Source: an optimization exercise on an open RTL-to-GDS flow (aim: a short achievable clock period and few clock cycles). Production flows keep margins and buffers that such runs may drop. Where RTL was checked, it was by simulation tests only, not by an equivalence proof against the original. The series may have gaps, and a smaller design here may also do less where the tests do not look. No functional check of the RTL was part of runs 2 to 5 and 7 to 10. Power figures rest on the tool's default switching activity, not on a simulated workload.

### Placement density heat map, run 1

23 x 23 tiles, from white (low) to dark blue (high), 0 to 100% covered.
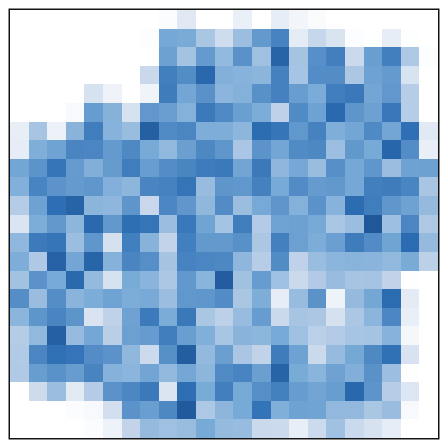
### Logic cells by family, run 1

The bar under the picture is 50 µm long.
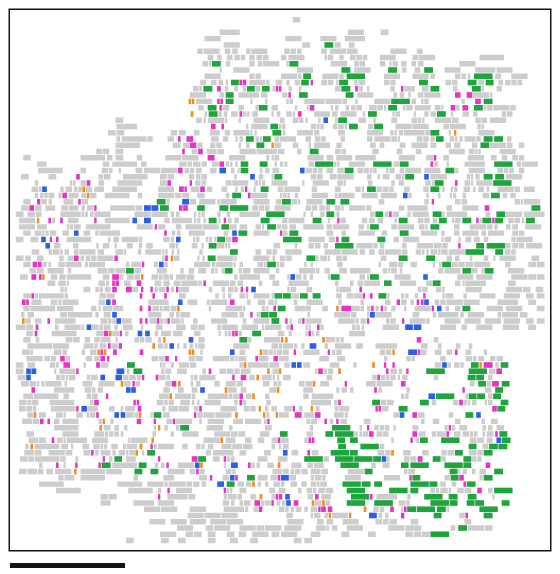
### Port wiring, run 1

The bar under the picture is 50 µm long.
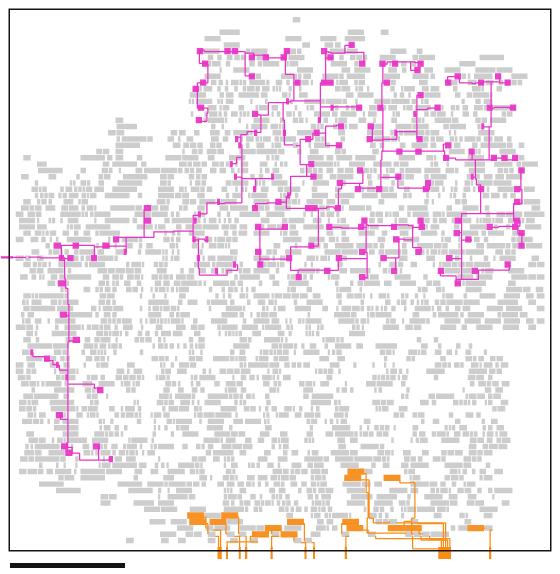
<file path="design/flow/constraint.sdc">
create_clock -name core_clock -period 10.5 [get_ports {clk}]
set_input_delay 2.1000 -clock core_clock [delete_from_list [all_inputs] [get_ports {clk}]]
set_output_delay 2.1000 -clock core_clock [all_outputs]
set_load 0.01 [all_outputs]
</file>
<file path="design/flow/config.mk">
export PLATFORM = sky130hd
export DESIGN_NAME = wisc_proc
export DESIGN_NICKNAME = wisc_proc
export VERILOG_FILES = /design/flow/design.v
export SDC_FILE = /design/flow/constraint.sdc
export NUM_CORES = 4
export LEC_CHECK = 0
export CAP_MARGIN = 20
export CORE_MARGIN = 2
export CORE_UTILIZATION = 40
export PLACE_DENSITY = 0.6
export SLEW_MARGIN = 20
</file>
<file path="design/flow/run.sh">
#!/bin/bash
# synth_recipe.tcl (not shown) runs the flow's synth.tcl, then flattens the netlist and writes it again
# the make line also repeats each setting of config.mk as NAME=value (left out here)
make -C /OpenROAD-flow-scripts/flow DESIGN_CONFIG=/design/flow/config.mk WORK_HOME=/design/flow/orfs CLKGATE_MAP_FILE= SYNTH_SCRIPT=/design/flow/synth_recipe.tcl finish
</file>
<file path="design/flow/design.v">
module wisc_proc (
	input clk,
	input rst,
	output [15:0] imem_addr,
	input [15:0] imem_rdata,
	output [15:0] dmem_addr,
	output [15:0] dmem_wdata,
	output dmem_en,
	output dmem_wr,
	input [15:0] dmem_rdata,
	output halt
	);
	localparam PRED = 1;
	localparam OP_HALT = 5'b00000, OP_NOP = 5'b00001;
	localparam OP_ADDI = 5'b01000, OP_SUBI = 5'b01001, OP_XORI = 5'b01010, OP_ANDNI = 5'b01011;
	localparam OP_ROLI = 5'b10100, OP_SLLI = 5'b10101, OP_RORI = 5'b10110, OP_SRLI = 5'b10111;
	localparam OP_ST = 5'b10000, OP_LD = 5'b10001, OP_STU = 5'b10011;
	localparam OP_BTR = 5'b11001, OP_ARI = 5'b11011, OP_SHR = 5'b11010;
	localparam OP_SEQ = 5'b11100, OP_SLT = 5'b11101, OP_SLE = 5'b11110, OP_SCO = 5'b11111;
	localparam OP_BEQZ = 5'b01100, OP_BNEZ = 5'b01101, OP_BLTZ = 5'b01110, OP_BGEZ = 5'b01111;
	localparam OP_LBI = 5'b11000, OP_SLBI = 5'b10010;
	localparam OP_J = 5'b00100, OP_JR = 5'b00101, OP_JAL = 5'b00110, OP_JALR = 5'b00111;
	reg [15:0] pc_f;
	reg        v_d;
	reg [15:0] ir_d, pcp2_d;
	reg        pred_d;
	reg        halted;
	reg        v_e;
	reg [15:0] a_e, b_e, sd_e;
	reg [2:0]  wr_e;
	reg        we_e, ld_e, st_e;
	reg        sub_e;                         
	reg        s_add, s_xor, s_andn, s_sh, s_btr, s_cmp, s_passb, s_slbi;
	reg [1:0]  shk_e;                         
	reg [1:0]  cmk_e;                         
	reg [15:0] dmem_addr_m, dmem_wdata_m;
	reg        en_m, wr_m_st;
	reg        ldv_m;
	reg [2:0]  wr_m;
	reg [15:0] rf0, rf1, rf2, rf3, rf4, rf5, rf6, rf7;
	function [15:0] rfread(input [2:0] s, input [15:0] r0, input [15:0] r1, input [15:0] r2,
		input [15:0] r3, input [15:0] r4, input [15:0] r5, input [15:0] r6, input [15:0] r7);
		case (s)
			3'd0: rfread = r0; 3'd1: rfread = r1; 3'd2: rfread = r2; 3'd3: rfread = r3;
			3'd4: rfread = r4; 3'd5: rfread = r5; 3'd6: rfread = r6; default: rfread = r7;
		endcase
	endfunction
	wire [15:0] ax_e = a_e ^ {16{sub_e}};
	wire [16:0] sum_e = {1'b0, ax_e} + {1'b0, b_e} + {16'b0, sub_e};
	wire [3:0] sa = b_e[3:0];
	wire [31:0] rl2 = {a_e, a_e} << sa;
	wire [31:0] rr2 = {a_e, a_e} >> sa;
	reg [15:0] sh_e;
	always @(*) begin
		case (shk_e)
			2'd0: sh_e = rl2[31:16];
			2'd1: sh_e = a_e << sa;
			2'd2: sh_e = rr2[15:0];
			default: sh_e = a_e >> sa;
		endcase
	end
	wire eq_e = (a_e == b_e);
	wire lt_e = (a_e[15] != b_e[15]) ? a_e[15] : (a_e[14:0] < b_e[14:0]);
	reg cm_e;
	always @(*) begin
		case (cmk_e)
			2'd0: cm_e = eq_e;
			2'd1: cm_e = lt_e;
			2'd2: cm_e = lt_e | eq_e;
			default: cm_e = sum_e[16];
		endcase
	end
	wire [15:0] btr_e;
	genvar gi;
	generate for (gi = 0; gi < 16; gi = gi + 1) begin : g_btr
		assign btr_e[gi] = a_e[15 - gi];
	end endgenerate
	wire [15:0] fast_e = s_slbi ? {a_e[7:0], b_e[7:0]} : b_e;
	wire [15:0] res_e =
		({16{s_add}} & sum_e[15:0]) |
		({16{s_xor}} & (a_e ^ b_e)) |
		({16{s_andn}} & (a_e & ~b_e)) |
		({16{s_sh}} & sh_e) |
		({16{s_btr}} & btr_e) |
		({16{s_cmp}} & {15'b0, cm_e}) |
		({16{s_passb | s_slbi}} & fast_e);
	wire e_wr = v_e & we_e & ~ld_e;           
	wire e_fast = s_passb | s_slbi;
	wire [4:0] op = ir_d[15:11];
	wire [2:0] rs = ir_d[10:8];
	wire [2:0] rt = ir_d[7:5];
	wire [2:0] rdr = ir_d[4:2];
	wire [1:0] fn = ir_d[1:0];
	wire vd = v_d & ~halted;
	wire [15:0] sx5 = {{11{ir_d[4]}}, ir_d[4:0]};
	wire [15:0] zx5 = {11'b0, ir_d[4:0]};
	wire [15:0] sx8 = {{8{ir_d[7]}}, ir_d[7:0]};
	wire [15:0] zx8 = {8'b0, ir_d[7:0]};
	wire [15:0] sx11 = {{5{ir_d[10]}}, ir_d[10:0]};
	wire i_alui  = (op[4:2] == 3'b010);                   
	wire i_shi   = (op[4:2] == 3'b101);                   
	wire i_st    = (op == OP_ST) | (op == OP_STU);
	wire i_stu   = (op == OP_STU);
	wire i_ld    = (op == OP_LD);
	wire i_btr   = (op == OP_BTR);
	wire i_ari   = (op == OP_ARI);
	wire i_shr   = (op == OP_SHR);
	wire i_cmp   = (op[4:2] == 3'b111);
	wire i_br    = (op[4:2] == 3'b011);
	wire i_lbi   = (op == OP_LBI);
	wire i_slbi  = (op == OP_SLBI);
	wire i_j     = (op == OP_J) | (op == OP_JAL);
	wire i_jr    = (op == OP_JR) | (op == OP_JALR);
	wire i_link  = (op == OP_JAL) | (op == OP_JALR);
	wire i_halt  = (op == OP_HALT);
	wire use_rs = i_alui | i_shi | i_st | i_ld | i_btr | i_ari | i_shr | i_cmp | i_br | i_slbi | i_jr;
	wire use_rt = i_ari | i_shr | i_cmp | i_st;
	wire writes = i_alui | i_shi | i_ld | i_stu | i_btr | i_ari | i_shr | i_cmp | i_lbi | i_slbi | i_link;
	wire [2:0] dst = (i_alui | i_shi | i_ld) ? rt :
	                 (i_stu | i_lbi | i_slbi) ? rs :
	                 i_link ? 3'd7 : rdr;
	wire [15:0] rf_a = rfread(rs, rf0, rf1, rf2, rf3, rf4, rf5, rf6, rf7);
	wire [15:0] rf_b = rfread(rt, rf0, rf1, rf2, rf3, rf4, rf5, rf6, rf7);
	wire hit_ea = e_wr & (wr_e == rs);
	wire hit_eb = e_wr & (wr_e == rt);
	wire hit_ma = ldv_m & (wr_m == rs);
	wire hit_mb = ldv_m & (wr_m == rt);
	wire [15:0] fa = hit_ea ? res_e : hit_ma ? dmem_rdata : rf_a;
	wire [15:0] fb = hit_eb ? res_e : hit_mb ? dmem_rdata : rf_b;
	wire lde = v_e & ld_e;
	wire stall_ld = lde & ((use_rs & (wr_e == rs)) | (use_rt & (wr_e == rt)));
	wire stall_jr = i_jr & ((hit_ea & ~e_fast) | hit_ma);
	wire stall = vd & (stall_ld | stall_jr);
	wire a_zero = (fa == 16'b0);
	reg br_taken;
	always @(*) begin
		case (op[1:0])
			2'b00: br_taken = a_zero;
			2'b01: br_taken = ~a_zero;
			2'b10: br_taken = fa[15];
			default: br_taken = ~fa[15];
		endcase
	end
	wire [15:0] jr_a = hit_ea ? fast_e : rf_a;
	wire [15:0] tgt_pc = pcp2_d + (i_j ? sx11 : sx8);
	wire [15:0] tgt_jr = jr_a + sx8;
	wire redir_t = (i_br & br_taken & ~pred_d) | (i_j & ~pred_d) | i_jr;    
	wire redir_n = i_br & ~br_taken & pred_d;                              
	wire redirect = vd & ~stall & (redir_t | redir_n);
	wire [15:0] redir_pc = i_jr ? tgt_jr : redir_n ? pcp2_d : tgt_pc;
	wire imm_s5 = i_alui & ~op[1] | i_st | i_ld;      
	wire [15:0] b_d = (i_ari | i_shr | i_cmp) ? fb :
	                  imm_s5 ? sx5 :
	                  i_lbi ? sx8 :
	                  i_slbi ? zx8 :
	                  i_link ? pcp2_d : zx5;
	wire [15:0] pcp2_f = pc_f + 16'd2;
	wire [4:0] fop = imem_rdata[15:11];
	wire f_j = (fop == OP_J) | (fop == OP_JAL);
	wire f_bb = (fop[4:2] == 3'b011) & imem_rdata[7];
	wire f_pred = (PRED != 0) & (f_j | f_bb);
	wire [15:0] f_off = f_j ? {{5{imem_rdata[10]}}, imem_rdata[10:0]} : {{8{imem_rdata[7]}}, imem_rdata[7:0]};
	wire [15:0] f_tgt = pcp2_f + f_off;
	always @(posedge clk) begin
		if (rst) begin
			pc_f <= 16'd0;
			v_d <= 1'b0;
			pred_d <= 1'b0;
		end else if (redirect) begin
			pc_f <= redir_pc;
			v_d <= 1'b0;
			pred_d <= 1'b0;
		end else if (!stall) begin
			pc_f <= f_pred ? f_tgt : pcp2_f;
			v_d <= 1'b1;
			pred_d <= f_pred;
		end
	end
	always @(posedge clk) begin
		if (!stall) begin
			ir_d <= imem_rdata;
			pcp2_d <= pcp2_f;
		end
	end
	always @(posedge clk) begin
		if (rst)
			halted <= 1'b0;
		else if (vd & i_halt)
			halted <= 1'b1;
	end
	assign halt = halted;
	always @(posedge clk) begin
		if (rst)
			v_e <= 1'b0;
		else
			v_e <= vd & ~stall;
	end
	always @(posedge clk) begin
		a_e <= fa;
		b_e <= b_d;
		sd_e <= fb;
		wr_e <= dst;
		we_e <= writes;
		ld_e <= i_ld;
		st_e <= i_st;
		sub_e <= (op == OP_SUBI) | (i_ari & (fn == 2'b01));
		s_add <= (i_alui & ~op[1]) | (i_ari & ~fn[1]) | i_st | i_ld;
		s_xor <= (op == OP_XORI) | (i_ari & (fn == 2'b10));
		s_andn <= (op == OP_ANDNI) | (i_ari & (fn == 2'b11));
		s_sh <= i_shi | i_shr;
		shk_e <= i_shi ? op[1:0] : fn;
		s_btr <= i_btr;
		s_cmp <= i_cmp;
		cmk_e <= op[1:0];
		s_passb <= i_lbi | i_link;
		s_slbi <= i_slbi;
	end
	always @(posedge clk) begin
		if (rst) begin
			en_m <= 1'b0;
			wr_m_st <= 1'b0;
			ldv_m <= 1'b0;
		end else begin
			en_m <= v_e & (ld_e | st_e);
			wr_m_st <= v_e & st_e;
			ldv_m <= v_e & ld_e;
		end
	end
	always @(posedge clk) begin
		dmem_addr_m <= sum_e[15:0];
		dmem_wdata_m <= sd_e;
		wr_m <= wr_e;
	end
	assign imem_addr = pc_f;
	assign dmem_addr = dmem_addr_m;
	assign dmem_wdata = dmem_wdata_m;
	assign dmem_en = en_m;
	assign dmem_wr = wr_m_st;
	wire [7:0] we_dec_e = e_wr ? (8'b1 << wr_e) : 8'b0;
	wire [7:0] we_dec_m = ldv_m ? (8'b1 << wr_m) : 8'b0;
	always @(posedge clk) begin
		if (rst) begin
			rf0 <= 16'd0; rf1 <= 16'd0; rf2 <= 16'd0; rf3 <= 16'd0;
			rf4 <= 16'd0; rf5 <= 16'd0; rf6 <= 16'd0; rf7 <= 16'd0;
		end else begin
			if (we_dec_e[0]) rf0 <= res_e; else if (we_dec_m[0]) rf0 <= dmem_rdata;
			if (we_dec_e[1]) rf1 <= res_e; else if (we_dec_m[1]) rf1 <= dmem_rdata;
			if (we_dec_e[2]) rf2 <= res_e; else if (we_dec_m[2]) rf2 <= dmem_rdata;
			if (we_dec_e[3]) rf3 <= res_e; else if (we_dec_m[3]) rf3 <= dmem_rdata;
			if (we_dec_e[4]) rf4 <= res_e; else if (we_dec_m[4]) rf4 <= dmem_rdata;
			if (we_dec_e[5]) rf5 <= res_e; else if (we_dec_m[5]) rf5 <= dmem_rdata;
			if (we_dec_e[6]) rf6 <= res_e; else if (we_dec_m[6]) rf6 <= dmem_rdata;
			if (we_dec_e[7]) rf7 <= res_e; else if (we_dec_m[7]) rf7 <= dmem_rdata;
		end
	end
endmodule
</file>
==> reports/qor.txt, run 1 <==
Ant diodes - 1
Non-clk buf share - 5.17%
Synth unique cells - 94
CTS Buffer Depth - 3
Clock share of power - 35.6%
Overflow left after global routing - 0
Crit-path max FO - 61
Cells after Synth - 2520
Least-Margin Pin Slew - 1.22 ns
Syn. warnings - 1
R2R Path Start - b_e[1]
Leading area contributor after synthesis - dfxtp_1
RSZ-0062 raised after global routing - no
Signal buffers - 134
Register clock-pin slew on the reported worst setup and hold paths - 0.07 ns
Clk pwr - 1240 µW
Hold_sp - sd_e[11]
Comb_multi_in - 1937
Leakage power - 0.00891 µW
Max power group - registers
Period Utilization, post-route - 59.3%
Max Fclk - 160 MHz
Pin count of the biggest net entering global routing - 88
DP Wirelength - 56400 µm
Cts bufs inserted - 36
Net switching power - 1200 µW
Post_cts resized - 0
CTS tree - yes
Pre-antenna DRT Iters - 7
Clock insertion delay at the later pin of the skew report - 0.57 ns
Inverters - 66
Tmin final - 6.23 ns
Num rows - 84
Placed Area - 22400 µm²
WL final - 83100 µm
Setup TNS - 0 ns
DRT antenna net count - 0
Global-route wire length before repair - 124000 µm
Area growth syn-to-layout - 11.0%
Post-CTS Repair Setup Buffers - 0
Combinational Power Share - 27.7%
Final hold violation count - 0
CTS Root Cell - clkbuf_16
Clock buf count - 52
Die width - 234 µm
Register Area - 6030 µm²
Switching part of the total - 34.7%
Synthesized flop and latch total - 285
Peak supply drop - 0.0000912 V
Full die area - 54800 µm²
HP Class - flip-flop to flip-flop
Vias per cell - 6.45
Nets - 2576
Setup Skew - 0.0298 ns
Syn avg cell area - 8.40 µm²
Max Cap Viol - 0
Vias in the first global route - 19500
Commonest non-fill, non-tap cell in the layout - nor2_1
Comb. pwr - 961 µW
WP data required - 10.97 ns
Clk tree area frac - 4.86%
Number of flip-flops and latches - 285
WS Path Type - flip-flop to flip-flop
GP Congestion - 0.968
# setup viols final - 0
Critical Path AT - 6.70 ns
Max Slew Vio Count - 0
H-tree depth - 2
Crit path from - b_e[1]
Flop pwr share - 36.7%
Slew HR - 16.7%
Sequential share of cell area - 25.7%
Vert. Die Dim - 234 µm
Setup crit end kind - flip-flop
Worst Setup Start Kind - flip-flop
Area contributors post-synth - dfxtp_1, a211oi_1, mux2_2
Layout cell share with drive strength beyond 1 - 11.6%
Mapped Area - 21200 µm²
Pwr Density - 148 nW/µm²
Top cell type's share of synthesized area - 23.9%
Well Taps - 688
FILL cells - 5125
Status - finished clean
Post-synth EDFFs - 32
Internal - 2270 µW
Dominant kind of cell - multi-input combinational cells
Per-cell routed wire length - 26.2 µm
Post-route DRC - 0
Seq power - 1280 µW
Synth Flop Type - dfxtp_1
1st-iter DRT viols - 2513
Register area share after synthesis - 28.5%
Most frequent cells in the layout - nor2_1, dfxtp_1, a211oi_1
Cts hold-fix bufs - 0
GRT Total Usage - 29.8%
FFs w/ async S/R, synth - 0%
DR vias - 20500
Initial antenna violation count - 4
Testbench counts for the RTL of run 1, summed over its fixed seeds: cycles 36,798.
About 'Placement density heat map':
4.2% of the tiles are over 75% full. The fullest tile reaches 84%. The emptiest ninth of the die: top left.
initial core utilization: 40.4%
core area: 52400 µm²

About 'Logic cells by family':
NAND gates: marked magenta, cells 249. AND and OR gates: marked blue, cells 67. inverters: marked orange, cells 66. multiplexers: marked green, cells 232.

About 'Port wiring':
dmem_addr: marked orange, bits 16, direction output, edge bottom, end cells 16, wire 406 µm. rst: marked magenta, bits 1, direction input, edge left, end cells 151, wire 1670 µm.
Port Buffer Count: 84
I/O pin count: 85

run 1: Yosys cell counts, types with 13 or more instances:
cell / instances
nor2_1: 261
dfxtp_1: 253
a211oi_1: 209
clkbuf_1: 180
nand2_1: 161
a21oi_1: 141
o21ai_0: 108
mux2i_1: 99
mux2_2: 91
nor2b_1: 87
ha_1: 78
inv_1: 61
nor3_1: 52
xnor2_1: 50
xor2_1: 42
mux4_2: 39
edfxtp_1: 32
o22ai_1: 32
nand2b_1: 30
nand3_1: 29
a221oi_1: 28
a31oi_1: 28
buf_2: 22
a21o_1: 21
and3_1: 20
o211ai_1: 20
a22oi_1: 17
buf_1: 17
o221ai_1: 16
and2_1: 14
a2111oi_0: 13
o21bai_1: 13
run 1: critical path, cell delays in order, from the launching register on:
cell      delay (ns)
dfxtp_2         0.34
buf_4           0.66
inv_2           0.32
fa_1            0.53
xnor2_1         0.22
a22oi_1         0.22
nand2_1         0.11
a21oi_1         0.76
nand3_1         0.15
a211oi_1        0.43
nand4_2         0.35
a311o_1         0.44
or2_1           0.51
or4_1           0.60
a31o_1          0.23
a311oi_1        0.24
run 1: metrics by stage:
stage          worst slack (ns)  std cells  power [µW]  util (%)  hold slack, ns
3_3_place_gp               4.36       3110        2220      42.6           0.313
5_1_grt                    3.87       3175        3610      44.8           0.329
3_5_place_dp               4.32       3110        2230      42.6           0.313
4_1_cts                    4.37       3174        3470      44.8           0.326
6_report                   4.27       3175        3470      44.8           0.325
2_1_floorplan              5.41       2520        1900         -           0.310
run 1: kinds of logic after synthesis:
family	after synthesis	synth area share, %
multiplexers	232	13.9
adder cells (fa/ha/maj)	82	4.99
buffers and inverters	298	5.75
XOR/XNOR	92	3.81
flip-flops	285	28.5
AO/OA/AOI/OAI	795	26.3
AND/OR/NAND/NOR	736	16.8
run 1: layer usage:
layer / wire (µm) / global-route usage, % / part of all wire, % / up-vias
met3: 7390 / 6.31 / 8.9 / 220
met2: 36600 / 46.2 / 44 / 987
met1: 35400 / 40.2 / 43 / 9942
met4: 3610 / 12.4 / 4.3 / 6
met5: 36 / 0 / 0.043 / -
li1: - / - / - / 9322
run 1: path summary, 6_finish.rpt:
path                                          to  slack [ns]  depth (start not counted)
worst min-delay path            dmem_wdata_m[11]        0.32                          0
worst max-delay path                     pc_f[4]        4.27                         15
worst min register to register  dmem_wdata_m[11]        0.32                          0
worst max register to register           pc_f[4]        4.27                         15
### I/O pins on the die edge, run 1

Pins as bars across the die edge, other pins in gray.
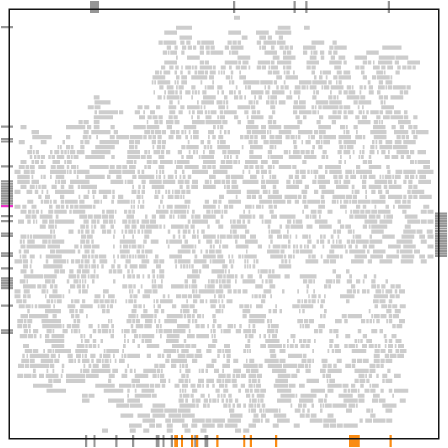

==> run 1 -> run 2 <==
--- a/design/flow/design.v
+++ b/design/flow/design.v
@@ -1 +1,37 @@
+module ks_add16 (
+	input [15:0] a,
+	input [15:0] b,
+	input cin,
+	output [15:0] s,
+	output cout
+	);
+	wire [15:0] p0 = a ^ b;
+	wire [15:0] g0 = (a & b) | {15'b0, p0[0] & cin};
+	wire [15:0] pp0 = {p0[15:1], 1'b0};
+	wire [15:0] g1 = g0 | (pp0 & {g0[14:0], 1'b0});
+	wire [15:0] p1 = pp0 & {pp0[14:0], 1'b0};
+	wire [15:0] g2 = g1 | (p1 & {g1[13:0], 2'b0});
+	wire [15:0] p2 = p1 & {p1[13:0], 2'b0};
+	wire [15:0] g3 = g2 | (p2 & {g2[11:0], 4'b0});
+	wire [15:0] p3 = p2 & {p2[11:0], 4'b0};
+	wire [15:0] g4 = g3 | (p3 & {g3[7:0], 8'b0});
+	assign s = p0 ^ {g4[14:0], cin};
+	assign cout = g4[15];
+endmodule
+module ks_add8 (
+	input [7:0] a,
+	input [7:0] b,
+	output [7:0] s,
+	output cout
+	);
+	wire [7:0] p0 = a ^ b;
+	wire [7:0] g0 = a & b;
+	wire [7:0] g1 = g0 | (p0 & {g0[6:0], 1'b0});
+	wire [7:0] p1 = p0 & {p0[6:0], 1'b0};
+	wire [7:0] g2 = g1 | (p1 & {g1[5:0], 2'b0});
+	wire [7:0] p2 = p1 & {p1[5:0], 2'b0};
+	wire [7:0] g3 = g2 | (p2 & {g2[3:0], 4'b0});
+	assign s = p0 ^ {g3[6:0], 1'b0};
+	assign cout = g3[7];
+endmodule
 module wisc_proc (
@@ -48,3 +84,4 @@
 	wire [15:0] ax_e = a_e ^ {16{sub_e}};
-	wire [16:0] sum_e = {1'b0, ax_e} + {1'b0, b_e} + {16'b0, sub_e};
+	wire [16:0] sum_e;
+	ks_add16 u_add_e (.a(ax_e), .b(b_e), .cin(sub_e), .s(sum_e[15:0]), .cout(sum_e[16]));
 	wire [3:0] sa = b_e[3:0];
@@ -62,3 +99,6 @@
 	wire eq_e = (a_e == b_e);
-	wire lt_e = (a_e[15] != b_e[15]) ? a_e[15] : (a_e[14:0] < b_e[14:0]);
+	wire [15:0] dif_e;
+	wire ge_u_e;                                   
+	ks_add16 u_cmp_e (.a(a_e), .b(~b_e), .cin(1'b1), .s(dif_e), .cout(ge_u_e));
+	wire lt_e = (a_e[15] != b_e[15]) ? a_e[15] : ~ge_u_e;
 	reg cm_e;
@@ -133,3 +173,10 @@
 	wire stall = vd & (stall_ld | stall_jr);
-	wire a_zero = (fa == 16'b0);
+	wire [15:0] zx_e = ax_e ^ b_e;
+	wire [15:0] zc_e = {ax_e[14:0] | b_e[14:0], sub_e};
+	wire zadd_e = (zx_e == zc_e);                  
+	wire zres_e = s_add ? zadd_e :
+	              s_xor ? eq_e :
+	              s_cmp ? ~cm_e :
+	              (res_e == 16'b0);
+	wire a_zero = hit_ea ? zres_e : hit_ma ? (dmem_rdata == 16'b0) : (rf_a == 16'b0);
 	reg br_taken;
@@ -144,6 +191,8 @@
 	wire [15:0] jr_a = hit_ea ? fast_e : rf_a;
-	wire [15:0] tgt_pc = pcp2_d + (i_j ? sx11 : sx8);
-	wire [15:0] tgt_jr = jr_a + sx8;
-	wire redir_t = (i_br & br_taken & ~pred_d) | (i_j & ~pred_d) | i_jr;    
-	wire redir_n = i_br & ~br_taken & pred_d;                              
+	wire [15:0] tgt_pc, tgt_jr;
+	ks_add16 u_add_pc (.a(pcp2_d), .b(i_j ? sx11 : sx8), .cin(1'b0), .s(tgt_pc), .cout());
+	ks_add16 u_add_jr (.a(jr_a), .b(sx8), .cin(1'b0), .s(tgt_jr), .cout());
+	wire br_off = |ir_d[7:0];
+	wire redir_t = (i_br & br_off & br_taken & ~pred_d) | (i_j & ~pred_d) | i_jr;    
+	wire redir_n = i_br & br_off & ~br_taken & pred_d;                              
 	wire redirect = vd & ~stall & (redir_t | redir_n);
@@ -159,9 +208,34 @@
 	wire f_j = (fop == OP_J) | (fop == OP_JAL);
-	wire f_bb = (fop[4:2] == 3'b011) & imem_rdata[7];
+	wire f_bb = (fop[4:2] == 3'b011) & (imem_rdata[7] | fop[0]);
 	wire f_pred = (PRED != 0) & (f_j | f_bb);
-	wire [15:0] f_off = f_j ? {{5{imem_rdata[10]}}, imem_rdata[10:0]} : {{8{imem_rdata[7]}}, imem_rdata[7:0]};
-	wire [15:0] f_tgt = pcp2_f + f_off;
+	wire [8:0] f_lo;
+	ks_add8 u_add_f (.a(pcp2_f[7:0]), .b(imem_rdata[7:0]), .s(f_lo[7:0]), .cout(f_lo[8]));
+	wire [7:0] ph = pcp2_f[15:8];
+	wire [7:0] ph_m4 = ph - 8'd4, ph_m3 = ph - 8'd3, ph_m2 = ph - 8'd2, ph_m1 = ph - 8'd1;
+	wire [7:0] ph_p1 = ph + 8'd1, ph_p2 = ph + 8'd2, ph_p3 = ph + 8'd3, ph_p4 = ph + 8'd4;
+	reg [7:0] hj0, hj1;
+	always @(*) begin
+		case (imem_rdata[10:8])
+			3'd0: begin hj0 = ph;    hj1 = ph_p1; end
+			3'd1: begin hj0 = ph_p1; hj1 = ph_p2; end
+			3'd2: begin hj0 = ph_p2; hj1 = ph_p3; end
+			3'd3: begin hj0 = ph_p3; hj1 = ph_p4; end
+			3'd4: begin hj0 = ph_m4; hj1 = ph_m3; end
+			3'd5: begin hj0 = ph_m3; hj1 = ph_m2; end
+			3'd6: begin hj0 = ph_m2; hj1 = ph_m1; end
+			default: begin hj0 = ph_m1; hj1 = ph; end
+		endcase
+	end
+	wire [7:0] hb0 = imem_rdata[7] ? ph_m1 : ph;
+	wire [7:0] hb1 = imem_rdata[7] ? ph : ph_p1;
+	wire [7:0] f_hi0 = f_j ? hj0 : hb0;
+	wire [7:0] f_hi1 = f_j ? hj1 : hb1;
+	wire [15:0] f_tgt = {f_lo[8] ? f_hi1 : f_hi0, f_lo[7:0]};
+	wire f_take = f_pred & ~redirect & ~stall & ~rst;
+	wire [15:0] pc_other = rst ? 16'd0 : redirect ? redir_pc : stall ? (pc_f & {16{~rst}}) : pcp2_f;
+	wire [15:0] pc_next = f_take ? f_tgt : pc_other;
+	always @(posedge clk)
+		pc_f <= pc_next;
 	always @(posedge clk) begin
 		if (rst) begin
-			pc_f <= 16'd0;
 			v_d <= 1'b0;
@@ -169,3 +243,2 @@
 		end else if (redirect) begin
-			pc_f <= redir_pc;
 			v_d <= 1'b0;
@@ -173,3 +246,2 @@
 		end else if (!stall) begin
-			pc_f <= f_pred ? f_tgt : pcp2_f;
 			v_d <= 1'b1;
==> design/flow/flow/run.sh (new file) <==
#!/bin/bash
# Standard layout, with timing repair aimed well below the design's
# clock period (the constraints are unchanged; only the repair target).
set -euo pipefail
MARGIN=${MARGIN:-7.3}
bash standard.sh SETUP_SLACK_MARGIN=$MARGIN TNS_END_PERCENT=100 finish > standard.log 2>&1
==> design/flow/standard.sh (new file) <==
#!/bin/bash
# synth_recipe.tcl (not shown) runs the flow's synth.tcl, then flattens the netlist and writes it again
# the make line also repeats each setting of config.mk as NAME=value (left out here)
make -C /OpenROAD-flow-scripts/flow DESIGN_CONFIG=/design/flow/config.mk WORK_HOME=/design/flow/orfs CLKGATE_MAP_FILE= SYNTH_SCRIPT=/design/flow/synth_recipe.tcl "${@:-finish}"
--- a/design/flow/config.mk
+++ b/design/flow/config.mk
@@ -11,2 +11,4 @@
 export PLACE_DENSITY = 0.6
+export SETUP_SLACK_MARGIN = 5
 export SLEW_MARGIN = 20
+export TNS_END_PERCENT = 100
removed: design/flow/run.sh
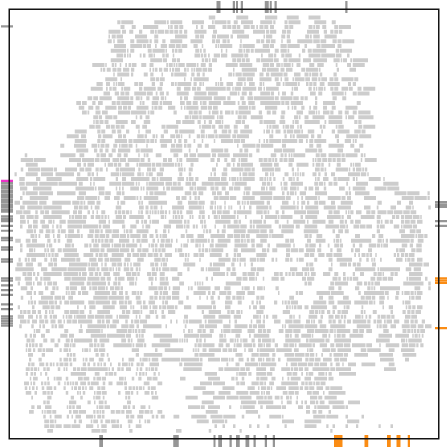
*I/O pins on the die edge, run 2*
Pins as bars across the die edge, other pins in gray.
rst: marked magenta, pins 1, direction input, edge left. dmem_addr: marked orange, pins 16, direction output, edge 12 bottom, 4 right.

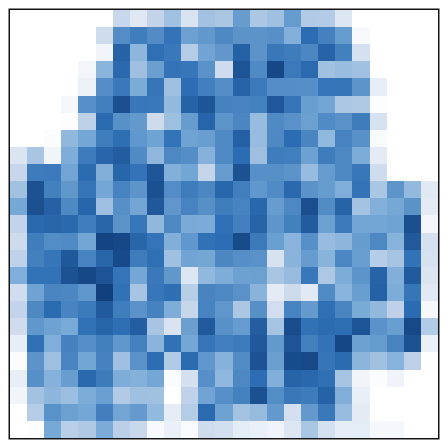
*Placement density heat map, run 2*
25 x 25 tiles, from white (low) to dark blue (high), 0 to 100% covered.
The mean over all tiles is 47%. 14% of the tiles are over 75% full. The densest ninth of the die: left middle. The fullest tile reaches 94%. 14% of the tiles are nearly empty.

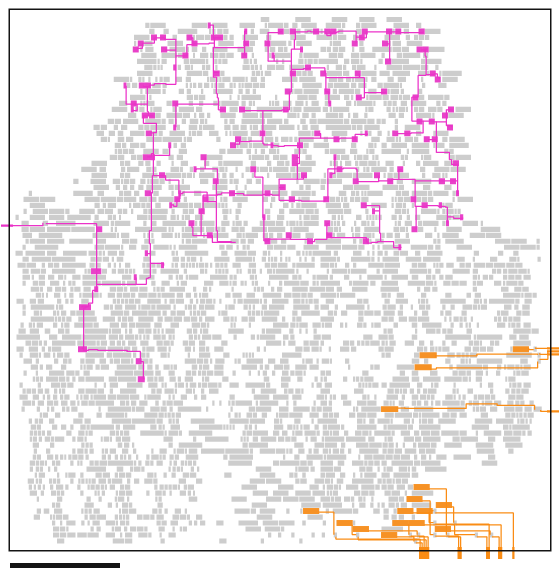
*Port wiring, run 2*
The bar under the picture is 50 µm long.
rst: marked magenta, bits 1, direction input, edge left, end cells 139, wire 1590 µm. dmem_addr: marked orange, bits 16, direction output, edge 12 bottom, 4 right, end cells 16, wire 648 µm.

==> reports/qor.txt, run 2 <==
Area contributors post-synth - dfxtp_1, a211oi_1, nor2_1
Initial core utilization - 40.4% (about the same)
DRT antenna net count - 0 (unchanged)
Met2 usage in global routing - 48.8% (+2.6 points)
CTS tree - yes
Mapped Area - 23200 µm² (+9.7%)
Net switching power - 1510 µW (+25%)
Most common cell in the netlist - nor2_1
Clock share of power - 31.0% (-4.6 points)
Pin count of the biggest net entering global routing - 90 (+2.3%)
Setup TNS - 0 ns (unchanged)
Flop pwr share - 31.9% (-4.8 points)
Cts bufs inserted - 36 (unchanged)
Slew HR - 26.2% (+9.5 points)
GRT met3 Usage - 6.98% (+0.66 points)
Tmin final - 4.31 ns (-1.92 ns)
DP Wirelength - 66200 µm (+17%)
Vias in the first global route - 23600 (+21%)
Post-route DRC - 0 (unchanged)
Commonest cells in the synthesized netlist - nor2_1, dfxtp_1, a211oi_1
Total power - 4030 µW (+16%)
Internal - 2530 µW (+11%)
Synthesized flop and latch total - 285 (unchanged)
H-tree depth - 2 (unchanged)
Pre-antenna DRT Iters - 8 (+1)
HP Class - flip-flop to flip-flop
Setup Skew - 0.0350 ns (+0.00521 ns)
Core area - 57600 µm² (+9.8%)
Clock insertion delay at the later pin of the skew report - 0.58 ns (about the same)
Status - finished clean
I/O pin count - 85 (unchanged)
Final hold violation count - 0 (unchanged)
CTS Buffer Depth - 3 (unchanged)
Initial antenna violation count - 3 (-1)
Worst Setup Start Kind - flip-flop
Full die area - 60000 µm² (+9.6%)
RSZ-0062 raised after global routing - yes
# setup viols final - 0 (unchanged)
Overflow left after global routing - 0 (unchanged)
Pwr Density - 138 nW/µm² (-6.4%)
Vias per cell - 6.60 (+2.4%)
Layout cell share with drive strength beyond 1 - 25.1% (+13 points)
Post-synth EDFFs - 33 (+3.1%)
WL final - 103000 µm (+24%)
Synth unique cells - 93 (-1.1%)
Comb. pwr - 1500 µW (+56%)
Crit-path max FO - 8 (-87%)
Leading area contributor after synthesis - dfxtp_1
WP data required - 10.97 ns (about the same)
FFs w/ async S/R, synth - 0% (unchanged)
run 2: cell count changes after synthesis, moves of 18 or more:
cell      before  now
nor2_1       261  317
nand3_1       29   75
nand2_1      161  206
a21oi_1      141  185
o21ai_0      108  138
xnor2_1       50   78
clkbuf_1     180  207
inv_1         61   82
mux2_2        91   73
run 2: layout make-up:
| cell class | count | area [µm²] | share of cell area (%) |
|---|---|---|---|
| well taps | 765 | 957 | 3.28 |
| inverters | 89 | 357 | 1.22 |
| clock inverters | 21 | 201 | 0.691 |
| multi-input cells | 2292 | 17300 | 59.2 |
| flip-flops and latches | 285 | 6140 | 21.1 |
| repair buffers | 329 | 3270 | 11.2 |
| clock buffers | 45 | 955 | 3.27 |
run 2: critical path, cell delays in order, from the launching register on:
cell and delay (ns):
dfxtp_4 0.39, buf_4 0.15, xor2_2 0.15, inv_1 0.08, ha_4 0.24, o21a_1 0.21, or2_4 0.25, a41oi_4 0.32
o311ai_4 0.13, nor4_4 0.33, nand4_1 0.21, nor4_4 0.39, nand4_4 0.24, buf_6 0.19, o221a_4 0.23, and3_4 0.21
or4_4 0.43, o31ai_2 0.07
run 2: worst paths after layout:
kind	to	slack, ns
worst min register to register	dmem_wdata_m[6]	0.32
worst max register to register	pc_f[7]	6.19
worst min-delay path	dmem_wdata_m[6]	0.32
worst max-delay path	pc_f[7]	6.19
run 2: routing by layer:
metal  share of wire [%]  up-vias  wire, µm
li1                    -    11100         -
met1                  40    12100     41400
met2                  43     1677     43900
met3                  11      364     11300
met4                 6.3        4      6470
met5               0.025        -        26
run 2: per-stage QoR:
step	std cells	area [µm²]	worst slack [ns]	hold slack [ns]	util [%]
global route	3826	29200	6.06	0.332	50.6
finish	3826	29200	6.19	0.323	50.6
floorplan	2930	23400	6.19	0.310	-
global placement	3590	24700	4.69	0.314	42.9
detailed placement	3590	24700	4.46	0.312	42.9
CTS	3759	27900	6.22	0.325	48.4
run 2: repair_timing:
item,4_1_cts,5_1_grt
resized for setup,577,194
setup endpoints to repair,284,189
setup buffers,90,65
pin swaps,58,69
gates cloned,13,2
run 2: cell families after synthesis:
| family | Yosys count | share of synthesized area [%] |
|---|---|---|
| compound gates | 912 | 26.8 |
| xor+xnor | 122 | 4.60 |
| fa+ha+maj | 100 | 5.50 |
| buf+inv | 355 | 6.17 |
| flops | 285 | 26.0 |
| mux | 211 | 11.4 |
| simple gates | 945 | 19.6 |
### Logic cells by family, run 2

The bar under the picture is 50 µm long.
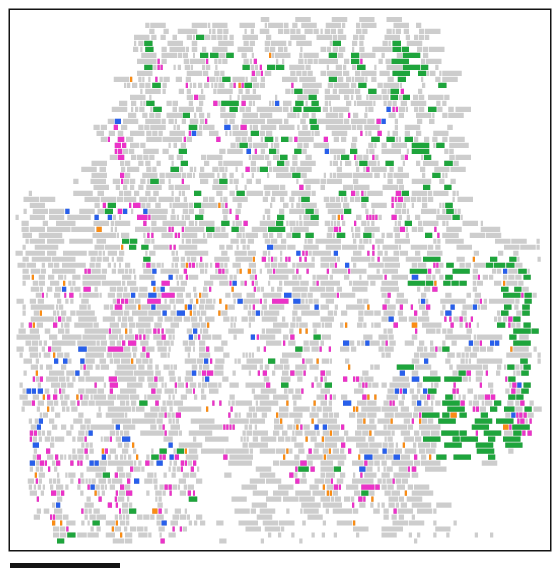

==> run 2 -> run 3 <==
--- a/design/flow/design.v
+++ b/design/flow/design.v
@@ -133,3 +133,3 @@
 	wire [1:0] fn = ir_d[1:0];
-	wire vd = v_d & ~halted;
+	wire vd = v_d & ~halted & ~mis_e;           
 	wire [15:0] sx5 = {{11{ir_d[4]}}, ir_d[4:0]};
@@ -173,10 +173,5 @@
 	wire stall = vd & (stall_ld | stall_jr);
-	wire [15:0] zx_e = ax_e ^ b_e;
-	wire [15:0] zc_e = {ax_e[14:0] | b_e[14:0], sub_e};
-	wire zadd_e = (zx_e == zc_e);                  
-	wire zres_e = s_add ? zadd_e :
-	              s_xor ? eq_e :
-	              s_cmp ? ~cm_e :
-	              (res_e == 16'b0);
-	wire a_zero = hit_ea ? zres_e : hit_ma ? (dmem_rdata == 16'b0) : (rf_a == 16'b0);
+	wire br_late = (hit_ea & ~e_fast) | (~hit_ea & hit_ma);
+	wire [15:0] fa_br = hit_ea ? fast_e : rf_a;
+	wire a_zero = (fa_br == 16'b0);
 	reg br_taken;
@@ -186,6 +181,21 @@
 			2'b01: br_taken = ~a_zero;
-			2'b10: br_taken = fa[15];
-			default: br_taken = ~fa[15];
+			2'b10: br_taken = fa_br[15];
+			default: br_taken = ~fa_br[15];
 		endcase
 	end
+	reg        br_e, bpred_e;
+	reg [1:0]  bop_e;
+	reg [15:0] btgt_e, bfall_e;
+	wire ae_zero = (a_e == 16'b0);
+	reg btaken_e;
+	always @(*) begin
+		case (bop_e)
+			2'b00: btaken_e = ae_zero;
+			2'b01: btaken_e = ~ae_zero;
+			2'b10: btaken_e = a_e[15];
+			default: btaken_e = ~a_e[15];
+		endcase
+	end
+	wire mis_e = v_e & br_e & (btaken_e != bpred_e);
+	wire [15:0] mis_pc = btaken_e ? btgt_e : bfall_e;
 	wire [15:0] jr_a = hit_ea ? fast_e : rf_a;
@@ -195,4 +205,5 @@
 	wire br_off = |ir_d[7:0];
-	wire redir_t = (i_br & br_off & br_taken & ~pred_d) | (i_j & ~pred_d) | i_jr;    
-	wire redir_n = i_br & br_off & ~br_taken & pred_d;                              
+	wire br_now = i_br & br_off & ~br_late;
+	wire redir_t = (br_now & br_taken & ~pred_d) | (i_j & ~pred_d) | i_jr;    
+	wire redir_n = br_now & ~br_taken & pred_d;                              
 	wire redirect = vd & ~stall & (redir_t | redir_n);
@@ -233,4 +244,4 @@
 	wire [15:0] f_tgt = {f_lo[8] ? f_hi1 : f_hi0, f_lo[7:0]};
-	wire f_take = f_pred & ~redirect & ~stall & ~rst;
-	wire [15:0] pc_other = rst ? 16'd0 : redirect ? redir_pc : stall ? (pc_f & {16{~rst}}) : pcp2_f;
+	wire f_take = f_pred & ~mis_e & ~redirect & ~stall & ~rst;
+	wire [15:0] pc_other = rst ? 16'd0 : mis_e ? mis_pc : redirect ? redir_pc : stall ? (pc_f & {16{~rst}}) : pcp2_f;
 	wire [15:0] pc_next = f_take ? f_tgt : pc_other;
@@ -242,3 +253,3 @@
 			pred_d <= 1'b0;
-		end else if (redirect) begin
+		end else if (mis_e | redirect) begin
 			v_d <= 1'b0;
@@ -287,2 +298,7 @@
 		s_passb <= i_lbi | i_link;
+		br_e <= i_br & br_off & br_late;
+		bpred_e <= pred_d;
+		bop_e <= op[1:0];
+		btgt_e <= tgt_pc;
+		bfall_e <= pcp2_d;
 		s_slbi <= i_slbi;
--- a/design/flow/config.mk
+++ b/design/flow/config.mk
@@ -13,2 +13,4 @@
 export SLEW_MARGIN = 20
+export SYNTH_HIERARCHICAL = 1
+export SYNTH_MINIMUM_KEEP_SIZE = 0
 export TNS_END_PERCENT = 100
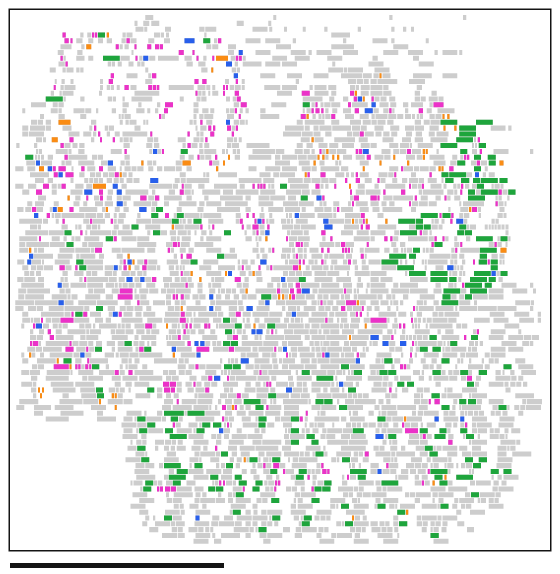
*Logic cells by family, run 3*
The bar under the picture is 100 µm long.
inverters: marked orange, cells 88. NAND gates: marked magenta, cells 352. multiplexers: marked green, cells 224. AND and OR gates: marked blue, cells 75.
fraction of area in multi-input gates: 58.3%
commonest non-fill, non-tap cell in the layout: dfxtp_1
Final Non-Filler Cells: 3922

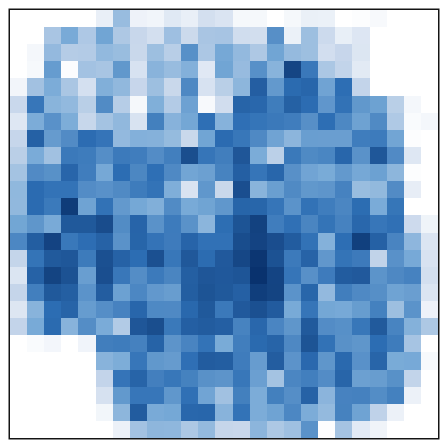
*Placement density heat map, run 3*
25 x 25 tiles, from white (low) to dark blue (high), 0 to 100% covered.
13% of the tiles are nearly empty. The mean over all tiles is 49%. The fullest tile reaches 99%. 18% of the tiles are over 75% full.

==> reports/qor.txt, run 3 <==
Status - finished clean
Layout cell share with drive strength beyond 1 - 31.9% (+6.8 points)
Period Utilization, post-route - 38.2%
Nets - 3238
Post-route DRC - 0 (unchanged)
Die width - 252 µm
H-tree depth - 2 (unchanged)
RSZ-0062 raised after global routing - yes
Placed Area - 26000 µm² (+5.3%)
WS Path Type - flip-flop to flip-flop
# setup viols final - 0 (unchanged)
CP cell instances - buf_12 > xor2_4 > or4_4 > buf_12 > and2_4 > nor2_4 > inv_2 > fa_2 > nand2b_4 > a21oi_4 > o211ai_2 > a2111o_1 > o211ai_2 > nor2_2 > a211oi_2 > o31ai_1 > a22oi_1
Bufs and invs on worst path - 3 (unchanged)
Most frequent cells in the layout - dfxtp_1, nor2_1, nand2_1
Mapped Area - 24700 µm² (+6.2%)
Crit-path slowest cell - or4_4
Slowest stage delay, CP - 0.53 ns (+0.10 ns)
Vias per cell - 6.72 (+1.8%)
CTS tree - yes
GP Congestion - 0.982
Slew HR - 14.3% (-12 points)
WL final - 107000 µm (+4.1%)
Peak supply drop - 0.000129 V
Critical Path AT - 4.50 ns
FILL cells - 5511
HP Class - flip-flop to flip-flop
Leakage power - 0.0121 µW
Register Area - 6820 µm² (+11%)
Clock insertion delay at the later pin of the skew report - 0.60 ns (+0.02 ns)
Final hold violation count - 0 (unchanged)
Worst Setup Start Kind - flip-flop
Syn. warnings - 7
Fin area - 32000 µm² (+9.8%)
Core area - 61400 µm² (+6.6%)
Total power - 4660 µW (+16%)
Core Util, Final - 52.2% (+1.6 points)
GRT Total Usage - 32.3%
CTS Root Cell - clkbuf_16
Register clock-pin slew on the reported worst setup and hold paths - 0.06 ns
Max Slew Vio Count - 0
Syn avg cell area - 8.39 µm²
Pre-antenna DRT Iters - 6 (-2)
Port Buffer Count - 84
Cts bufs inserted - 41 (+14%)
Pin count of the biggest net entering global routing - 80 (-11%)
Initial antenna violation count - 1 (-2)
Overflow left after global routing - 0 (unchanged)
CTS Buffer Depth - 3 (unchanged)
Global-route wire length before repair - 158000 µm
Cts hold-fix bufs - 0
Max Fclk - 249 MHz
Vias in the first global route - 25000 (+6.2%)
Pwr Density - 146 nW/µm² (+5.3%)
Setup crit end kind - flip-flop
Setup TNS - 0 ns (unchanged)
WP data required - 10.98 ns (about the same)
Cells after Synth - 2942
Max Cap Viol - 0
DRT antenna net count - 0 (unchanged)
Setup Skew - 0.0454 ns (+0.0104 ns)
1st-iter DRT viols - 3302
Least-Margin Pin Slew - 1.28 ns
DP Wirelength - 69200 µm (+4.5%)
Initial core utilization - 40.2% (-0.13 points)
CTS sink cnt - 319
Area growth syn-to-layout - 29.7%
I/O pin count - 85 (unchanged)
Cell family with most CP delay - compound AO/OA/AOI/OAI gates
Full die area - 63700 µm² (+6.1%)
Vert. Die Dim - 252 µm
Multi-input logic area - 18700 µm² (+8.1%)
DR vias - 26400
Per-cell routed wire length - 27.4 µm
Tmin final - 4.02 ns (-0.298 ns)
Num rows - 91
Crit-path max FO - 5 (-3)
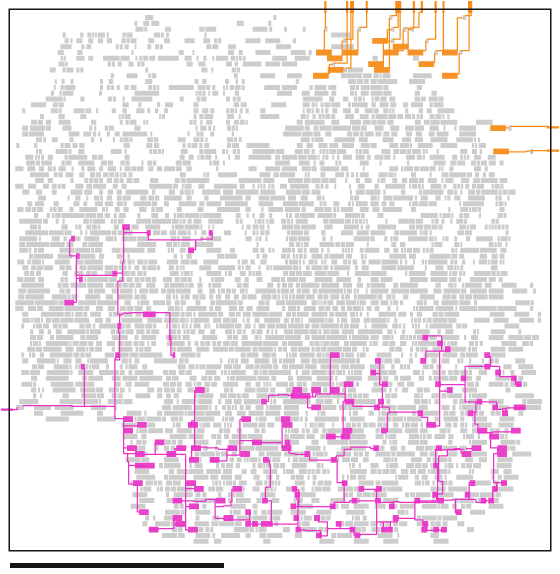
*Port wiring, run 3*
The bar under the picture is 100 µm long.
rst: marked magenta, bits 1, direction input, edge left, end cells 143, wire 1690 µm. dmem_addr: marked orange, bits 16, direction output, edge 14 top, 2 right, end cells 16, wire 398 µm.

==> run 3: cell type report <==
type | instances | area share (%)
sequential | 319 | 21.3
antenna | 2 | 0.0156
tap | 790 | 3.09
clock buffer | 50 | 3.47
clock inverter | 22 | 0.762
multi-input combinational | 2267 | 58.3
timing repair buffer | 384 | 11.8
inverter | 88 | 1.25
==> run 3: worst reg2reg max path, cell delays in order, from the launching register on <==
cell and delay [ns]:
edfxtp_1 0.50, buf_12 0.21, xor2_4 0.20, or4_4 0.53
buf_12 0.15, and2_4 0.14, nor2_4 0.10, inv_2 0.05
fa_2 0.40, nand2b_4 0.16, a21oi_4 0.15, o211ai_2 0.13
a2111o_1 0.44, o211ai_2 0.11, nor2_2 0.07, a211oi_2 0.27
o31ai_1 0.14, a22oi_1 0.19
==> run 3: through the flow <==
stage | setup slack [ns] | instances | hold slack (ns)
global placement | 5.13 | 3609 | 0.314
CTS | 6.54 | 3866 | 0.289
finish | 6.48 | 3922 | 0.292
detailed placement | 5.19 | 3609 | 0.313
global route | 6.37 | 3920 | 0.301
floorplan | 6.42 | 2943 | 0.310
==> run 3: worst paths after layout <==
path	start	cells after the start	end	slack, ns
setup / recovery	ir_d[9]	17	pc_f[10]	6.48
hold / removal	sd_e[12]	0	dmem_wdata_m[12]	0.29
setup reg to reg	ir_d[9]	17	pc_f[10]	6.48
hold reg to reg	sd_e[12]	0	dmem_wdata_m[12]	0.29
==> run 3: routing by layer <==
layer | wire [µm] | part of all wire [%] | global-route usage [%]
met5 | 0 | 0 | 0
met4 | 6140 | 5.7 | 15.8
met3 | 11200 | 10 | 6.70
met2 | 47400 | 44 | 49.9
met1 | 42700 | 40 | 42.7
==> run 3: power breakdown <==
part           internal [µW]  total, µW  switching [µW]
Combinational            725       1700             979
Sequential              1360       1500             141
Clock                    854       1460             603
==> run 3: repair_timing <==
action,4_1_cts,5_1_grt
setup endpoints to repair,281,204
cloned,16,4
resized for setup,653,173
pin swaps,124,93
setup buffers,169,49
### I/O pins on the die edge, run 3

Pins as bars across the die edge, other pins in gray.
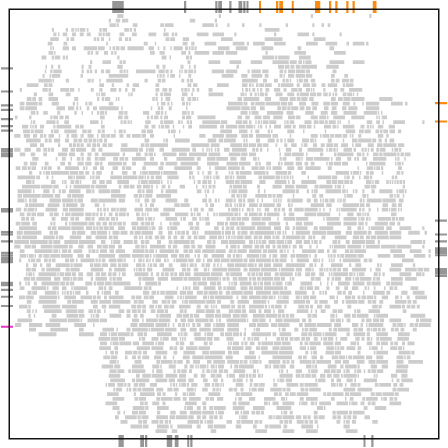

==> run 3 -> run 4 <==
--- a/design/flow/design.v
+++ b/design/flow/design.v
@@ -173,5 +173,10 @@
 	wire stall = vd & (stall_ld | stall_jr);
-	wire br_late = (hit_ea & ~e_fast) | (~hit_ea & hit_ma);
+	wire [15:0] zx_e = ax_e ^ b_e;
+	wire [15:0] zc_e = {ax_e[14:0] | b_e[14:0], sub_e};
+	wire zadd_e = (zx_e == zc_e);                  
+	wire e_zq = s_add | s_xor;                     
+	wire ze_e = s_add ? zadd_e : eq_e;
+	wire br_late = (hit_ea & ~e_fast & ~(e_zq & ~op[1])) | (~hit_ea & hit_ma);
 	wire [15:0] fa_br = hit_ea ? fast_e : rf_a;
-	wire a_zero = (fa_br == 16'b0);
+	wire a_zero = (hit_ea & e_zq) ? ze_e : (fa_br == 16'b0);
 	reg br_taken;
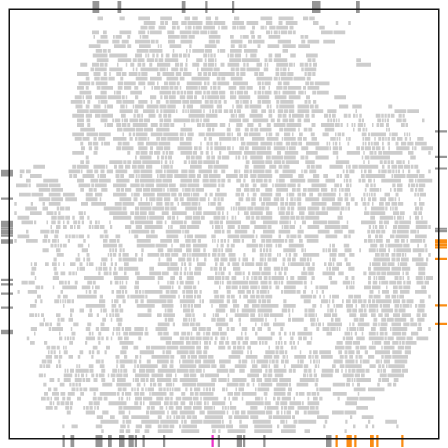
*I/O pins on the die edge, run 4*
Pins as bars across the die edge, other pins in gray.
dmem_addr: marked orange, pins 16, direction output, edge 9 bottom, 7 right. rst: marked magenta, pins 1, direction input, edge bottom.
die width: 251 µm
Vert. Die Dim: 251 µm

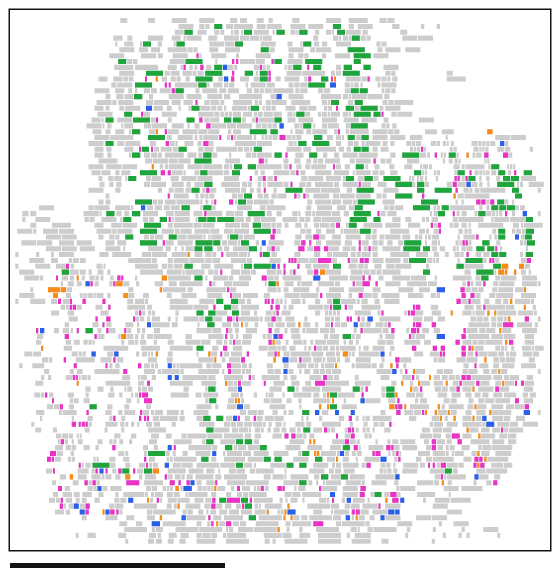
*Logic cells by family, run 4*
The bar under the picture is 100 µm long.
AND and OR gates: marked blue, cells 66, where widely spread. NAND gates: marked magenta, cells 359, where widely spread. multiplexers: marked green, cells 237, where widely spread. inverters: marked orange, cells 105.
Final Non-Filler Cells: 3892
fraction of area in multi-input gates: 57.4%

==> reports/qor.txt, run 4 <==
Pin count of the biggest net entering global routing - 103 (+29%)
Leakage power - 0.0122 µW (+0.11%)
Cell family with most CP delay - simple AND/OR/NAND/NOR gates
1st-iter DRT viols - 3056 (-7.5%)
Area growth syn-to-layout - 30.6%
Overflow left after global routing - 0 (unchanged)
Max Fclk - 243 MHz (-2.4%)
CTS Root Cell - clkbuf_16
Setup TNS - 0 ns (unchanged)
WP data required - 10.84 ns (-0.14 ns)
Num rows - 90 (-1.1%)
Cts bufs inserted - 39 (-4.9%)
Nets - 3229 (-0.28%)
Peak supply drop - 0.0000941 V (-27%)
CP cell instances - buf_4 > buf_4 > buf_12 > xnor2_2 > nand4_1 > buf_6 > or4_1 > o21ai_1 > a41oi_2 > xnor2_2 > mux2i_1 > buf_4 > buf_4 > a31oi_4 > or4_4
Per-cell routed wire length - 27.2 µm (-0.64%)
Pwr Density - 151 nW/µm² (+3.8%)
Max Cap Viol - 0 (unchanged)
Global-route wire length before repair - 156000 µm (-1.1%)
Full die area - 63000 µm² (-1.1%)
WS Path Type - flip-flop to flip-flop
Core area - 60400 µm² (-1.6%)
Commonest non-fill, non-tap cell in the layout - dfxtp_1
I/O pin count - 85 (unchanged)
Slew HR - 23.2% (+8.9 points)
GP Congestion - 0.945 (-3.7%)
H-tree depth - 2 (unchanged)
CTS sink cnt - 319 (unchanged)
Layout cell share with drive strength beyond 1 - 31.8% (-0.11 points)
Mapped Area - 24400 µm² (-1.1%)
Syn avg cell area - 8.36 µm² (-0.32%)
Cts hold-fix bufs - 0 (unchanged)
Critical Path AT - 4.45 ns (-0.05 ns)
Pre-antenna DRT Iters - 6 (unchanged)
Hold WS - 0.311 ns (+0.0193 ns)
Initial antenna violation count - 4 (+3)
Flop pwr share - 30.8% (-1.4 points)
Setup crit end kind - flip-flop
Net switching power - 1780 µW (+3.2%)
Vias per cell - 6.53 (-2.9%)
DRT antenna net count - 0 (unchanged)
Status - finished clean
Vias in the first global route - 24500 (-2.1%)
Cells after Synth - 2920 (-0.75%)
Clock share of power - 31.5% (+0.3 points)
Bufs and invs on worst path - 6 (+3)
Max Slew Vio Count - 0 (unchanged)
Worst Setup Start Kind - flip-flop
Setup Skew - 0.0398 ns (-0.00564 ns)
Internal - 3040 µW (+3.4%)
Switching part of the total - 36.9% (-0.045 points)
WL final - 106000 µm (-1.4%)
CTS tree - yes
Crit-path slowest cell - or4_1
Clock insertion delay at the later pin of the skew report - 0.61 ns (about the same)
Crit-path max FO - 10 (+5)
GRT Total Usage - 32.3% (about the same)
Final hold violation count - 0 (unchanged)
Post-route DRC - 0 (unchanged)
Period Utilization, post-route - 39.2% (+0.94 points)
RSZ-0062 raised after global routing - yes
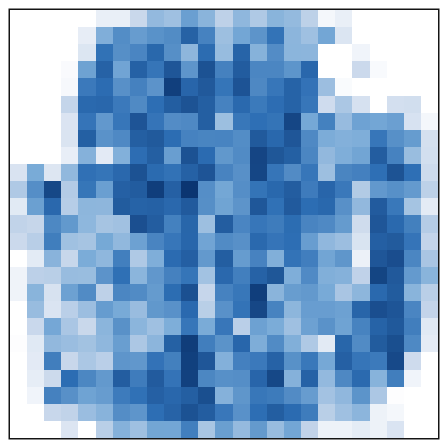
*Placement density heat map, run 4*
25 x 25 tiles, from white (low) to dark blue (high), 0 to 100% covered.
The mean over all tiles is 49%. 21% of the tiles are over 75% full. The fullest tile reaches 98%. The emptiest ninth of the die: top right. 13% of the tiles are nearly empty.
initial core utilization: 40.5%
Core Util, Final: 52.8%

-- run 4: changes by cell type in the layout (fill, tap and decap cells not counted), sizes merged, moves of 10 or more --
cell and change:
a211oi -19, inv +14, a2111oi -16, xnor2 +33
ha +14, nand2b +18, o21ai +45, clkinvlp +10
mux2i +15, a21oi -18, a221oi -13, buf -10
nor2 -20
-- run 4: metal layers --
layer / vias to the layer above / GRT usage, % / part of all wire, %
met5: - / 0 / 0
met1: 12400 / 41.6 / 40
met2: 1450 / 51.4 / 46
li1: 11200 / - / -
met4: 0 / 17.7 / 5.6
met3: 328 / 5.54 / 8.9
-- run 4: worst paths after layout --
kind,from,to,cells past startpoint
max,ir_d[8],pc_f[0],15
min,sd_e[15],dmem_wdata_m[15],0
max reg2reg,ir_d[8],pc_f[0],15
min reg2reg,sd_e[15],dmem_wdata_m[15],0
-- run 4: layout make-up --
cell class              instances  area [µm²]
fillers                      5436       28500
diodes                          1        2.50
clock buffers                  46        1040
multi-input cells            2237       18300
flip-flops and latches        319        6840
clock inverters                26         364
repair buffers                376        3880
well taps                     782         978
inverters                     105         470
-- run 4: per-stage QoR --
stage	total power, µW	area (µm²)	instances	setup slack [ns]
after detailed placement	2870	25900	3592	5.06
after global routing	4990	31900	3892	6.34
after floorplan	2420	24800	2921	6.42
final	4820	31900	3892	6.39
after CTS	4680	30700	3828	6.59
after global placement	2850	25900	3592	5.02
-- run 4: what timing repair did --
item                       4_1_cts  5_1_grt
pin swaps                       87       78
setup endpoints to repair      278      226
resized for setup              700      151
setup buffers                  144       58
cloned                          20        4
-- run 4: power groups by stage --
stage               clock, µW  combinational [µW]  sequential [µW]
floorplan                   0                 969             1450
global placement            0                1340             1510
detailed placement          0                1350             1510
CTS                      1530                1670             1480
global route             1580                1920             1490
finish                   1520                1820             1480
### Port wiring, run 4

The bar under the picture is 100 µm long.
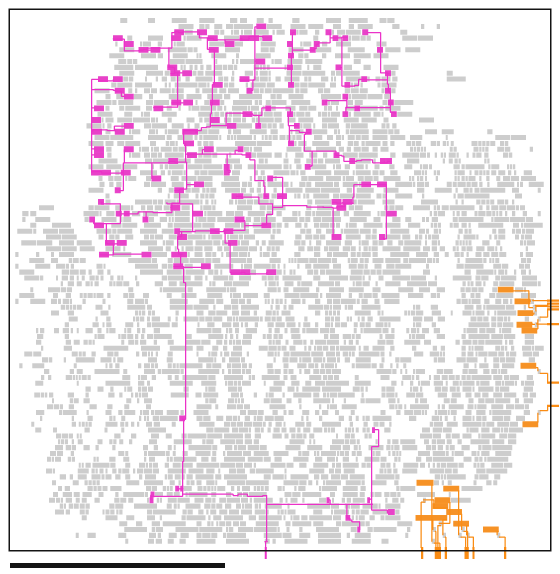

==> run 4 -> run 5 <==
--- a/design/flow/design.v
+++ b/design/flow/design.v
@@ -163,10 +163,6 @@
 	wire [15:0] rf_b = rfread(rt, rf0, rf1, rf2, rf3, rf4, rf5, rf6, rf7);
-	wire hit_ea = e_wr & (wr_e == rs);
-	wire hit_eb = e_wr & (wr_e == rt);
-	wire hit_ma = ldv_m & (wr_m == rs);
-	wire hit_mb = ldv_m & (wr_m == rt);
+	reg hit_ea, hit_eb, hit_ma, hit_mb, ldh_a, ldh_b;
 	wire [15:0] fa = hit_ea ? res_e : hit_ma ? dmem_rdata : rf_a;
 	wire [15:0] fb = hit_eb ? res_e : hit_mb ? dmem_rdata : rf_b;
-	wire lde = v_e & ld_e;
-	wire stall_ld = lde & ((use_rs & (wr_e == rs)) | (use_rt & (wr_e == rt)));
+	wire stall_ld = (use_rs & ldh_a) | (use_rt & ldh_b);
 	wire stall_jr = i_jr & ((hit_ea & ~e_fast) | hit_ma);
@@ -205,6 +201,7 @@
 	wire [15:0] mis_pc = btaken_e ? btgt_e : bfall_e;
-	wire [15:0] jr_a = hit_ea ? fast_e : rf_a;
-	wire [15:0] tgt_pc, tgt_jr;
+	wire [15:0] tgt_pc, tgt_jr_rf, tgt_jr_e;
 	ks_add16 u_add_pc (.a(pcp2_d), .b(i_j ? sx11 : sx8), .cin(1'b0), .s(tgt_pc), .cout());
-	ks_add16 u_add_jr (.a(jr_a), .b(sx8), .cin(1'b0), .s(tgt_jr), .cout());
+	ks_add16 u_add_jr (.a(rf_a), .b(sx8), .cin(1'b0), .s(tgt_jr_rf), .cout());
+	ks_add16 u_add_je (.a(fast_e), .b(sx8), .cin(1'b0), .s(tgt_jr_e), .cout());
+	wire [15:0] tgt_jr = hit_ea ? tgt_jr_e : tgt_jr_rf;
 	wire br_off = |ir_d[7:0];
@@ -225,3 +222,4 @@
 	wire f_bb = (fop[4:2] == 3'b011) & (imem_rdata[7] | fop[0]);
-	wire f_pred = (PRED != 0) & (f_j | f_bb);
+	wire f_short = (imem_rdata[10:8] == {3{imem_rdata[7]}});
+	wire f_pred = (PRED != 0) & ((f_j & f_short) | f_bb);
 	wire [8:0] f_lo;
@@ -229,21 +227,5 @@
 	wire [7:0] ph = pcp2_f[15:8];
-	wire [7:0] ph_m4 = ph - 8'd4, ph_m3 = ph - 8'd3, ph_m2 = ph - 8'd2, ph_m1 = ph - 8'd1;
-	wire [7:0] ph_p1 = ph + 8'd1, ph_p2 = ph + 8'd2, ph_p3 = ph + 8'd3, ph_p4 = ph + 8'd4;
-	reg [7:0] hj0, hj1;
-	always @(*) begin
-		case (imem_rdata[10:8])
-			3'd0: begin hj0 = ph;    hj1 = ph_p1; end
-			3'd1: begin hj0 = ph_p1; hj1 = ph_p2; end
-			3'd2: begin hj0 = ph_p2; hj1 = ph_p3; end
-			3'd3: begin hj0 = ph_p3; hj1 = ph_p4; end
-			3'd4: begin hj0 = ph_m4; hj1 = ph_m3; end
-			3'd5: begin hj0 = ph_m3; hj1 = ph_m2; end
-			3'd6: begin hj0 = ph_m2; hj1 = ph_m1; end
-			default: begin hj0 = ph_m1; hj1 = ph; end
-		endcase
-	end
-	wire [7:0] hb0 = imem_rdata[7] ? ph_m1 : ph;
-	wire [7:0] hb1 = imem_rdata[7] ? ph : ph_p1;
-	wire [7:0] f_hi0 = f_j ? hj0 : hb0;
-	wire [7:0] f_hi1 = f_j ? hj1 : hb1;
+	wire [7:0] ph_m1 = ph - 8'd1, ph_p1 = ph + 8'd1;
+	wire [7:0] f_hi0 = imem_rdata[7] ? ph_m1 : ph;
+	wire [7:0] f_hi1 = imem_rdata[7] ? ph : ph_p1;
 	wire [15:0] f_tgt = {f_lo[8] ? f_hi1 : f_hi0, f_lo[7:0]};
@@ -279,2 +261,21 @@
 	assign halt = halted;
+	wire [2:0] rs_n = stall ? rs : imem_rdata[10:8];
+	wire [2:0] rt_n = stall ? rt : imem_rdata[7:5];
+	wire go_e = vd & ~stall;
+	wire ew_n = go_e & writes & ~i_ld;
+	wire el_n = go_e & i_ld;
+	wire ml_n = v_e & ld_e;
+	always @(posedge clk) begin
+		if (rst) begin
+			hit_ea <= 1'b0; hit_eb <= 1'b0; hit_ma <= 1'b0; hit_mb <= 1'b0;
+			ldh_a <= 1'b0; ldh_b <= 1'b0;
+		end else begin
+			hit_ea <= ew_n & (dst == rs_n);
+			hit_eb <= ew_n & (dst == rt_n);
+			ldh_a <= el_n & (dst == rs_n);
+			ldh_b <= el_n & (dst == rt_n);
+			hit_ma <= ml_n & (wr_e == rs_n);
+			hit_mb <= ml_n & (wr_e == rt_n);
+		end
+	end
 	always @(posedge clk) begin
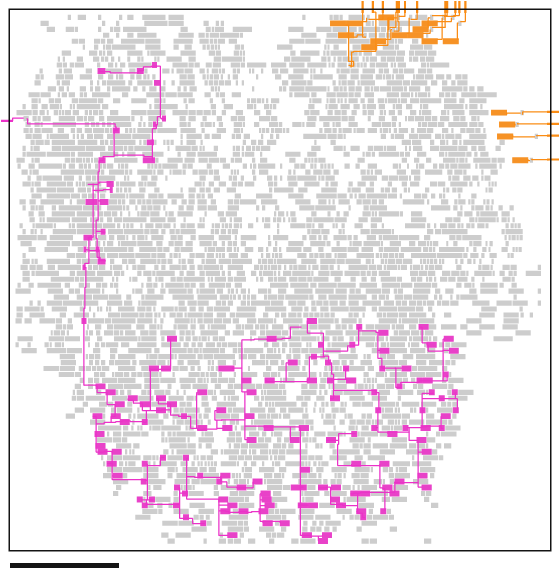
*Port wiring, run 5*
The bar under the picture is 50 µm long.
dmem_addr: marked orange, bits 16, direction output, edge 12 top, 4 right, end cells 16, wire 320 µm. rst: marked magenta, bits 1, direction input, edge left, end cells 150, wire 1630 µm.

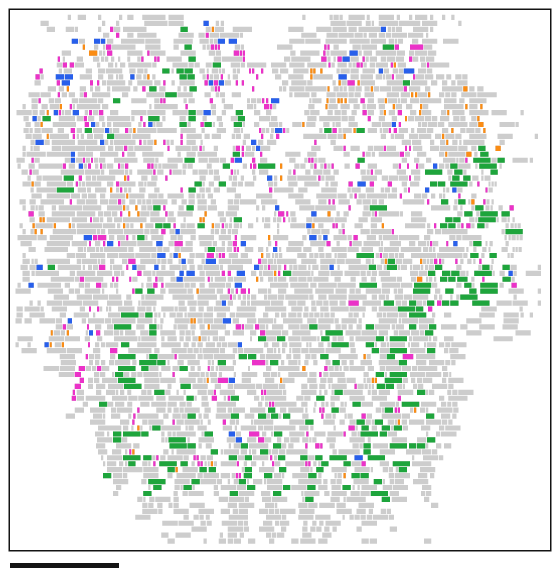
*Logic cells by family, run 5*
The bar under the picture is 50 µm long.
AND and OR gates: marked blue, cells 79. inverters: marked orange, cells 107. multiplexers: marked green, cells 250. NAND gates: marked magenta, cells 312.

==> reports/qor.txt, run 5 <==
Status - finished clean
Overflow left after global routing - 0 (unchanged)
Cts hold-fix bufs - 0 (unchanged)
Mapped Area - 23600 µm² (-3.4%)
Cts bufs inserted - 38 (-2.6%)
Slowest stage delay, CP - 0.46 ns
Least-Margin Pin Slew - 0.957 ns
DR vias - 24700
Critical Path AT - 4.55 ns (+0.10 ns)
Clock insertion delay at the later pin of the skew report - 0.58 ns (-0.03 ns)
Setup TNS - 0 ns (unchanged)
CP cell instances - buf_8 > ha_4 > inv_2 > fa_2 > nor2b_4 > o21ai_2 > a21oi_2 > a211oi_4 > a21oi_2 > nor2b_2 > nand2_1 > or4_4 > nor3_4 > a31oi_2 > xor2_1 > o32ai_1 > a21o_1
Max Slew Vio Count - 0 (unchanged)
Fin area - 32100 µm² (+0.81%)
Port Buffer Count - 84
Core Util, Final - 54.8% (+1.9 points)
GP Congestion - 1.04 (+9.8%)
Vias per cell - 6.43 (-1.4%)
DRT antenna net count - 0 (unchanged)
FILL cells - 5078 (-6.6%)
Multi-input logic area - 18100 µm² (-1.2%)
Register Area - 6970 µm² (+1.9%)
Pre-antenna DRT Iters - 8 (+2)
Cells after Synth - 2799 (-4.1%)
Final Non-Filler Cells - 3834 (-1.5%)
Layout cell share with drive strength beyond 1 - 34.1% (+2.2 points)
Met1 Use GR - 40.5% (-1.0 points)
WP data required - 10.97 ns (+0.13 ns)
Leakage power - 0.0127 µW (+4.1%)
GRT Total Usage - 31.5% (-0.81 points)
Syn. warnings - 7
Most frequent cells in the layout - dfxtp_1, nor2_1, nand2_1
Slew HR - 36.1% (+13 points)
Met2 usage in global routing - 48.9% (-2.6 points)
Placed Area - 25300 µm² (-2.4%)
Worst Setup Start Kind - input port
I/O pin count - 85 (unchanged)
Most common cell on crit path - a21oi_2
CTS Buffer Depth - 3
CTS tree - yes
Period Utilization, post-route - 38.9% (-0.33 points)
WS Path Type - input port to flip-flop
Bufs and invs on worst path - 2 (-4)
Crit-path slowest cell - or4_4
Max Cap Viol - 0 (unchanged)
CTS Root Cell - clkbuf_16
Core area - 58700 µm² (-2.8%)
Final hold violation count - 0 (unchanged)
Nets - 3193 (-1.1%)
1st-iter DRT viols - 2875 (-5.9%)
Cell family with most CP delay - simple AND/OR/NAND/NOR gates
Commonest non-fill, non-tap cell in the layout - dfxtp_1
GRT met3 Usage - 7.47% (+1.9 points)
CTS sink cnt - 325 (+1.9%)
Syn avg cell area - 8.43 µm² (+0.77%)
# setup viols final - 0
Hold WS - 0.321 ns (+0.00965 ns)
Crit-path max FO - 3 (-7)
Num rows - 89 (-1.1%)
WL final - 101000 µm (-4.4%)
Per-cell routed wire length - 26.4 µm (-2.9%)
Post-route DRC - 0 (unchanged)
Setup Skew - 0.0187 ns (-0.0210 ns)
HP Class - flip-flop to flip-flop
Global-route wire length before repair - 147000 µm (-6.2%)
Area growth syn-to-layout - 36.2%
Peak supply drop - 0.000113 V (+20%)
Tmin final - 4.08 ns
RSZ-0062 raised after global routing - yes
DP Wirelength - 61900 µm
Pwr Density - 139 nW/µm² (-7.8%)
Placed insts - 3480 (-3.1%)
Vias in the first global route - 23500 (-4.2%)
Setup crit end kind - flip-flop
Pin count of the biggest net entering global routing - 81 (-21%)
H-tree depth - 2 (unchanged)
Max Fclk - 245 MHz (+0.84%)
Register clock-pin slew on the reported worst setup and hold paths - 0.07 ns
Initial core utilization - 40.2% (-0.26 points)
Initial antenna violation count - 2 (-2)
Full die area - 60900 µm² (-3.3%)
Global routing's busiest layer - met2
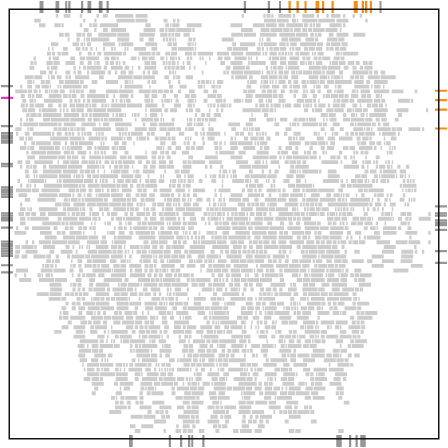
*I/O pins on the die edge, run 5*
Pins as bars across the die edge, other pins in gray.
rst: marked magenta, pins 1, direction input, edge left. dmem_addr: marked orange, pins 16, direction output, edge 12 top, 4 right.
All pins by edge: 29 left, 28 top, 15 bottom, 13 right.
die width: 247 µm
Vert. Die Dim: 247 µm

-- run 5: worst paths after layout --
path            startpoint                to  slack (ns)  cells past startpoint
min               sd_e[13]  dmem_wdata_m[13]        0.32                      0
max reg2reg       ir_d[12]          pc_f[10]        6.42                     14
max          imem_rdata[0]          pc_f[15]        6.42                     17
min reg2reg       sd_e[13]  dmem_wdata_m[13]        0.32                      0
-- run 5: power breakdown --
group	total, µW	switching, µW	internal [µW]
sequential	1460	105	1350
combinational	1590	874	713
clock	1430	585	848
total	4480	1560	2920
-- run 5: layer usage --
| layer | share of wire, % | wire length [µm] |
|---|---|---|
| met5 | 0.016 | 16 |
| met4 | 6.1 | 6210 |
| met3 | 10 | 10400 |
| met2 | 44 | 44600 |
| met1 | 40 | 40100 |
-- run 5: layout make-up --
type                    instances  area share (%)
inverters                     106            1.32
repair inverters                1          0.0156
diodes                          1         0.00779
well taps                     773            3.01
repair buffers                423            13.6
multi-input cells            2138            56.3
flip-flops and latches        325            21.7
clock inverters                16           0.767
clock buffers                  51            3.34
-- run 5: timing repair --
action / in CTS / in global routing
setup endpoints to repair: 268 / 201
buffers inserted: 186 / 68
gates cloned: 21 / 10
gates resized for setup: 692 / 238
pin swaps: 98 / 85
-- run 5: through the flow --
stage          total power (µW)  setup slack [ns]
6_report                   4480              6.42
5_1_grt                    4630              6.26
4_1_cts                    4280              6.43
3_5_place_dp               2580              5.13
3_3_place_gp               2570              5.18
2_1_floorplan              2210              6.01
### Placement density heat map, run 5

25 x 25 tiles, from white (low) to dark blue (high), 0 to 100% covered.
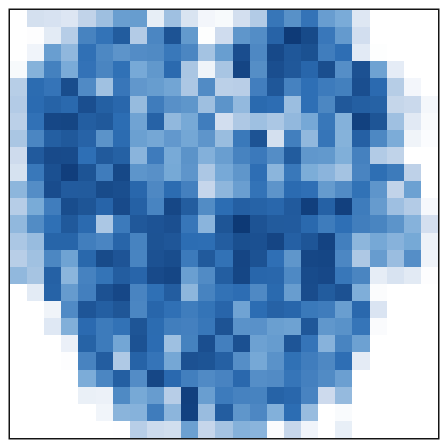

==> run 5 -> run 6 <==
--- a/design/flow/design.v
+++ b/design/flow/design.v
@@ -83,5 +83,6 @@
 	endfunction
-	wire [15:0] ax_e = a_e ^ {16{sub_e}};
 	wire [16:0] sum_e;
-	ks_add16 u_add_e (.a(ax_e), .b(b_e), .cin(sub_e), .s(sum_e[15:0]), .cout(sum_e[16]));
+	wire [15:0] dsub_e;
+	ks_add16 u_add_e (.a(a_e), .b(b_e), .cin(1'b0), .s(sum_e[15:0]), .cout(sum_e[16]));
+	ks_add16 u_sub_e (.a(~a_e), .b(b_e), .cin(1'b1), .s(dsub_e), .cout());
 	wire [3:0] sa = b_e[3:0];
@@ -120,2 +121,3 @@
 		({16{s_add}} & sum_e[15:0]) |
+		({16{sub_e}} & dsub_e) |
 		({16{s_xor}} & (a_e ^ b_e)) |
@@ -169,10 +171,13 @@
 	wire stall = vd & (stall_ld | stall_jr);
-	wire [15:0] zx_e = ax_e ^ b_e;
-	wire [15:0] zc_e = {ax_e[14:0] | b_e[14:0], sub_e};
-	wire zadd_e = (zx_e == zc_e);                  
-	wire e_zq = s_add | s_xor;                     
-	wire ze_e = s_add ? zadd_e : eq_e;
+	wire zadd_e = ((a_e ^ b_e) == {a_e[14:0] | b_e[14:0], 1'b0});      
+	wire zsub_e = ((~a_e ^ b_e) == {~a_e[14:0] | b_e[14:0], 1'b1});    
+	wire e_zq = s_add | sub_e | s_xor;             
+	wire ze_e = s_add ? zadd_e : sub_e ? zsub_e : eq_e;
 	wire br_late = (hit_ea & ~e_fast & ~(e_zq & ~op[1])) | (~hit_ea & hit_ma);
-	wire [15:0] fa_br = hit_ea ? fast_e : rf_a;
-	wire a_zero = (hit_ea & e_zq) ? ze_e : (fa_br == 16'b0);
+	wire [7:0] rz = {rf7 == 16'b0, rf6 == 16'b0, rf5 == 16'b0, rf4 == 16'b0,
+	                 rf3 == 16'b0, rf2 == 16'b0, rf1 == 16'b0, rf0 == 16'b0};
+	wire [7:0] rn = {rf7[15], rf6[15], rf5[15], rf4[15], rf3[15], rf2[15], rf1[15], rf0[15]};
+	wire fe_zero = (fast_e == 16'b0);
+	wire a_zero = hit_ea ? (e_zq ? ze_e : fe_zero) : rz[rs];
+	wire a_neg = hit_ea ? fast_e[15] : rn[rs];
 	reg br_taken;
@@ -182,4 +187,4 @@
 			2'b01: br_taken = ~a_zero;
-			2'b10: br_taken = fa_br[15];
-			default: br_taken = ~fa_br[15];
+			2'b10: br_taken = a_neg;
+			default: br_taken = ~a_neg;
 		endcase
@@ -231,5 +236,11 @@
 	wire [15:0] f_tgt = {f_lo[8] ? f_hi1 : f_hi0, f_lo[7:0]};
-	wire f_take = f_pred & ~mis_e & ~redirect & ~stall & ~rst;
-	wire [15:0] pc_other = rst ? 16'd0 : mis_e ? mis_pc : redirect ? redir_pc : stall ? (pc_f & {16{~rst}}) : pcp2_f;
-	wire [15:0] pc_next = f_take ? f_tgt : pc_other;
+	wire sel_mis = ~rst & mis_e;
+	wire sel_red = ~rst & redirect;               
+	wire sel_hold = ~rst & stall;                 
+	wire quiet = ~rst & ~mis_e & ~redirect & ~stall;
+	wire sel_f = quiet & f_pred;
+	wire sel_seq = quiet & ~f_pred;
+	wire [15:0] pc_next = ({16{sel_f}} & f_tgt) | ({16{sel_mis}} & mis_pc) |
+	                      ({16{sel_red}} & redir_pc) | ({16{sel_hold}} & pc_f) |
+	                      ({16{sel_seq}} & pcp2_f);
 	always @(posedge clk)
@@ -295,3 +306,3 @@
 		sub_e <= (op == OP_SUBI) | (i_ari & (fn == 2'b01));
-		s_add <= (i_alui & ~op[1]) | (i_ari & ~fn[1]) | i_st | i_ld;
+		s_add <= (op == OP_ADDI) | (i_ari & (fn == 2'b00)) | i_st | i_ld;
 		s_xor <= (op == OP_XORI) | (i_ari & (fn == 2'b10));
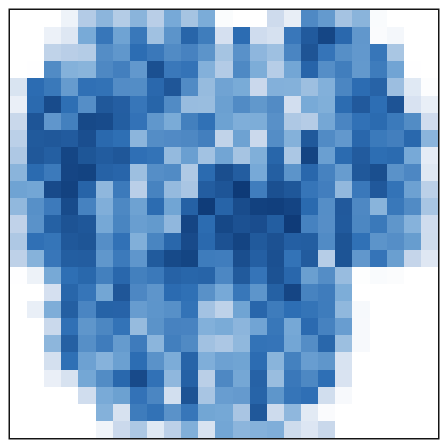
*Placement density heat map, run 6*
25 x 25 tiles, from white (low) to dark blue (high), 0 to 100% covered.
15% of the tiles are nearly empty. The emptiest ninth of the die: bottom right. The densest ninth of the die: middle. The mean over all tiles is 50%. 23% of the tiles are over 75% full. The fullest tile reaches 96%.

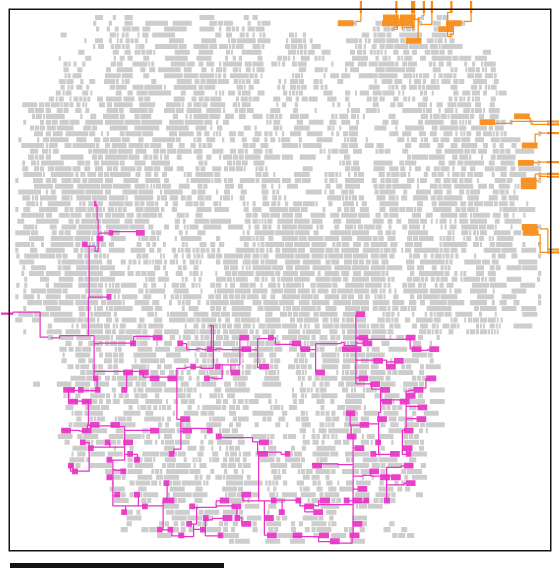
*Port wiring, run 6*
The bar under the picture is 100 µm long.
dmem_addr: marked orange, bits 16, direction output, edge 8 right, 8 top, end cells 16, wire 210 µm. rst: marked magenta, bits 1, direction input, edge left, end cells 135, wire 1500 µm.

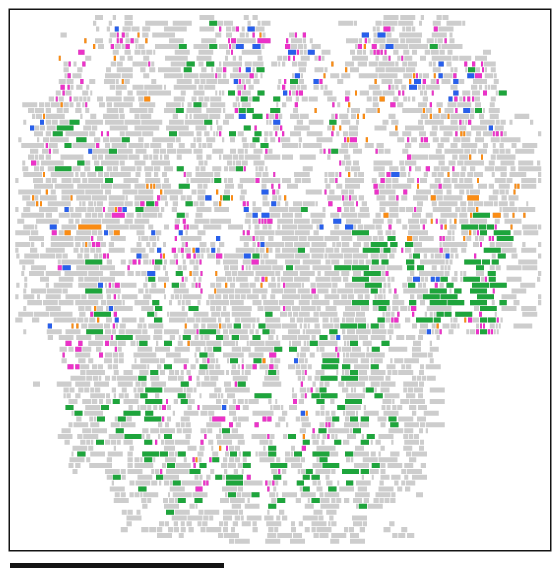
*Logic cells by family, run 6*
The bar under the picture is 100 µm long.
NAND gates: marked magenta, cells 294, where widely spread. inverters: marked orange, cells 105. multiplexers: marked green, cells 262, where widely spread. AND and OR gates: marked blue, cells 67.

==> reports/qor.txt, run 6 <==
Status - finished clean
Mapped Area - 24700 µm² (+4.6%)
Initial core utilization - 40.2% (about the same)
Setup crit end kind - flip-flop
Setup Skew - 0.0280 ns (+0.00924 ns)
Worst r2r path cells - 17 (+3)
Setup TNS - 0 ns (unchanged)
Hold Path Stages - 0 (unchanged)
# setup viols final - 0 (unchanged)
Tmin final - 3.79 ns (-0.293 ns)
Peak supply drop - 0.000129 V (+14%)
Max Cap Viol - 0 (unchanged)
Critical Path AT - 4.23 ns (-0.32 ns)
1st-iter DRT viols - 3207 (+12%)
Least-Margin Pin Slew - 1.07 ns (+0.118 ns)
Register clock-pin slew on the reported worst setup and hold paths - 0.06 ns (about the same)
Num rows - 91 (+2.2%)
Syn avg cell area - 8.74 µm² (+3.7%)
WL final - 107000 µm (+6.0%)
Clock insertion delay at the later pin of the skew report - 0.59 ns (about the same)
WS Path Type - flip-flop to flip-flop
Nets - 3226 (+1.0%)
GP Congestion - 1.02 (-1.8%)
CTS tree - yes
Pwr Density - 157 nW/µm² (+13%)
Core Util, Final - 53.4% (-1.3 points)
Post-route DRC - 0 (unchanged)
Pre-antenna DRT Iters - 6 (-2)
CTS sink cnt - 325 (unchanged)
Leakage power - 0.0127 µW (about the same)
Vias in the first global route - 24400 (+4.0%)
CTS Buffer Depth - 3 (unchanged)
Syn. warnings - 7 (unchanged)
Period Utilization, post-route - 36.1% (-2.8 points)
Overflow left after global routing - 0 (unchanged)
Crit-path max FO - 6 (+3)
Vias per cell - 6.64 (+3.2%)
DRT antenna net count - 0 (unchanged)
Global-route wire length before repair - 158000 µm (+7.5%)
Die width - 252 µm (+2.2%)
CTS Root Cell - clkbuf_16
Max Fclk - 264 MHz (+7.7%)
Cts bufs inserted - 39 (+2.6%)
FILL cells - 5363 (+5.6%)
I/O pin count - 85 (unchanged)
Full die area - 63700 µm² (+4.5%)
Worst Setup Start Kind - flip-flop
Layout cell share with drive strength beyond 1 - 35.3% (+1.2 points)
Pin count of the biggest net entering global routing - 74 (-8.6%)
Placed Area - 26200 µm² (+3.5%)
Core area - 61400 µm² (+4.6%)
WP data required - 10.94 ns (-0.03 ns)
Port Buffer Count - 84 (unchanged)
Initial antenna violation count - 7 (+5)
Slew HR - 26.5% (-9.6 points)
Max Slew Vio Count - 0 (unchanged)
HP Class - flip-flop to flip-flop
DR vias - 25700 (+4.1%)
Total power - 5160 µW (+15%)
Vert. Die Dim - 252 µm (+2.2%)
Final hold violation count - 0 (unchanged)
Cells after Synth - 2824 (+0.89%)
Fin area - 32800 µm² (+2.1%)
Most frequent cells in the layout - dfxtp_1, nor2_1, buf_4
Per-cell routed wire length - 27.7 µm (+5.0%)
Area growth syn-to-layout - 32.9%
RSZ-0062 raised after global routing - yes
GRT Total Usage - 32.4% (+0.91 points)
H-tree depth - 2 (unchanged)
DP Wirelength - 69400 µm (+12%)
Commonest non-fill, non-tap cell in the layout - dfxtp_1
Testbench counts for the RTL of run 6, summed over its fixed seeds: cycles 36,225.
## run 6: power breakdown
part | leakage [µW] | internal, µW | switching [µW]
clock | 0.000669 | 880 | 605
combinational | 0.00921 | 953 | 1180
sequential | 0.00278 | 1410 | 132
total | 0.0127 | 3240 | 1920
## run 6: worst max-delay path, stage by stage, from the launching register on
cell      delay [ns]
edfxtp_1        0.45
buf_12          0.19
buf_12          0.14
mux2_4          0.31
a221oi_4        0.24
a31oi_2         0.09
o22a_2          0.26
ha_4            0.23
a21o_1          0.22
o21bai_4        0.20
a31oi_4         0.21
buf_12          0.15
buf_4           0.10
a311oi_2        0.11
mux2i_1         0.18
nor2_1          0.08
a311oi_2        0.35
o221ai_2        0.13
## run 6: metrics by stage
stage / std cells / hold WS (ns) / worst slack [ns]
floorplan: 2828 / 0.310 / 6.37
global placement: 3540 / 0.310 / 5.17
detailed placement: 3540 / 0.312 / 5.13
CTS: 3802 / 0.324 / 6.73
global route: 3869 / 0.332 / 6.62
finish: 3869 / 0.325 / 6.71
## run 6: final timing paths
check | startpoint | end | slack (ns)
max | ir_d[8] | pc_f[13] | 6.71
min | sd_e[14] | dmem_wdata_m[14] | 0.32
max reg2reg | ir_d[8] | pc_f[13] | 6.71
min reg2reg | sd_e[14] | dmem_wdata_m[14] | 0.32
## run 6: layout make-up
class / instances / area (µm²) / share of cell area (%)
antenna: 1 / 2.50 / 0.00763
clock buffer: 51 / 1110 / 3.40
clock inverter: 20 / 268 / 0.816
inverter: 102 / 445 / 1.36
multi-input combinational: 2180 / 19100 / 58.1
sequential: 325 / 6920 / 21.1
tap: 790 / 988 / 3.01
timing repair buffer: 397 / 3980 / 12.1
timing repair inverter: 3 / 26.3 / 0.0801
## run 6: what timing repair did
action                                  CTS  global route
cloned                                   18             5
hold buffers                              0             0
gates resized for setup                 735           182
pin swaps                               135           140
buffers inserted                        173            59
endpoints found under the setup margin  231           170
## run 6: per-layer routing
metal  up-vias  track usage, %  wire, µm
li1      11100               -         -
met1     12500            44.2     43700
met2      1619            49.1     46100
met3       386            6.44     11300
met4         4            14.7      6120
met5         -               0        17
### I/O pins on the die edge, run 6

Pins as bars across the die edge, other pins in gray.
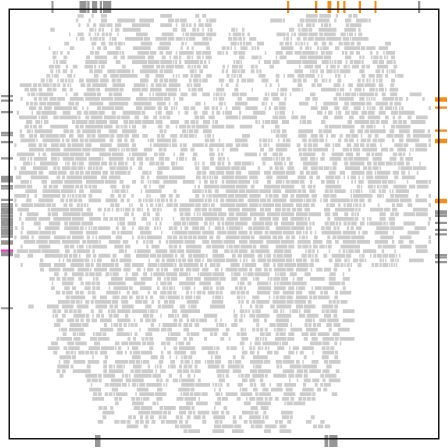

==> run 6 -> run 7 <==
--- a/design/flow/design.v
+++ b/design/flow/design.v
@@ -169,4 +169,3 @@
 	wire stall_ld = (use_rs & ldh_a) | (use_rt & ldh_b);
-	wire stall_jr = i_jr & ((hit_ea & ~e_fast) | hit_ma);
-	wire stall = vd & (stall_ld | stall_jr);
+	wire stall = vd & stall_ld;
 	wire zadd_e = ((a_e ^ b_e) == {a_e[14:0] | b_e[14:0], 1'b0});      
@@ -204,15 +203,15 @@
 	end
-	wire mis_e = v_e & br_e & (btaken_e != bpred_e);
-	wire [15:0] mis_pc = btaken_e ? btgt_e : bfall_e;
-	wire [15:0] tgt_pc, tgt_jr_rf, tgt_jr_e;
+	reg        jr_e;
+	wire [15:0] jrt_e;
+	ks_add16 u_add_jr (.a(a_e), .b(btgt_e), .cin(1'b0), .s(jrt_e), .cout());
+	wire mis_e = v_e & ((br_e & (btaken_e != bpred_e)) | jr_e);
+	wire [15:0] mis_pc = jr_e ? jrt_e : btaken_e ? btgt_e : bfall_e;
+	wire [15:0] tgt_pc;
 	ks_add16 u_add_pc (.a(pcp2_d), .b(i_j ? sx11 : sx8), .cin(1'b0), .s(tgt_pc), .cout());
-	ks_add16 u_add_jr (.a(rf_a), .b(sx8), .cin(1'b0), .s(tgt_jr_rf), .cout());
-	ks_add16 u_add_je (.a(fast_e), .b(sx8), .cin(1'b0), .s(tgt_jr_e), .cout());
-	wire [15:0] tgt_jr = hit_ea ? tgt_jr_e : tgt_jr_rf;
 	wire br_off = |ir_d[7:0];
 	wire br_now = i_br & br_off & ~br_late;
-	wire redir_t = (br_now & br_taken & ~pred_d) | (i_j & ~pred_d) | i_jr;    
+	wire redir_t = (br_now & br_taken & ~pred_d) | (i_j & ~pred_d);    
 	wire redir_n = br_now & ~br_taken & pred_d;                              
 	wire redirect = vd & ~stall & (redir_t | redir_n);
-	wire [15:0] redir_pc = i_jr ? tgt_jr : redir_n ? pcp2_d : tgt_pc;
+	wire [15:0] redir_pc = redir_n ? pcp2_d : tgt_pc;
 	wire imm_s5 = i_alui & ~op[1] | i_st | i_ld;      
@@ -318,3 +317,4 @@
 		bop_e <= op[1:0];
-		btgt_e <= tgt_pc;
+		btgt_e <= i_jr ? sx8 : tgt_pc;
+		jr_e <= i_jr;
 		bfall_e <= pcp2_d;
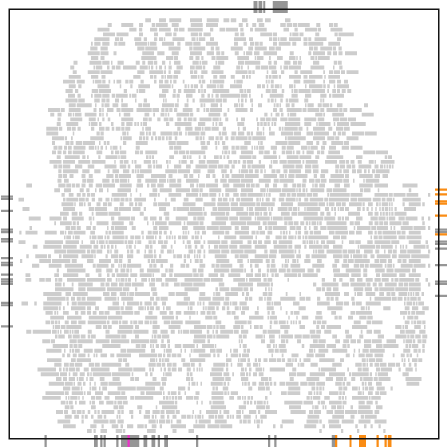
*I/O pins on the die edge, run 7*
Pins as bars across the die edge, other pins in gray.
dmem_addr: marked orange, pins 16, direction output, edge 10 bottom, 6 right. rst: marked magenta, pins 1, direction input, edge bottom.
All pins by edge: 39 bottom, 17 left, 15 right, 14 top.
die width: 247 µm
Vert. Die Dim: 247 µm

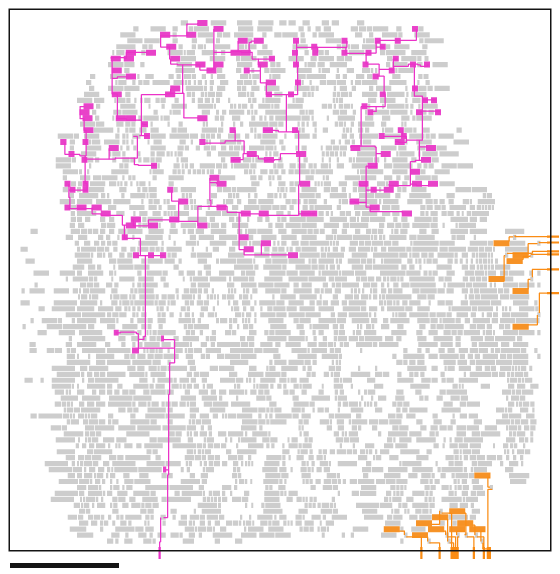
*Port wiring, run 7*
The bar under the picture is 50 µm long.
rst: marked magenta, bits 1, direction input, edge bottom, end cells 132, wire 1460 µm. dmem_addr: marked orange, bits 16, direction output, edge 10 bottom, 6 right, end cells 16, wire 294 µm.

==> reports/qor.txt, run 7 <==
Status - finished clean
# setup viols final - 0 (unchanged)
Mapped Area - 23500 µm² (-4.6%)
Vias in the first global route - 23400 (-4.3%)
Crit-path slowest cell - fa_2
I/O pin count - 85 (unchanged)
Vias per cell - 6.61 (-0.34%)
Core area - 57900 µm² (-5.6%)
DP Wirelength - 63900 µm (-7.9%)
DR vias - 24600 (-4.3%)
Pwr Density - 156 nW/µm² (-1.1%)
Slew HR - 22.6% (-3.9 points)
Setup Skew - 0.0343 ns (+0.00636 ns)
Setup crit end kind - flip-flop
H-tree depth - 2 (unchanged)
Placed insts - 3443 (-2.7%)
GRT Total Usage - 32.3% (-0.090 points)
Critical Path AT - 4.46 ns (+0.23 ns)
Period Utilization, post-route - 37.7% (+1.6 points)
WL final - 102000 µm (-5.4%)
Combinational Power Share - 36.5% (-4.8 points)
Register Area - 6940 µm² (+0.27%)
Max Cap Viol - 0 (unchanged)
Pin count of the biggest net entering global routing - 106 (+43%)
Ant diodes - 0 (-1)
Final Non-Filler Cells - 3715 (-4.0%)
Clock share of power - 32.6% (+3.8 points)
R2R Path Start - b_e[0]
Hold Path Stages - 0 (unchanged)
Least-Margin Pin Slew - 1.16 ns (+0.0867 ns)
Multi-input logic area - 17600 µm² (-7.8%)
1st-iter DRT viols - 3423 (+6.7%)
Port Buffer Count - 84 (unchanged)
CP cell instances - buf_8 > ha_4 > inv_2 > fa_2 > nor2b_4 > o21ai_2 > a21oi_2 > a211oi_2 > a21oi_2 > nor2b_4 > nor3b_4 > nand2_2 > nor3b_2 > a32oi_1 > xor2_1 > o211ai_1
Tmin final - 3.96 ns (+0.169 ns)
Max Slew Vio Count - 0 (unchanged)
Reg-to-reg setup timing slack - 6.74 ns (+0.03 ns)
Worst Setup Start Kind - input port
Syn avg cell area - 8.54 µm² (-2.3%)
GP Congestion - 0.974 (-4.4%)
CTS Buffer Depth - 3 (unchanged)
Slowest stage delay, CP - 0.37 ns (-0.08 ns)
Max Fclk - 253 MHz (-4.3%)
Per-cell routed wire length - 27.3 µm (-1.4%)
Net switching power - 1700 µW (-11%)
Initial antenna violation count - 1 (-6)
Register clock-pin slew on the reported worst setup and hold paths - 0.06 ns (about the same)
Pre-antenna DRT Iters - 9 (+3)
Full die area - 60800 µm² (-4.5%)
Num rows - 88 (-3.3%)
Worst r2r path cells - 17 (unchanged)
Bufs and invs on worst path - 2 (-2)
CTS sink cnt - 326 (+0.31%)
WP data required - 11.00 ns (+0.06 ns)
CTS tree - yes
FILL cells - 5231 (-2.5%)
Layout cell share with drive strength beyond 1 - 31.1% (-4.2 points)
Hold WS - 0.324 ns (-0.00116 ns)
Nets - 3080 (-4.5%)
Post-route DRC - 0 (unchanged)
WS Path Type - input port to flip-flop
Switching part of the total - 35.4% (-1.8 points)
CTS Root Cell - clkbuf_16
Crit-path max FO - 2 (-4)
Clock insertion delay at the later pin of the skew report - 0.59 ns (about the same)
Commonest non-fill, non-tap cell in the layout - dfxtp_1
Syn. warnings - 7 (unchanged)
Hold_sp - sd_e[5]
Setup TNS - 0 ns (unchanged)
Cells after Synth - 2758 (-2.3%)
Cell family with most CP delay - simple AND/OR/NAND/NOR gates
HP Class - flip-flop to flip-flop
Most frequent cells in the layout - dfxtp_1, nor2_1, nand2_1
Global-route wire length before repair - 150000 µm (-5.1%)
Internal - 3100 µW (-4.3%)
Initial core utilization - 40.7% (+0.45 points)
Worst Hold Endpoint - dmem_wdata_m[5]
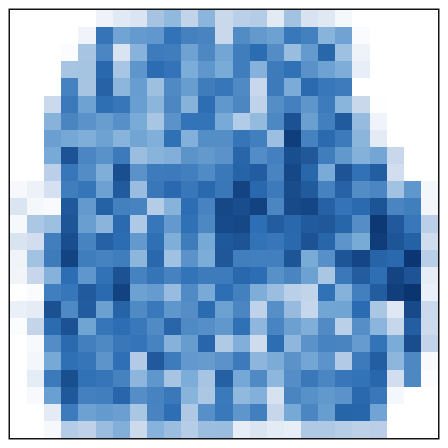
*Placement density heat map, run 7*
25 x 25 tiles, from white (low) to dark blue (high), 0 to 100% covered.
The emptiest ninth of the die: top right. The fullest tile reaches 98%. The mean over all tiles is 49%. The densest ninth of the die: middle. 13% of the tiles are nearly empty.

run 7: per-layer routing:
metal	track usage [%]	share of wire, %	up-vias	wire length [µm]
li1	-	-	10600	-
met1	44.3	41	12000	42000
met2	48.0	43	1572	43400
met3	7.47	11	359	11100
met4	14.4	4.9	2	5000
met5	0	0.013	-	13
run 7: stage by stage:
step                      cell area (µm²)  setup slack (ns)
after floorplan                     23800              6.11
after global placement              25100              5.23
after detailed placement            25100              5.15
after CTS                           29900              6.54
after global routing                30900              6.39
final                               30900              6.54
run 7: power groups by stage:
stage	Sequential [µW]	Combinational [µW]	Clock, µW
4_1_cts	1480	1600	1580
3_5_place_dp	1510	1290	0
6_report	1490	1750	1560
5_1_grt	1490	1850	1630
3_3_place_gp	1500	1270	0
2_1_floorplan	1470	906	0
run 7: final cells by class:
type	instances	share of cell area, %
repair buffers	343	11.5
clock inverters	22	0.964
clock buffers	53	3.87
well taps	765	3.10
flip-flops and latches	326	22.5
inverters	88	1.23
multi-input cells	2118	56.9
run 7: worst max-delay path by stage:
| stage | startpoint | cells after the start | end | slack [ns] |
|---|---|---|---|---|
| finish | imem_rdata[0] | 16 | pc_f[15] | 6.54 |
| global placement | imem_rdata[0] | 16 | pc_f[15] | 5.23 |
| floorplan | imem_rdata[0] | 15 | pc_f[15] | 6.11 |
| global route | imem_rdata[0] | 16 | pc_f[15] | 6.39 |
| CTS | imem_rdata[0] | 16 | pc_f[15] | 6.54 |
| detailed placement | imem_rdata[0] | 16 | pc_f[15] | 5.15 |
run 7: worst reg2reg max path: cells and delay by family (launching register included):
family / cells / cell delay (ns)
DFF: 1 / 0.36
buffers and inverters: 5 / 0.64
adders and majority gates: 2 / 0.61
and+or+nand+nor: 4 / 0.54
AOI/OAI and AO/OA: 6 / 1.42
run 7: timing repair:
item | 4_1_cts | 5_1_grt
hold buffers | 0 | 0
pin swaps | 113 | 74
endpoints found under the hold margin | 0 | 0
cloned | 19 | 2
setup buffers | 137 | 39
gates resized for setup | 663 | 144
endpoints found under the setup margin | 238 | 165
### Logic cells by family, run 7

The bar under the picture is 50 µm long.
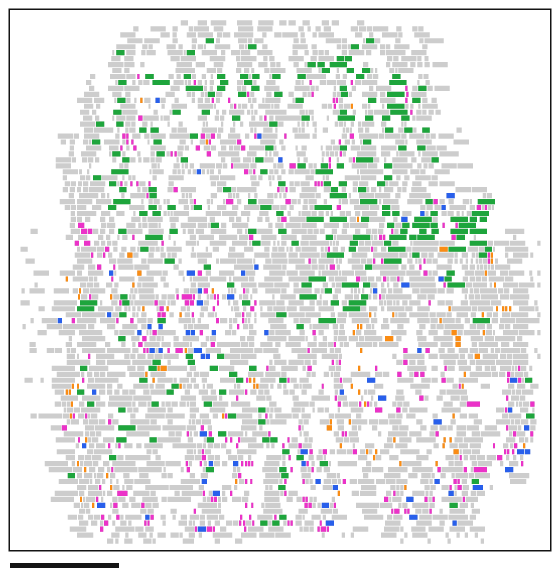

==> run 7 -> run 8 <==
--- a/design/flow/design.v
+++ b/design/flow/design.v
@@ -86,20 +86,25 @@
 	ks_add16 u_add_e (.a(a_e), .b(b_e), .cin(1'b0), .s(sum_e[15:0]), .cout(sum_e[16]));
-	ks_add16 u_sub_e (.a(~a_e), .b(b_e), .cin(1'b1), .s(dsub_e), .cout());
+	wire ge_ba_e;                                  
+	ks_add16 u_sub_e (.a(~a_e), .b(b_e), .cin(1'b1), .s(dsub_e), .cout(ge_ba_e));
 	wire [3:0] sa = b_e[3:0];
-	wire [31:0] rl2 = {a_e, a_e} << sa;
-	wire [31:0] rr2 = {a_e, a_e} >> sa;
-	reg [15:0] sh_e;
+	wire [3:0] amt = shk_e[1] ? (4'd0 - sa) : sa;
+	wire [15:0] r1 = amt[0] ? {a_e[14:0], a_e[15]} : a_e;
+	wire [15:0] r2 = amt[1] ? {r1[13:0], r1[15:14]} : r1;
+	wire [15:0] r4 = amt[2] ? {r2[11:0], r2[15:12]} : r2;
+	wire [15:0] r8 = amt[3] ? {r4[7:0], r4[15:8]} : r4;
+	reg [15:0] shm;
+	integer si;
 	always @(*) begin
-		case (shk_e)
-			2'd0: sh_e = rl2[31:16];
-			2'd1: sh_e = a_e << sa;
-			2'd2: sh_e = rr2[15:0];
-			default: sh_e = a_e >> sa;
-		endcase
+		for (si = 0; si < 16; si = si + 1)
+			case (shk_e)
+				2'd1: shm[si] = (si >= sa);
+				2'd3: shm[si] = (si + sa <= 15);
+				default: shm[si] = 1'b1;
+			endcase
 	end
+	wire [15:0] sh_e = r8 & shm;
 	wire eq_e = (a_e == b_e);
-	wire [15:0] dif_e;
-	wire ge_u_e;                                   
-	ks_add16 u_cmp_e (.a(a_e), .b(~b_e), .cin(1'b1), .s(dif_e), .cout(ge_u_e));
-	wire lt_e = (a_e[15] != b_e[15]) ? a_e[15] : ~ge_u_e;
+	wire sgn_d = a_e[15] ^ b_e[15];
+	wire lt_e = sgn_d ? a_e[15] : (ge_ba_e & ~eq_e);
+	wire le_e = sgn_d ? a_e[15] : ge_ba_e;
 	reg cm_e;
@@ -109,3 +114,3 @@
 			2'd1: cm_e = lt_e;
-			2'd2: cm_e = lt_e | eq_e;
+			2'd2: cm_e = le_e;
 			default: cm_e = sum_e[16];
@@ -169,3 +174,4 @@
 	wire stall_ld = (use_rs & ldh_a) | (use_rt & ldh_b);
-	wire stall = vd & stall_ld;
+	wire stall_jr = i_jr & ((hit_ea & ~e_fast) | hit_ma);
+	wire stall = vd & (stall_ld | stall_jr);
 	wire zadd_e = ((a_e ^ b_e) == {a_e[14:0] | b_e[14:0], 1'b0});      
@@ -203,15 +209,15 @@
 	end
-	reg        jr_e;
-	wire [15:0] jrt_e;
-	ks_add16 u_add_jr (.a(a_e), .b(btgt_e), .cin(1'b0), .s(jrt_e), .cout());
-	wire mis_e = v_e & ((br_e & (btaken_e != bpred_e)) | jr_e);
-	wire [15:0] mis_pc = jr_e ? jrt_e : btaken_e ? btgt_e : bfall_e;
-	wire [15:0] tgt_pc;
+	wire mis_e = v_e & br_e & (btaken_e != bpred_e);
+	wire [15:0] mis_pc = btaken_e ? btgt_e : bfall_e;
+	wire [15:0] tgt_pc, tgt_jr_rf, tgt_jr_e;
 	ks_add16 u_add_pc (.a(pcp2_d), .b(i_j ? sx11 : sx8), .cin(1'b0), .s(tgt_pc), .cout());
+	ks_add16 u_add_jr (.a(rf_a), .b(sx8), .cin(1'b0), .s(tgt_jr_rf), .cout());
+	ks_add16 u_add_je (.a(fast_e), .b(sx8), .cin(1'b0), .s(tgt_jr_e), .cout());
+	wire [15:0] tgt_jr = hit_ea ? tgt_jr_e : tgt_jr_rf;
 	wire br_off = |ir_d[7:0];
 	wire br_now = i_br & br_off & ~br_late;
-	wire redir_t = (br_now & br_taken & ~pred_d) | (i_j & ~pred_d);    
+	wire redir_t = (br_now & br_taken & ~pred_d) | (i_j & ~pred_d) | i_jr;    
 	wire redir_n = br_now & ~br_taken & pred_d;                              
 	wire redirect = vd & ~stall & (redir_t | redir_n);
-	wire [15:0] redir_pc = redir_n ? pcp2_d : tgt_pc;
+	wire [15:0] redir_pc = i_jr ? tgt_jr : redir_n ? pcp2_d : tgt_pc;
 	wire imm_s5 = i_alui & ~op[1] | i_st | i_ld;      
@@ -317,4 +323,3 @@
 		bop_e <= op[1:0];
-		btgt_e <= i_jr ? sx8 : tgt_pc;
-		jr_e <= i_jr;
+		btgt_e <= tgt_pc;
 		bfall_e <= pcp2_d;
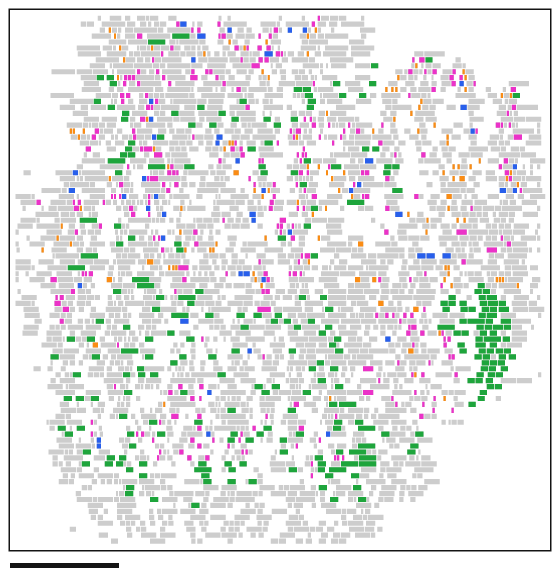
*Logic cells by family, run 8*
The bar under the picture is 50 µm long.
NAND gates: marked magenta, cells 289. inverters: marked orange, cells 121. AND and OR gates: marked blue, cells 50. multiplexers: marked green, cells 262, where widely spread.
Final Non-Filler Cells: 3752
fraction of area in multi-input gates: 56.9%

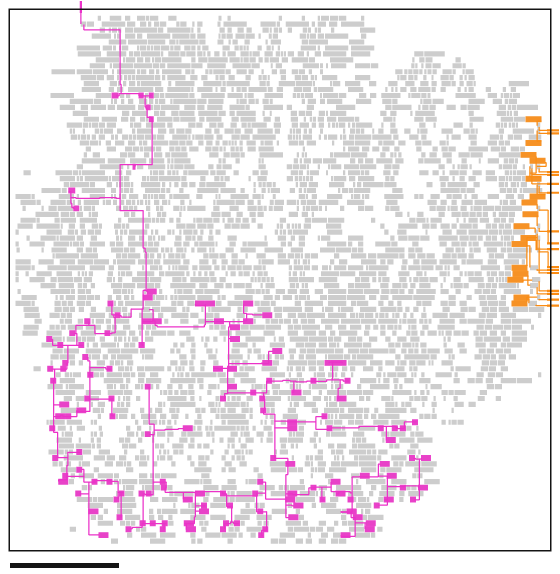
*Port wiring, run 8*
The bar under the picture is 50 µm long.
dmem_addr: marked orange, bits 16, direction output, edge right, end cells 16, wire 263 µm. rst: marked magenta, bits 1, direction input, edge top, end cells 136, wire 1480 µm.

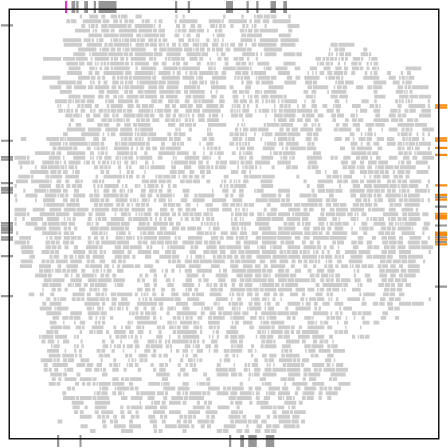
*I/O pins on the die edge, run 8*
Pins as bars across the die edge, other pins in gray.
rst: marked magenta, pins 1, direction input, edge top. dmem_addr: marked orange, pins 16, direction output, edge right.
All pins by edge: 31 top, 22 right, 17 left, 15 bottom.

==> reports/qor.txt, run 8 <==
Status - finished clean
Worst r2r path cells - 17 (unchanged)
Global-route wire length before repair - 150000 µm (about the same)
CTS Buffer Depth - 3 (unchanged)
Reg-to-reg setup timing slack - 6.41 ns (-0.33 ns)
Vert. Die Dim - 247 µm (+0.25%)
Full die area - 61100 µm² (+0.49%)
Num rows - 89 (+1.1%)
Placed insts - 3425 (-0.52%)
Vias per cell - 6.49 (-1.8%)
DP Wirelength - 67100 µm (+4.9%)
R2R Path Start - ir_d[9]
Commonest non-fill, non-tap cell in the layout - dfxtp_1
Die width - 247 µm (+0.25%)
GP Congestion - 0.980 (+0.64%)
Register Area - 6980 µm² (+0.52%)
Setup Skew - 0.0318 ns (-0.00253 ns)
CTS Root Cell - clkbuf_16
Period Utilization, post-route - 40.1% (+2.4 points)
Layout cell share with drive strength beyond 1 - 32.7% (+1.6 points)
Setup TNS - 0 ns (unchanged)
Multi-input logic area - 17800 µm² (+1.4%)
Pre-antenna DRT Iters - 9 (unchanged)
GRT Total Usage - 32.3% (about the same)
WS Path Type - input port to flip-flop
Syn avg cell area - 8.68 µm² (+1.7%)
H-tree depth - 2 (unchanged)
Hold_sp - sd_e[10]
Port Buffer Count - 84 (unchanged)
DR vias - 24400 (-0.87%)
Switching part of the total - 36.3% (+0.94 points)
Ant diodes - 0 (unchanged)
Cts hold-fix bufs - 0 (unchanged)
Post-route DRC - 0 (unchanged)
Worst Setup Start Kind - input port
I/O pin count - 85 (unchanged)
Crit-path max FO - 3 (+1)
# setup viols final - 0 (unchanged)
Initial antenna violation count - 2 (+1)
CTS sink cnt - 325 (-0.31%)
Most frequent cells in the layout - dfxtp_1, buf_4, nor2_1
Mapped Area - 23700 µm² (+0.50%)
Slew HR - 24.0% (+1.4 points)
Max Slew Vio Count - 0 (unchanged)
Combinational Power Share - 38.0% (+1.5 points)
Cell family with most CP delay - simple AND/OR/NAND/NOR gates
Max Cap Viol - 0 (unchanged)
Tmin final - 4.21 ns (+0.254 ns)
Bufs and invs on worst path - 2 (unchanged)
Pwr Density - 147 nW/µm² (-5.4%)
Net switching power - 1670 µW (-1.5%)
Vias in the first global route - 23400 (+0.21%)
Setup crit end kind - flip-flop
Syn. warnings - 7 (unchanged)
1st-iter DRT viols - 2926 (-15%)
Clock share of power - 29.8% (-2.8 points)
Internal - 2930 µW (-5.4%)
run 8: power by group through the flow:
stage / registers [µW] / clock network, µW / logic, µW
finish: 1480 / 1370 / 1750
global route: 1490 / 1440 / 1840
CTS: 1480 / 1390 / 1540
detailed placement: 1520 / 0 / 1260
global placement: 1520 / 0 / 1240
floorplan: 1470 / 0 / 878
run 8: how the worst max path moves through the flow:
stage / start / endpoint / slack [ns] / cells past startpoint
2_1_floorplan: imem_rdata[0] / pc_f[15] / 6.02 / 15
3_3_place_gp: imem_rdata[0] / pc_f[15] / 5.25 / 16
3_5_place_dp: imem_rdata[0] / pc_f[15] / 5.16 / 16
4_1_cts: imem_rdata[0] / pc_f[15] / 6.40 / 16
5_1_grt: imem_rdata[0] / pc_f[15] / 6.18 / 16
6_report: imem_rdata[0] / pc_f[15] / 6.29 / 16
run 8: worst reg2reg max path, delay by kind of cell (launching register included):
family,cells,cell delay [ns]
compound gates,7,1.46
fa+ha+maj,1,0.47
buf+inv,3,0.60
flops,1,0.44
mux,3,0.49
simple gates,3,0.48
run 8: routing by layer:
metal | wire (µm) | up-vias | track usage [%]
li1 | - | 10700 | -
met4 | 5580 | 0 | 14.3
met5 | 0 | - | 0
met2 | 45000 | 1469 | 50.3
met3 | 10000 | 326 | 6.18
met1 | 42200 | 11900 | 43.2
run 8: metrics by stage:
step | total power, µW | cell area [µm²] | setup slack, ns | hold slack [ns] | utilization [%]
floorplan | 2350 | 23800 | 6.02 | 0.310 | -
global placement | 2760 | 25200 | 5.25 | 0.312 | 42.8
detailed placement | 2780 | 25200 | 5.16 | 0.312 | 42.8
CTS | 4400 | 29500 | 6.40 | 0.325 | 50.2
global route | 4780 | 31300 | 6.18 | 0.333 | 53.2
finish | 4610 | 31300 | 6.29 | 0.325 | 53.2
run 8: what timing repair did:
item | CTS | global route
gates resized for setup | 601 | 225
cloned | 15 | 6
setup buffers | 151 | 85
pin swaps | 108 | 123
endpoints found under the setup margin | 286 | 168
run 8: final cells by class:
cell class              count  area share [%]
flip-flops and latches    325            22.3
inverters                 121            1.59
clock buffers              53            3.44
well taps                 773            3.09
clock inverters            17           0.611
multi-input cells        2082            56.9
repair buffers            381            12.1
### Placement density heat map, run 8

25 x 25 tiles, from white (low) to dark blue (high), 0 to 100% covered.
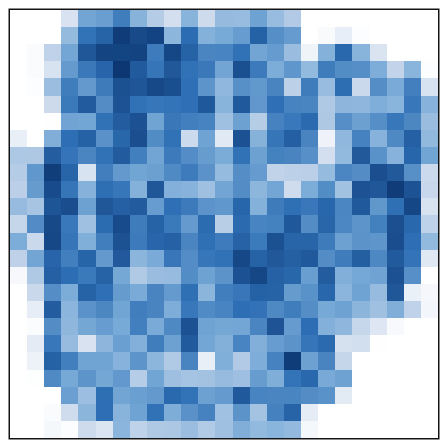

==> run 8 -> run 9 <==
--- a/design/flow/design.v
+++ b/design/flow/design.v
@@ -213,3 +213,12 @@
 	ks_add16 u_add_pc (.a(pcp2_d), .b(i_j ? sx11 : sx8), .cin(1'b0), .s(tgt_pc), .cout());
-	ks_add16 u_add_jr (.a(rf_a), .b(sx8), .cin(1'b0), .s(tgt_jr_rf), .cout());
+	wire [15:0] jt0, jt1, jt2, jt3, jt4, jt5, jt6, jt7;
+	ks_add16 u_jt0 (.a(rf0), .b(sx8), .cin(1'b0), .s(jt0), .cout());
+	ks_add16 u_jt1 (.a(rf1), .b(sx8), .cin(1'b0), .s(jt1), .cout());
+	ks_add16 u_jt2 (.a(rf2), .b(sx8), .cin(1'b0), .s(jt2), .cout());
+	ks_add16 u_jt3 (.a(rf3), .b(sx8), .cin(1'b0), .s(jt3), .cout());
+	ks_add16 u_jt4 (.a(rf4), .b(sx8), .cin(1'b0), .s(jt4), .cout());
+	ks_add16 u_jt5 (.a(rf5), .b(sx8), .cin(1'b0), .s(jt5), .cout());
+	ks_add16 u_jt6 (.a(rf6), .b(sx8), .cin(1'b0), .s(jt6), .cout());
+	ks_add16 u_jt7 (.a(rf7), .b(sx8), .cin(1'b0), .s(jt7), .cout());
+	assign tgt_jr_rf = rfread(rs, jt0, jt1, jt2, jt3, jt4, jt5, jt6, jt7);
 	ks_add16 u_add_je (.a(fast_e), .b(sx8), .cin(1'b0), .s(tgt_jr_e), .cout());
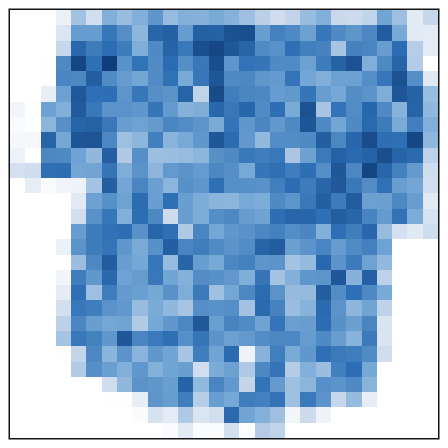
*Placement density heat map, run 9*
28 x 28 tiles, from white (low) to dark blue (high), 0 to 100% covered.
The mean over all tiles is 46%. 19% of the tiles are nearly empty. The fullest tile reaches 94%. 12% of the tiles are over 75% full.
Core Util, Final: 48.9%
initial core utilization: 40.3%
core area: 75800 µm²

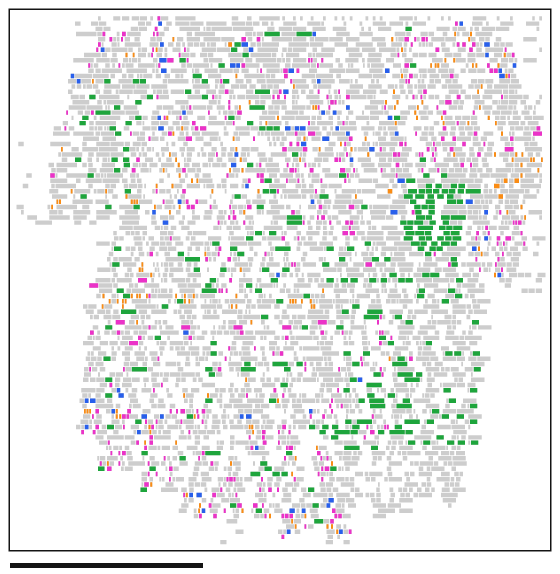
*Logic cells by family, run 9*
The bar under the picture is 100 µm long.
multiplexers: marked green, cells 283. NAND gates: marked magenta, cells 388, where widely spread. AND and OR gates: marked blue, cells 78, where widely spread. inverters: marked orange, cells 183, where widely spread.

==> reports/qor.txt, run 9 <==
# setup viols final - 0 (unchanged)
Post-route DRC - 0 (unchanged)
DRT antenna net count - 0
Die width - 280 µm (+13%)
Peak supply drop - 0.000105 V
WL final - 130000 µm
Vias per cell - 6.57 (+1.2%)
GP Congestion - 1.02 (+4.1%)
DR vias - 30800 (+26%)
Setup TNS - 0 ns (unchanged)
Status - finished clean
Most frequent cells in the layout - dfxtp_1, nor2_1, a211oi_1
Slowest stage delay, CP - 0.41 ns
RSZ-0062 raised after global routing - yes
Commonest non-fill, non-tap cell in the layout - dfxtp_1
Hold WS - 0.331 ns (+0.00623 ns)
Critical Path AT - 4.51 ns
Per-cell routed wire length - 27.8 µm
Pwr Density - 128 nW/µm² (-13%)
Layout cell share with drive strength beyond 1 - 25.9% (-6.8 points)
CTS Buffer Depth - 3 (unchanged)
Initial antenna violation count - 4 (+2)
Worst Setup Start Kind - input port
Final hold violation count - 0
Max Cap Viol - 0 (unchanged)
FILL cells - 7138
CTS sink cnt - 325 (unchanged)
H-tree depth - 2 (unchanged)
Vias in the first global route - 28200 (+21%)
Num rows - 101 (+13%)
Setup crit end kind - flip-flop
Full die area - 78600 µm² (+29%)
Crit-path slowest cell - or3b_4
Port Buffer Count - 84 (unchanged)
Leakage power - 0.0145 µW
Register clock-pin slew on the reported worst setup and hold paths - 0.06 ns
Cells after Synth - 3585
Pre-antenna DRT Iters - 8 (-1)
Syn avg cell area - 8.53 µm² (-1.8%)
Syn. warnings - 7 (unchanged)
GRT Total Usage - 31.6% (-0.67 points)
CTS Root Cell - clkbuf_16
I/O pin count - 85 (unchanged)
Period Utilization, post-route - 38.3% (-1.8 points)
Mapped Area - 30600 µm² (+29%)
Tmin final - 4.03 ns (-0.184 ns)
Overflow left after global routing - 0
Least-Margin Pin Slew - 1.19 ns
Area growth syn-to-layout - 21.3%
Cts hold-fix bufs - 0 (unchanged)
HP Class - flip-flop to flip-flop
Nets - 3978
Clock insertion delay at the later pin of the skew report - 0.60 ns
Crit-path max FO - 3 (unchanged)
1st-iter DRT viols - 4258 (+46%)
Slew HR - 18.7% (-5.3 points)
WP data required - 10.99 ns
Vert. Die Dim - 280 µm (+13%)
CP cell instances - buf_8 > ha_4 > inv_2 > fa_2 > nor2b_4 > o21ai_4 > a21oi_2 > a211oi_2 > a21oi_2 > nor2b_4 > or3b_4 > nor3_2 > o21ai_1 > xnor2_1 > a211o_1
CTS tree - yes
Max Slew Vio Count - 0 (unchanged)
Cts bufs inserted - 40
Global-route wire length before repair - 187000 µm (+25%)
Pin count of the biggest net entering global routing - 84
Setup Skew - 0.0263 ns (-0.00546 ns)
Max Fclk - 248 MHz
WS Path Type - input port to flip-flop
DP Wirelength - 91600 µm (+37%)
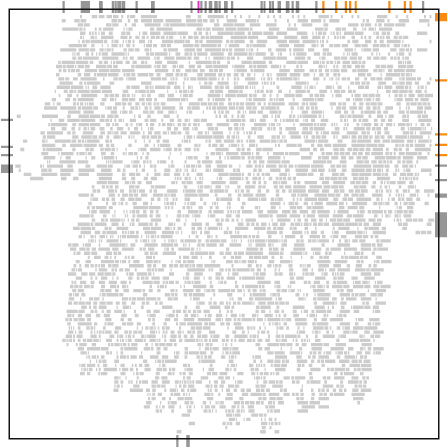
*I/O pins on the die edge, run 9*
Pins as bars across the die edge, other pins in gray.
rst: marked magenta, pins 1, direction input, edge top. dmem_addr: marked orange, pins 16, direction output, edge 8 right, 8 top.
All pins by edge: 51 top, 24 right, 7 left, 3 bottom.

run 9: timing repair:
item,CTS,global route
gates resized for setup,600,164
setup buffers,90,38
cloned,9,6
setup endpoints to repair,285,192
pin swaps,120,84
run 9: power breakdown:
part / switching, µW / internal (µW)
registers: 139 / 1370
logic: 1030 / 726
clock network: 610 / 867
run 9: worst paths after layout:
| check | to | slack (ns) | cells past startpoint | start |
|---|---|---|---|---|
| max reg2reg | pc_f[13] | 6.49 | 15 | ir_d[0] |
| max | pc_f[15] | 6.47 | 15 | imem_rdata[0] |
| min reg2reg | dmem_wdata_m[4] | 0.33 | 0 | sd_e[4] |
| min | dmem_wdata_m[4] | 0.33 | 0 | sd_e[4] |
run 9: layer usage:
| metal | share of wire [%] | global-route usage [%] | vias to the layer above | wire (µm) |
|---|---|---|---|---|
| met3 | 11 | 7.27 | 427 | 14500 |
| met1 | 40 | 42.4 | 14800 | 52800 |
| met4 | 6.0 | 16.2 | 4 | 7810 |
| met5 | 0.066 | 0.813 | - | 86 |
| li1 | - | - | 13700 | - |
| met2 | 42 | 47.0 | 1906 | 55200 |
run 9: through the flow:
stage                     util, %  instances  cell area [µm²]  worst slack (ns)  power, µW
after floorplan                 -       3595            30800              6.00       2500
after global placement       42.4       4474            32100              5.14       2950
after detailed placement     42.4       4475            32100              5.14       2950
after CTS                    47.3       4645            35900              6.47       4580
after global routing         48.9       4689            37100              6.32       4900
final                        48.9       4690            37100              6.47       4740
run 9: layout make-up:
type	count	area, µm²	area share, %
Inverter	183	708	1.91
Timing Repair Buffer	276	2760	7.44
Sequential cell	325	6960	18.8
Multi-Input combinational cell	2856	24000	64.8
Clock buffer	59	1190	3.22
Tap cell	978	1220	3.30
Antenna cell	1	2.50	0.00675
Clock inverter	12	184	0.496
run 9: worst max-delay path: cells and delay by family:
kind | cells | cell delay (ns)
simple gates | 4 | 0.85
compound gates | 6 | 0.82
fa+ha+maj | 2 | 0.48
xor+xnor | 1 | 0.13
buf+inv | 2 | 0.10
### Port wiring, run 9

The bar under the picture is 100 µm long.
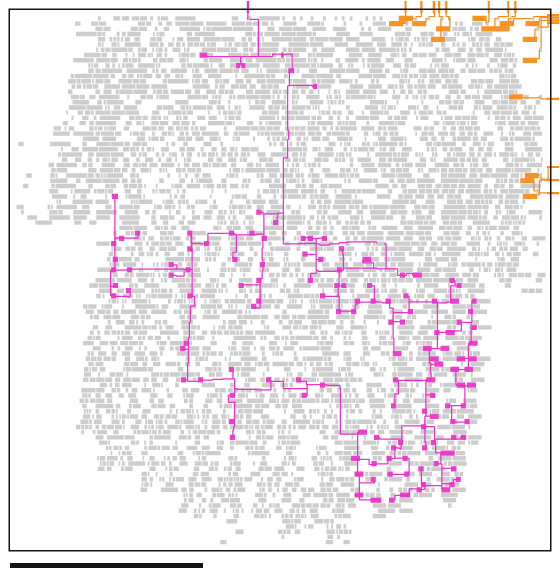

==> run 9 -> run 10 <==
--- a/design/flow/design.v
+++ b/design/flow/design.v
@@ -36,2 +36,22 @@
 endmodule
+module ao4x16 (
+	input s0, input [15:0] d0,
+	input s1, input [15:0] d1,
+	input s2, input [15:0] d2,
+	input s3, input [15:0] d3,
+	output [15:0] y
+	);
+	assign y = ({16{s0}} & d0) | ({16{s1}} & d1) | ({16{s2}} & d2) | ({16{s3}} & d3);
+endmodule
+module ao5x16 (
+	input s0, input [15:0] d0,
+	input s1, input [15:0] d1,
+	input s2, input [15:0] d2,
+	input s3, input [15:0] d3,
+	input s4, input [15:0] d4,
+	output [15:0] y
+	);
+	assign y = ({16{s0}} & d0) | ({16{s1}} & d1) | ({16{s2}} & d2) | ({16{s3}} & d3) |
+	           ({16{s4}} & d4);
+endmodule
 module wisc_proc (
@@ -124,5 +144,3 @@
 	wire [15:0] fast_e = s_slbi ? {a_e[7:0], b_e[7:0]} : b_e;
-	wire [15:0] res_e =
-		({16{s_add}} & sum_e[15:0]) |
-		({16{sub_e}} & dsub_e) |
+	wire [15:0] early_e =
 		({16{s_xor}} & (a_e ^ b_e)) |
@@ -131,4 +149,6 @@
 		({16{s_btr}} & btr_e) |
-		({16{s_cmp}} & {15'b0, cm_e}) |
 		({16{s_passb | s_slbi}} & fast_e);
+	wire [15:0] res_e;
+	ao4x16 u_res (.s0(s_add), .d0(sum_e[15:0]), .s1(sub_e), .d1(dsub_e),
+		.s2(s_cmp), .d2({15'b0, cm_e}), .s3(1'b1), .d3(early_e), .y(res_e));
 	wire e_wr = v_e & we_e & ~ld_e;           
@@ -171,4 +191,7 @@
 	reg hit_ea, hit_eb, hit_ma, hit_mb, ldh_a, ldh_b;
-	wire [15:0] fa = hit_ea ? res_e : hit_ma ? dmem_rdata : rf_a;
-	wire [15:0] fb = hit_eb ? res_e : hit_mb ? dmem_rdata : rf_b;
+	wire [15:0] fa, fb;
+	ao4x16 u_fa (.s0(hit_ea), .d0(res_e), .s1(~hit_ea & hit_ma), .d1(dmem_rdata),
+		.s2(~hit_ea & ~hit_ma), .d2(rf_a), .s3(1'b0), .d3(16'b0), .y(fa));
+	ao4x16 u_fb (.s0(hit_eb), .d0(res_e), .s1(~hit_eb & hit_mb), .d1(dmem_rdata),
+		.s2(~hit_eb & ~hit_mb), .d2(rf_b), .s3(1'b0), .d3(16'b0), .y(fb));
 	wire stall_ld = (use_rs & ldh_a) | (use_rt & ldh_b);
@@ -232,3 +255,4 @@
 	wire imm_s5 = i_alui & ~op[1] | i_st | i_ld;      
-	wire [15:0] b_d = (i_ari | i_shr | i_cmp) ? fb :
+	wire use_b = i_ari | i_shr | i_cmp;
+	wire [15:0] imm_d =
 	                  imm_s5 ? sx5 :
@@ -237,2 +261,5 @@
 	                  i_link ? pcp2_d : zx5;
+	wire [15:0] b_d;
+	ao4x16 u_bd (.s0(use_b & hit_eb), .d0(res_e), .s1(use_b & ~hit_eb & hit_mb), .d1(dmem_rdata),
+		.s2(use_b & ~hit_eb & ~hit_mb), .d2(rf_b), .s3(~use_b), .d3(imm_d), .y(b_d));
 	wire [15:0] pcp2_f = pc_f + 16'd2;
@@ -256,5 +283,5 @@
 	wire sel_seq = quiet & ~f_pred;
-	wire [15:0] pc_next = ({16{sel_f}} & f_tgt) | ({16{sel_mis}} & mis_pc) |
-	                      ({16{sel_red}} & redir_pc) | ({16{sel_hold}} & pc_f) |
-	                      ({16{sel_seq}} & pcp2_f);
+	wire [15:0] pc_next;
+	ao5x16 u_pcn (.s0(sel_f), .d0(f_tgt), .s1(sel_mis), .d1(mis_pc), .s2(sel_red), .d2(redir_pc),
+		.s3(sel_hold), .d3(pc_f), .s4(sel_seq), .d4(pcp2_f), .y(pc_next));
 	always @(posedge clk)
@@ -359,16 +386,17 @@
 	wire [7:0] we_dec_m = ldv_m ? (8'b1 << wr_m) : 8'b0;
+	wire [7:0] rsel_e = {8{~rst}} & we_dec_e;
+	wire [7:0] rsel_m = {8{~rst}} & ~we_dec_e & we_dec_m;
+	wire [7:0] rsel_h = {8{~rst}} & ~we_dec_e & ~we_dec_m;
+	wire [15:0] rd0, rd1, rd2, rd3, rd4, rd5, rd6, rd7;
+	ao4x16 u_rw0 (.s0(rsel_e[0]), .d0(res_e), .s1(rsel_m[0]), .d1(dmem_rdata), .s2(rsel_h[0]), .d2(rf0), .s3(1'b0), .d3(16'b0), .y(rd0));
+	ao4x16 u_rw1 (.s0(rsel_e[1]), .d0(res_e), .s1(rsel_m[1]), .d1(dmem_rdata), .s2(rsel_h[1]), .d2(rf1), .s3(1'b0), .d3(16'b0), .y(rd1));
+	ao4x16 u_rw2 (.s0(rsel_e[2]), .d0(res_e), .s1(rsel_m[2]), .d1(dmem_rdata), .s2(rsel_h[2]), .d2(rf2), .s3(1'b0), .d3(16'b0), .y(rd2));
+	ao4x16 u_rw3 (.s0(rsel_e[3]), .d0(res_e), .s1(rsel_m[3]), .d1(dmem_rdata), .s2(rsel_h[3]), .d2(rf3), .s3(1'b0), .d3(16'b0), .y(rd3));
+	ao4x16 u_rw4 (.s0(rsel_e[4]), .d0(res_e), .s1(rsel_m[4]), .d1(dmem_rdata), .s2(rsel_h[4]), .d2(rf4), .s3(1'b0), .d3(16'b0), .y(rd4));
+	ao4x16 u_rw5 (.s0(rsel_e[5]), .d0(res_e), .s1(rsel_m[5]), .d1(dmem_rdata), .s2(rsel_h[5]), .d2(rf5), .s3(1'b0), .d3(16'b0), .y(rd5));
+	ao4x16 u_rw6 (.s0(rsel_e[6]), .d0(res_e), .s1(rsel_m[6]), .d1(dmem_rdata), .s2(rsel_h[6]), .d2(rf6), .s3(1'b0), .d3(16'b0), .y(rd6));
+	ao4x16 u_rw7 (.s0(rsel_e[7]), .d0(res_e), .s1(rsel_m[7]), .d1(dmem_rdata), .s2(rsel_h[7]), .d2(rf7), .s3(1'b0), .d3(16'b0), .y(rd7));
 	always @(posedge clk) begin
-		if (rst) begin
-			rf0 <= 16'd0; rf1 <= 16'd0; rf2 <= 16'd0; rf3 <= 16'd0;
-			rf4 <= 16'd0; rf5 <= 16'd0; rf6 <= 16'd0; rf7 <= 16'd0;
-		end else begin
-			if (we_dec_e[0]) rf0 <= res_e; else if (we_dec_m[0]) rf0 <= dmem_rdata;
-			if (we_dec_e[1]) rf1 <= res_e; else if (we_dec_m[1]) rf1 <= dmem_rdata;
-			if (we_dec_e[2]) rf2 <= res_e; else if (we_dec_m[2]) rf2 <= dmem_rdata;
-			if (we_dec_e[3]) rf3 <= res_e; else if (we_dec_m[3]) rf3 <= dmem_rdata;
-			if (we_dec_e[4]) rf4 <= res_e; else if (we_dec_m[4]) rf4 <= dmem_rdata;
-			if (we_dec_e[5]) rf5 <= res_e; else if (we_dec_m[5]) rf5 <= dmem_rdata;
-			if (we_dec_e[6]) rf6 <= res_e; else if (we_dec_m[6]) rf6 <= dmem_rdata;
-			if (we_dec_e[7]) rf7 <= res_e; else if (we_dec_m[7]) rf7 <= dmem_rdata;
-		end
+		rf0 <= rd0; rf1 <= rd1; rf2 <= rd2; rf3 <= rd3;
+		rf4 <= rd4; rf5 <= rd5; rf6 <= rd6; rf7 <= rd7;
 	end
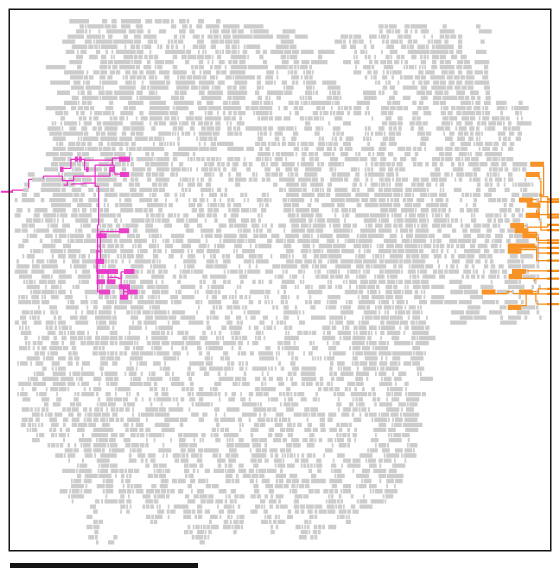
*Port wiring, run 10*
The bar under the picture is 100 µm long.
rst: marked magenta, bits 1, direction input, edge left, end cells 19, wire 307 µm. dmem_addr: marked orange, bits 16, direction output, edge right, end cells 16, wire 261 µm.

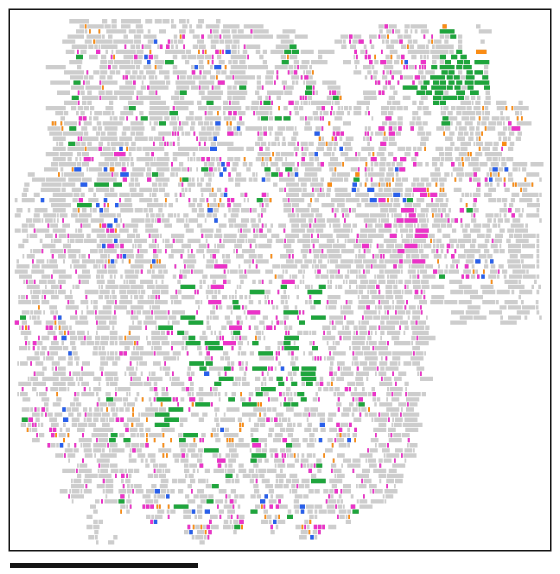
*Logic cells by family, run 10*
The bar under the picture is 100 µm long.
inverters: marked orange, cells 182, where widely spread. NAND gates: marked magenta, cells 641, where widely spread. multiplexers: marked green, cells 167. AND and OR gates: marked blue, cells 76.
fraction of area in multi-input gates: 65.7%
Final Non-Filler Cells: 5096

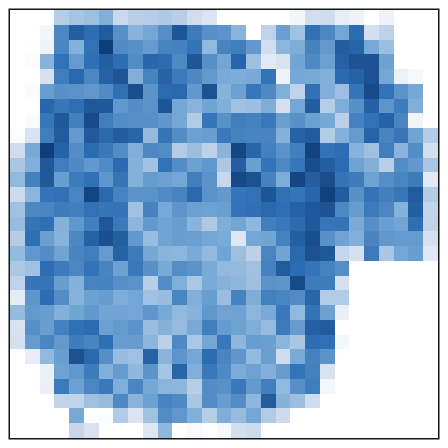
*Placement density heat map, run 10*
29 x 29 tiles, from white (low) to dark blue (high), 0 to 100% covered.
The emptiest ninth of the die: bottom right. The fullest tile reaches 94%. The mean over all tiles is 46%. 13% of the tiles are over 75% full. 18% of the tiles are nearly empty.
core area: 79300 µm²
Core Util, Final: 49.8%

==> reports/qor.txt, run 10 <==
Setup Skew - 0.0376 ns (+0.0113 ns)
CTS Buffer Depth - 3 (unchanged)
Initial core utilization - 40.6% (+0.25 points)
Crit-path max FO - 46 (+43)
Clock share of power - 22.5% (-8.7 points)
Period Utilization, post-route - 40.2% (+1.9 points)
Die width - 287 µm (+2.5%)
Setup crit end kind - flip-flop
Cell family with most CP delay - compound AO/OA/AOI/OAI gates
Max Slew Vio Count - 4 (+4)
Violated checks - slew limit
Post-route DRC - 0 (unchanged)
GRT Total Usage - 34.9% (+3.3 points)
GP Congestion - 1.07 (+4.8%)
Status - finished with violations
Cts bufs inserted - 39 (-2.5%)
Clock insertion delay at the later pin of the skew report - 0.60 ns (about the same)
[run 10: per-layer routing]
metal	wire, µm	part of all wire [%]	vias to the layer above
met2	60400	40	2363
met4	10500	6.9	6
met3	21400	14	593
met5	91	0.060	-
met1	59400	39	16100
li1	-	-	14500
[run 10: worst paths after layout]
| path | start | endpoint | slack (ns) | cells past startpoint |
|---|---|---|---|---|
| worst max-delay path | ir_d[6] | pc_f[15] | 6.28 | 16 |
| worst min-delay path | sd_e[3] | dmem_wdata_m[3] | 0.33 | 0 |
| worst max register to register | ir_d[6] | pc_f[15] | 6.28 | 16 |
| worst min register to register | sd_e[3] | dmem_wdata_m[3] | 0.33 | 0 |
[run 10: cell type report]
| class | count | area share (%) |
|---|---|---|
| flip-flops and latches | 325 | 17.6 |
| repair buffers | 323 | 8.17 |
| clock inverters | 17 | 0.583 |
| diodes | 3 | 0.0190 |
| inverters | 182 | 1.81 |
| multi-input cells | 3141 | 65.7 |
| well taps | 1050 | 3.33 |
| clock buffers | 55 | 2.86 |

Setup slack of run 10, layout unchanged: 6.275 ns with ideal ports, 6.275 ns with driving cells assumed (clock clkbuf_16, inputs buf_2), 5.717 ns with port delays also shifted by the 0.655 ns mid clock arrival.
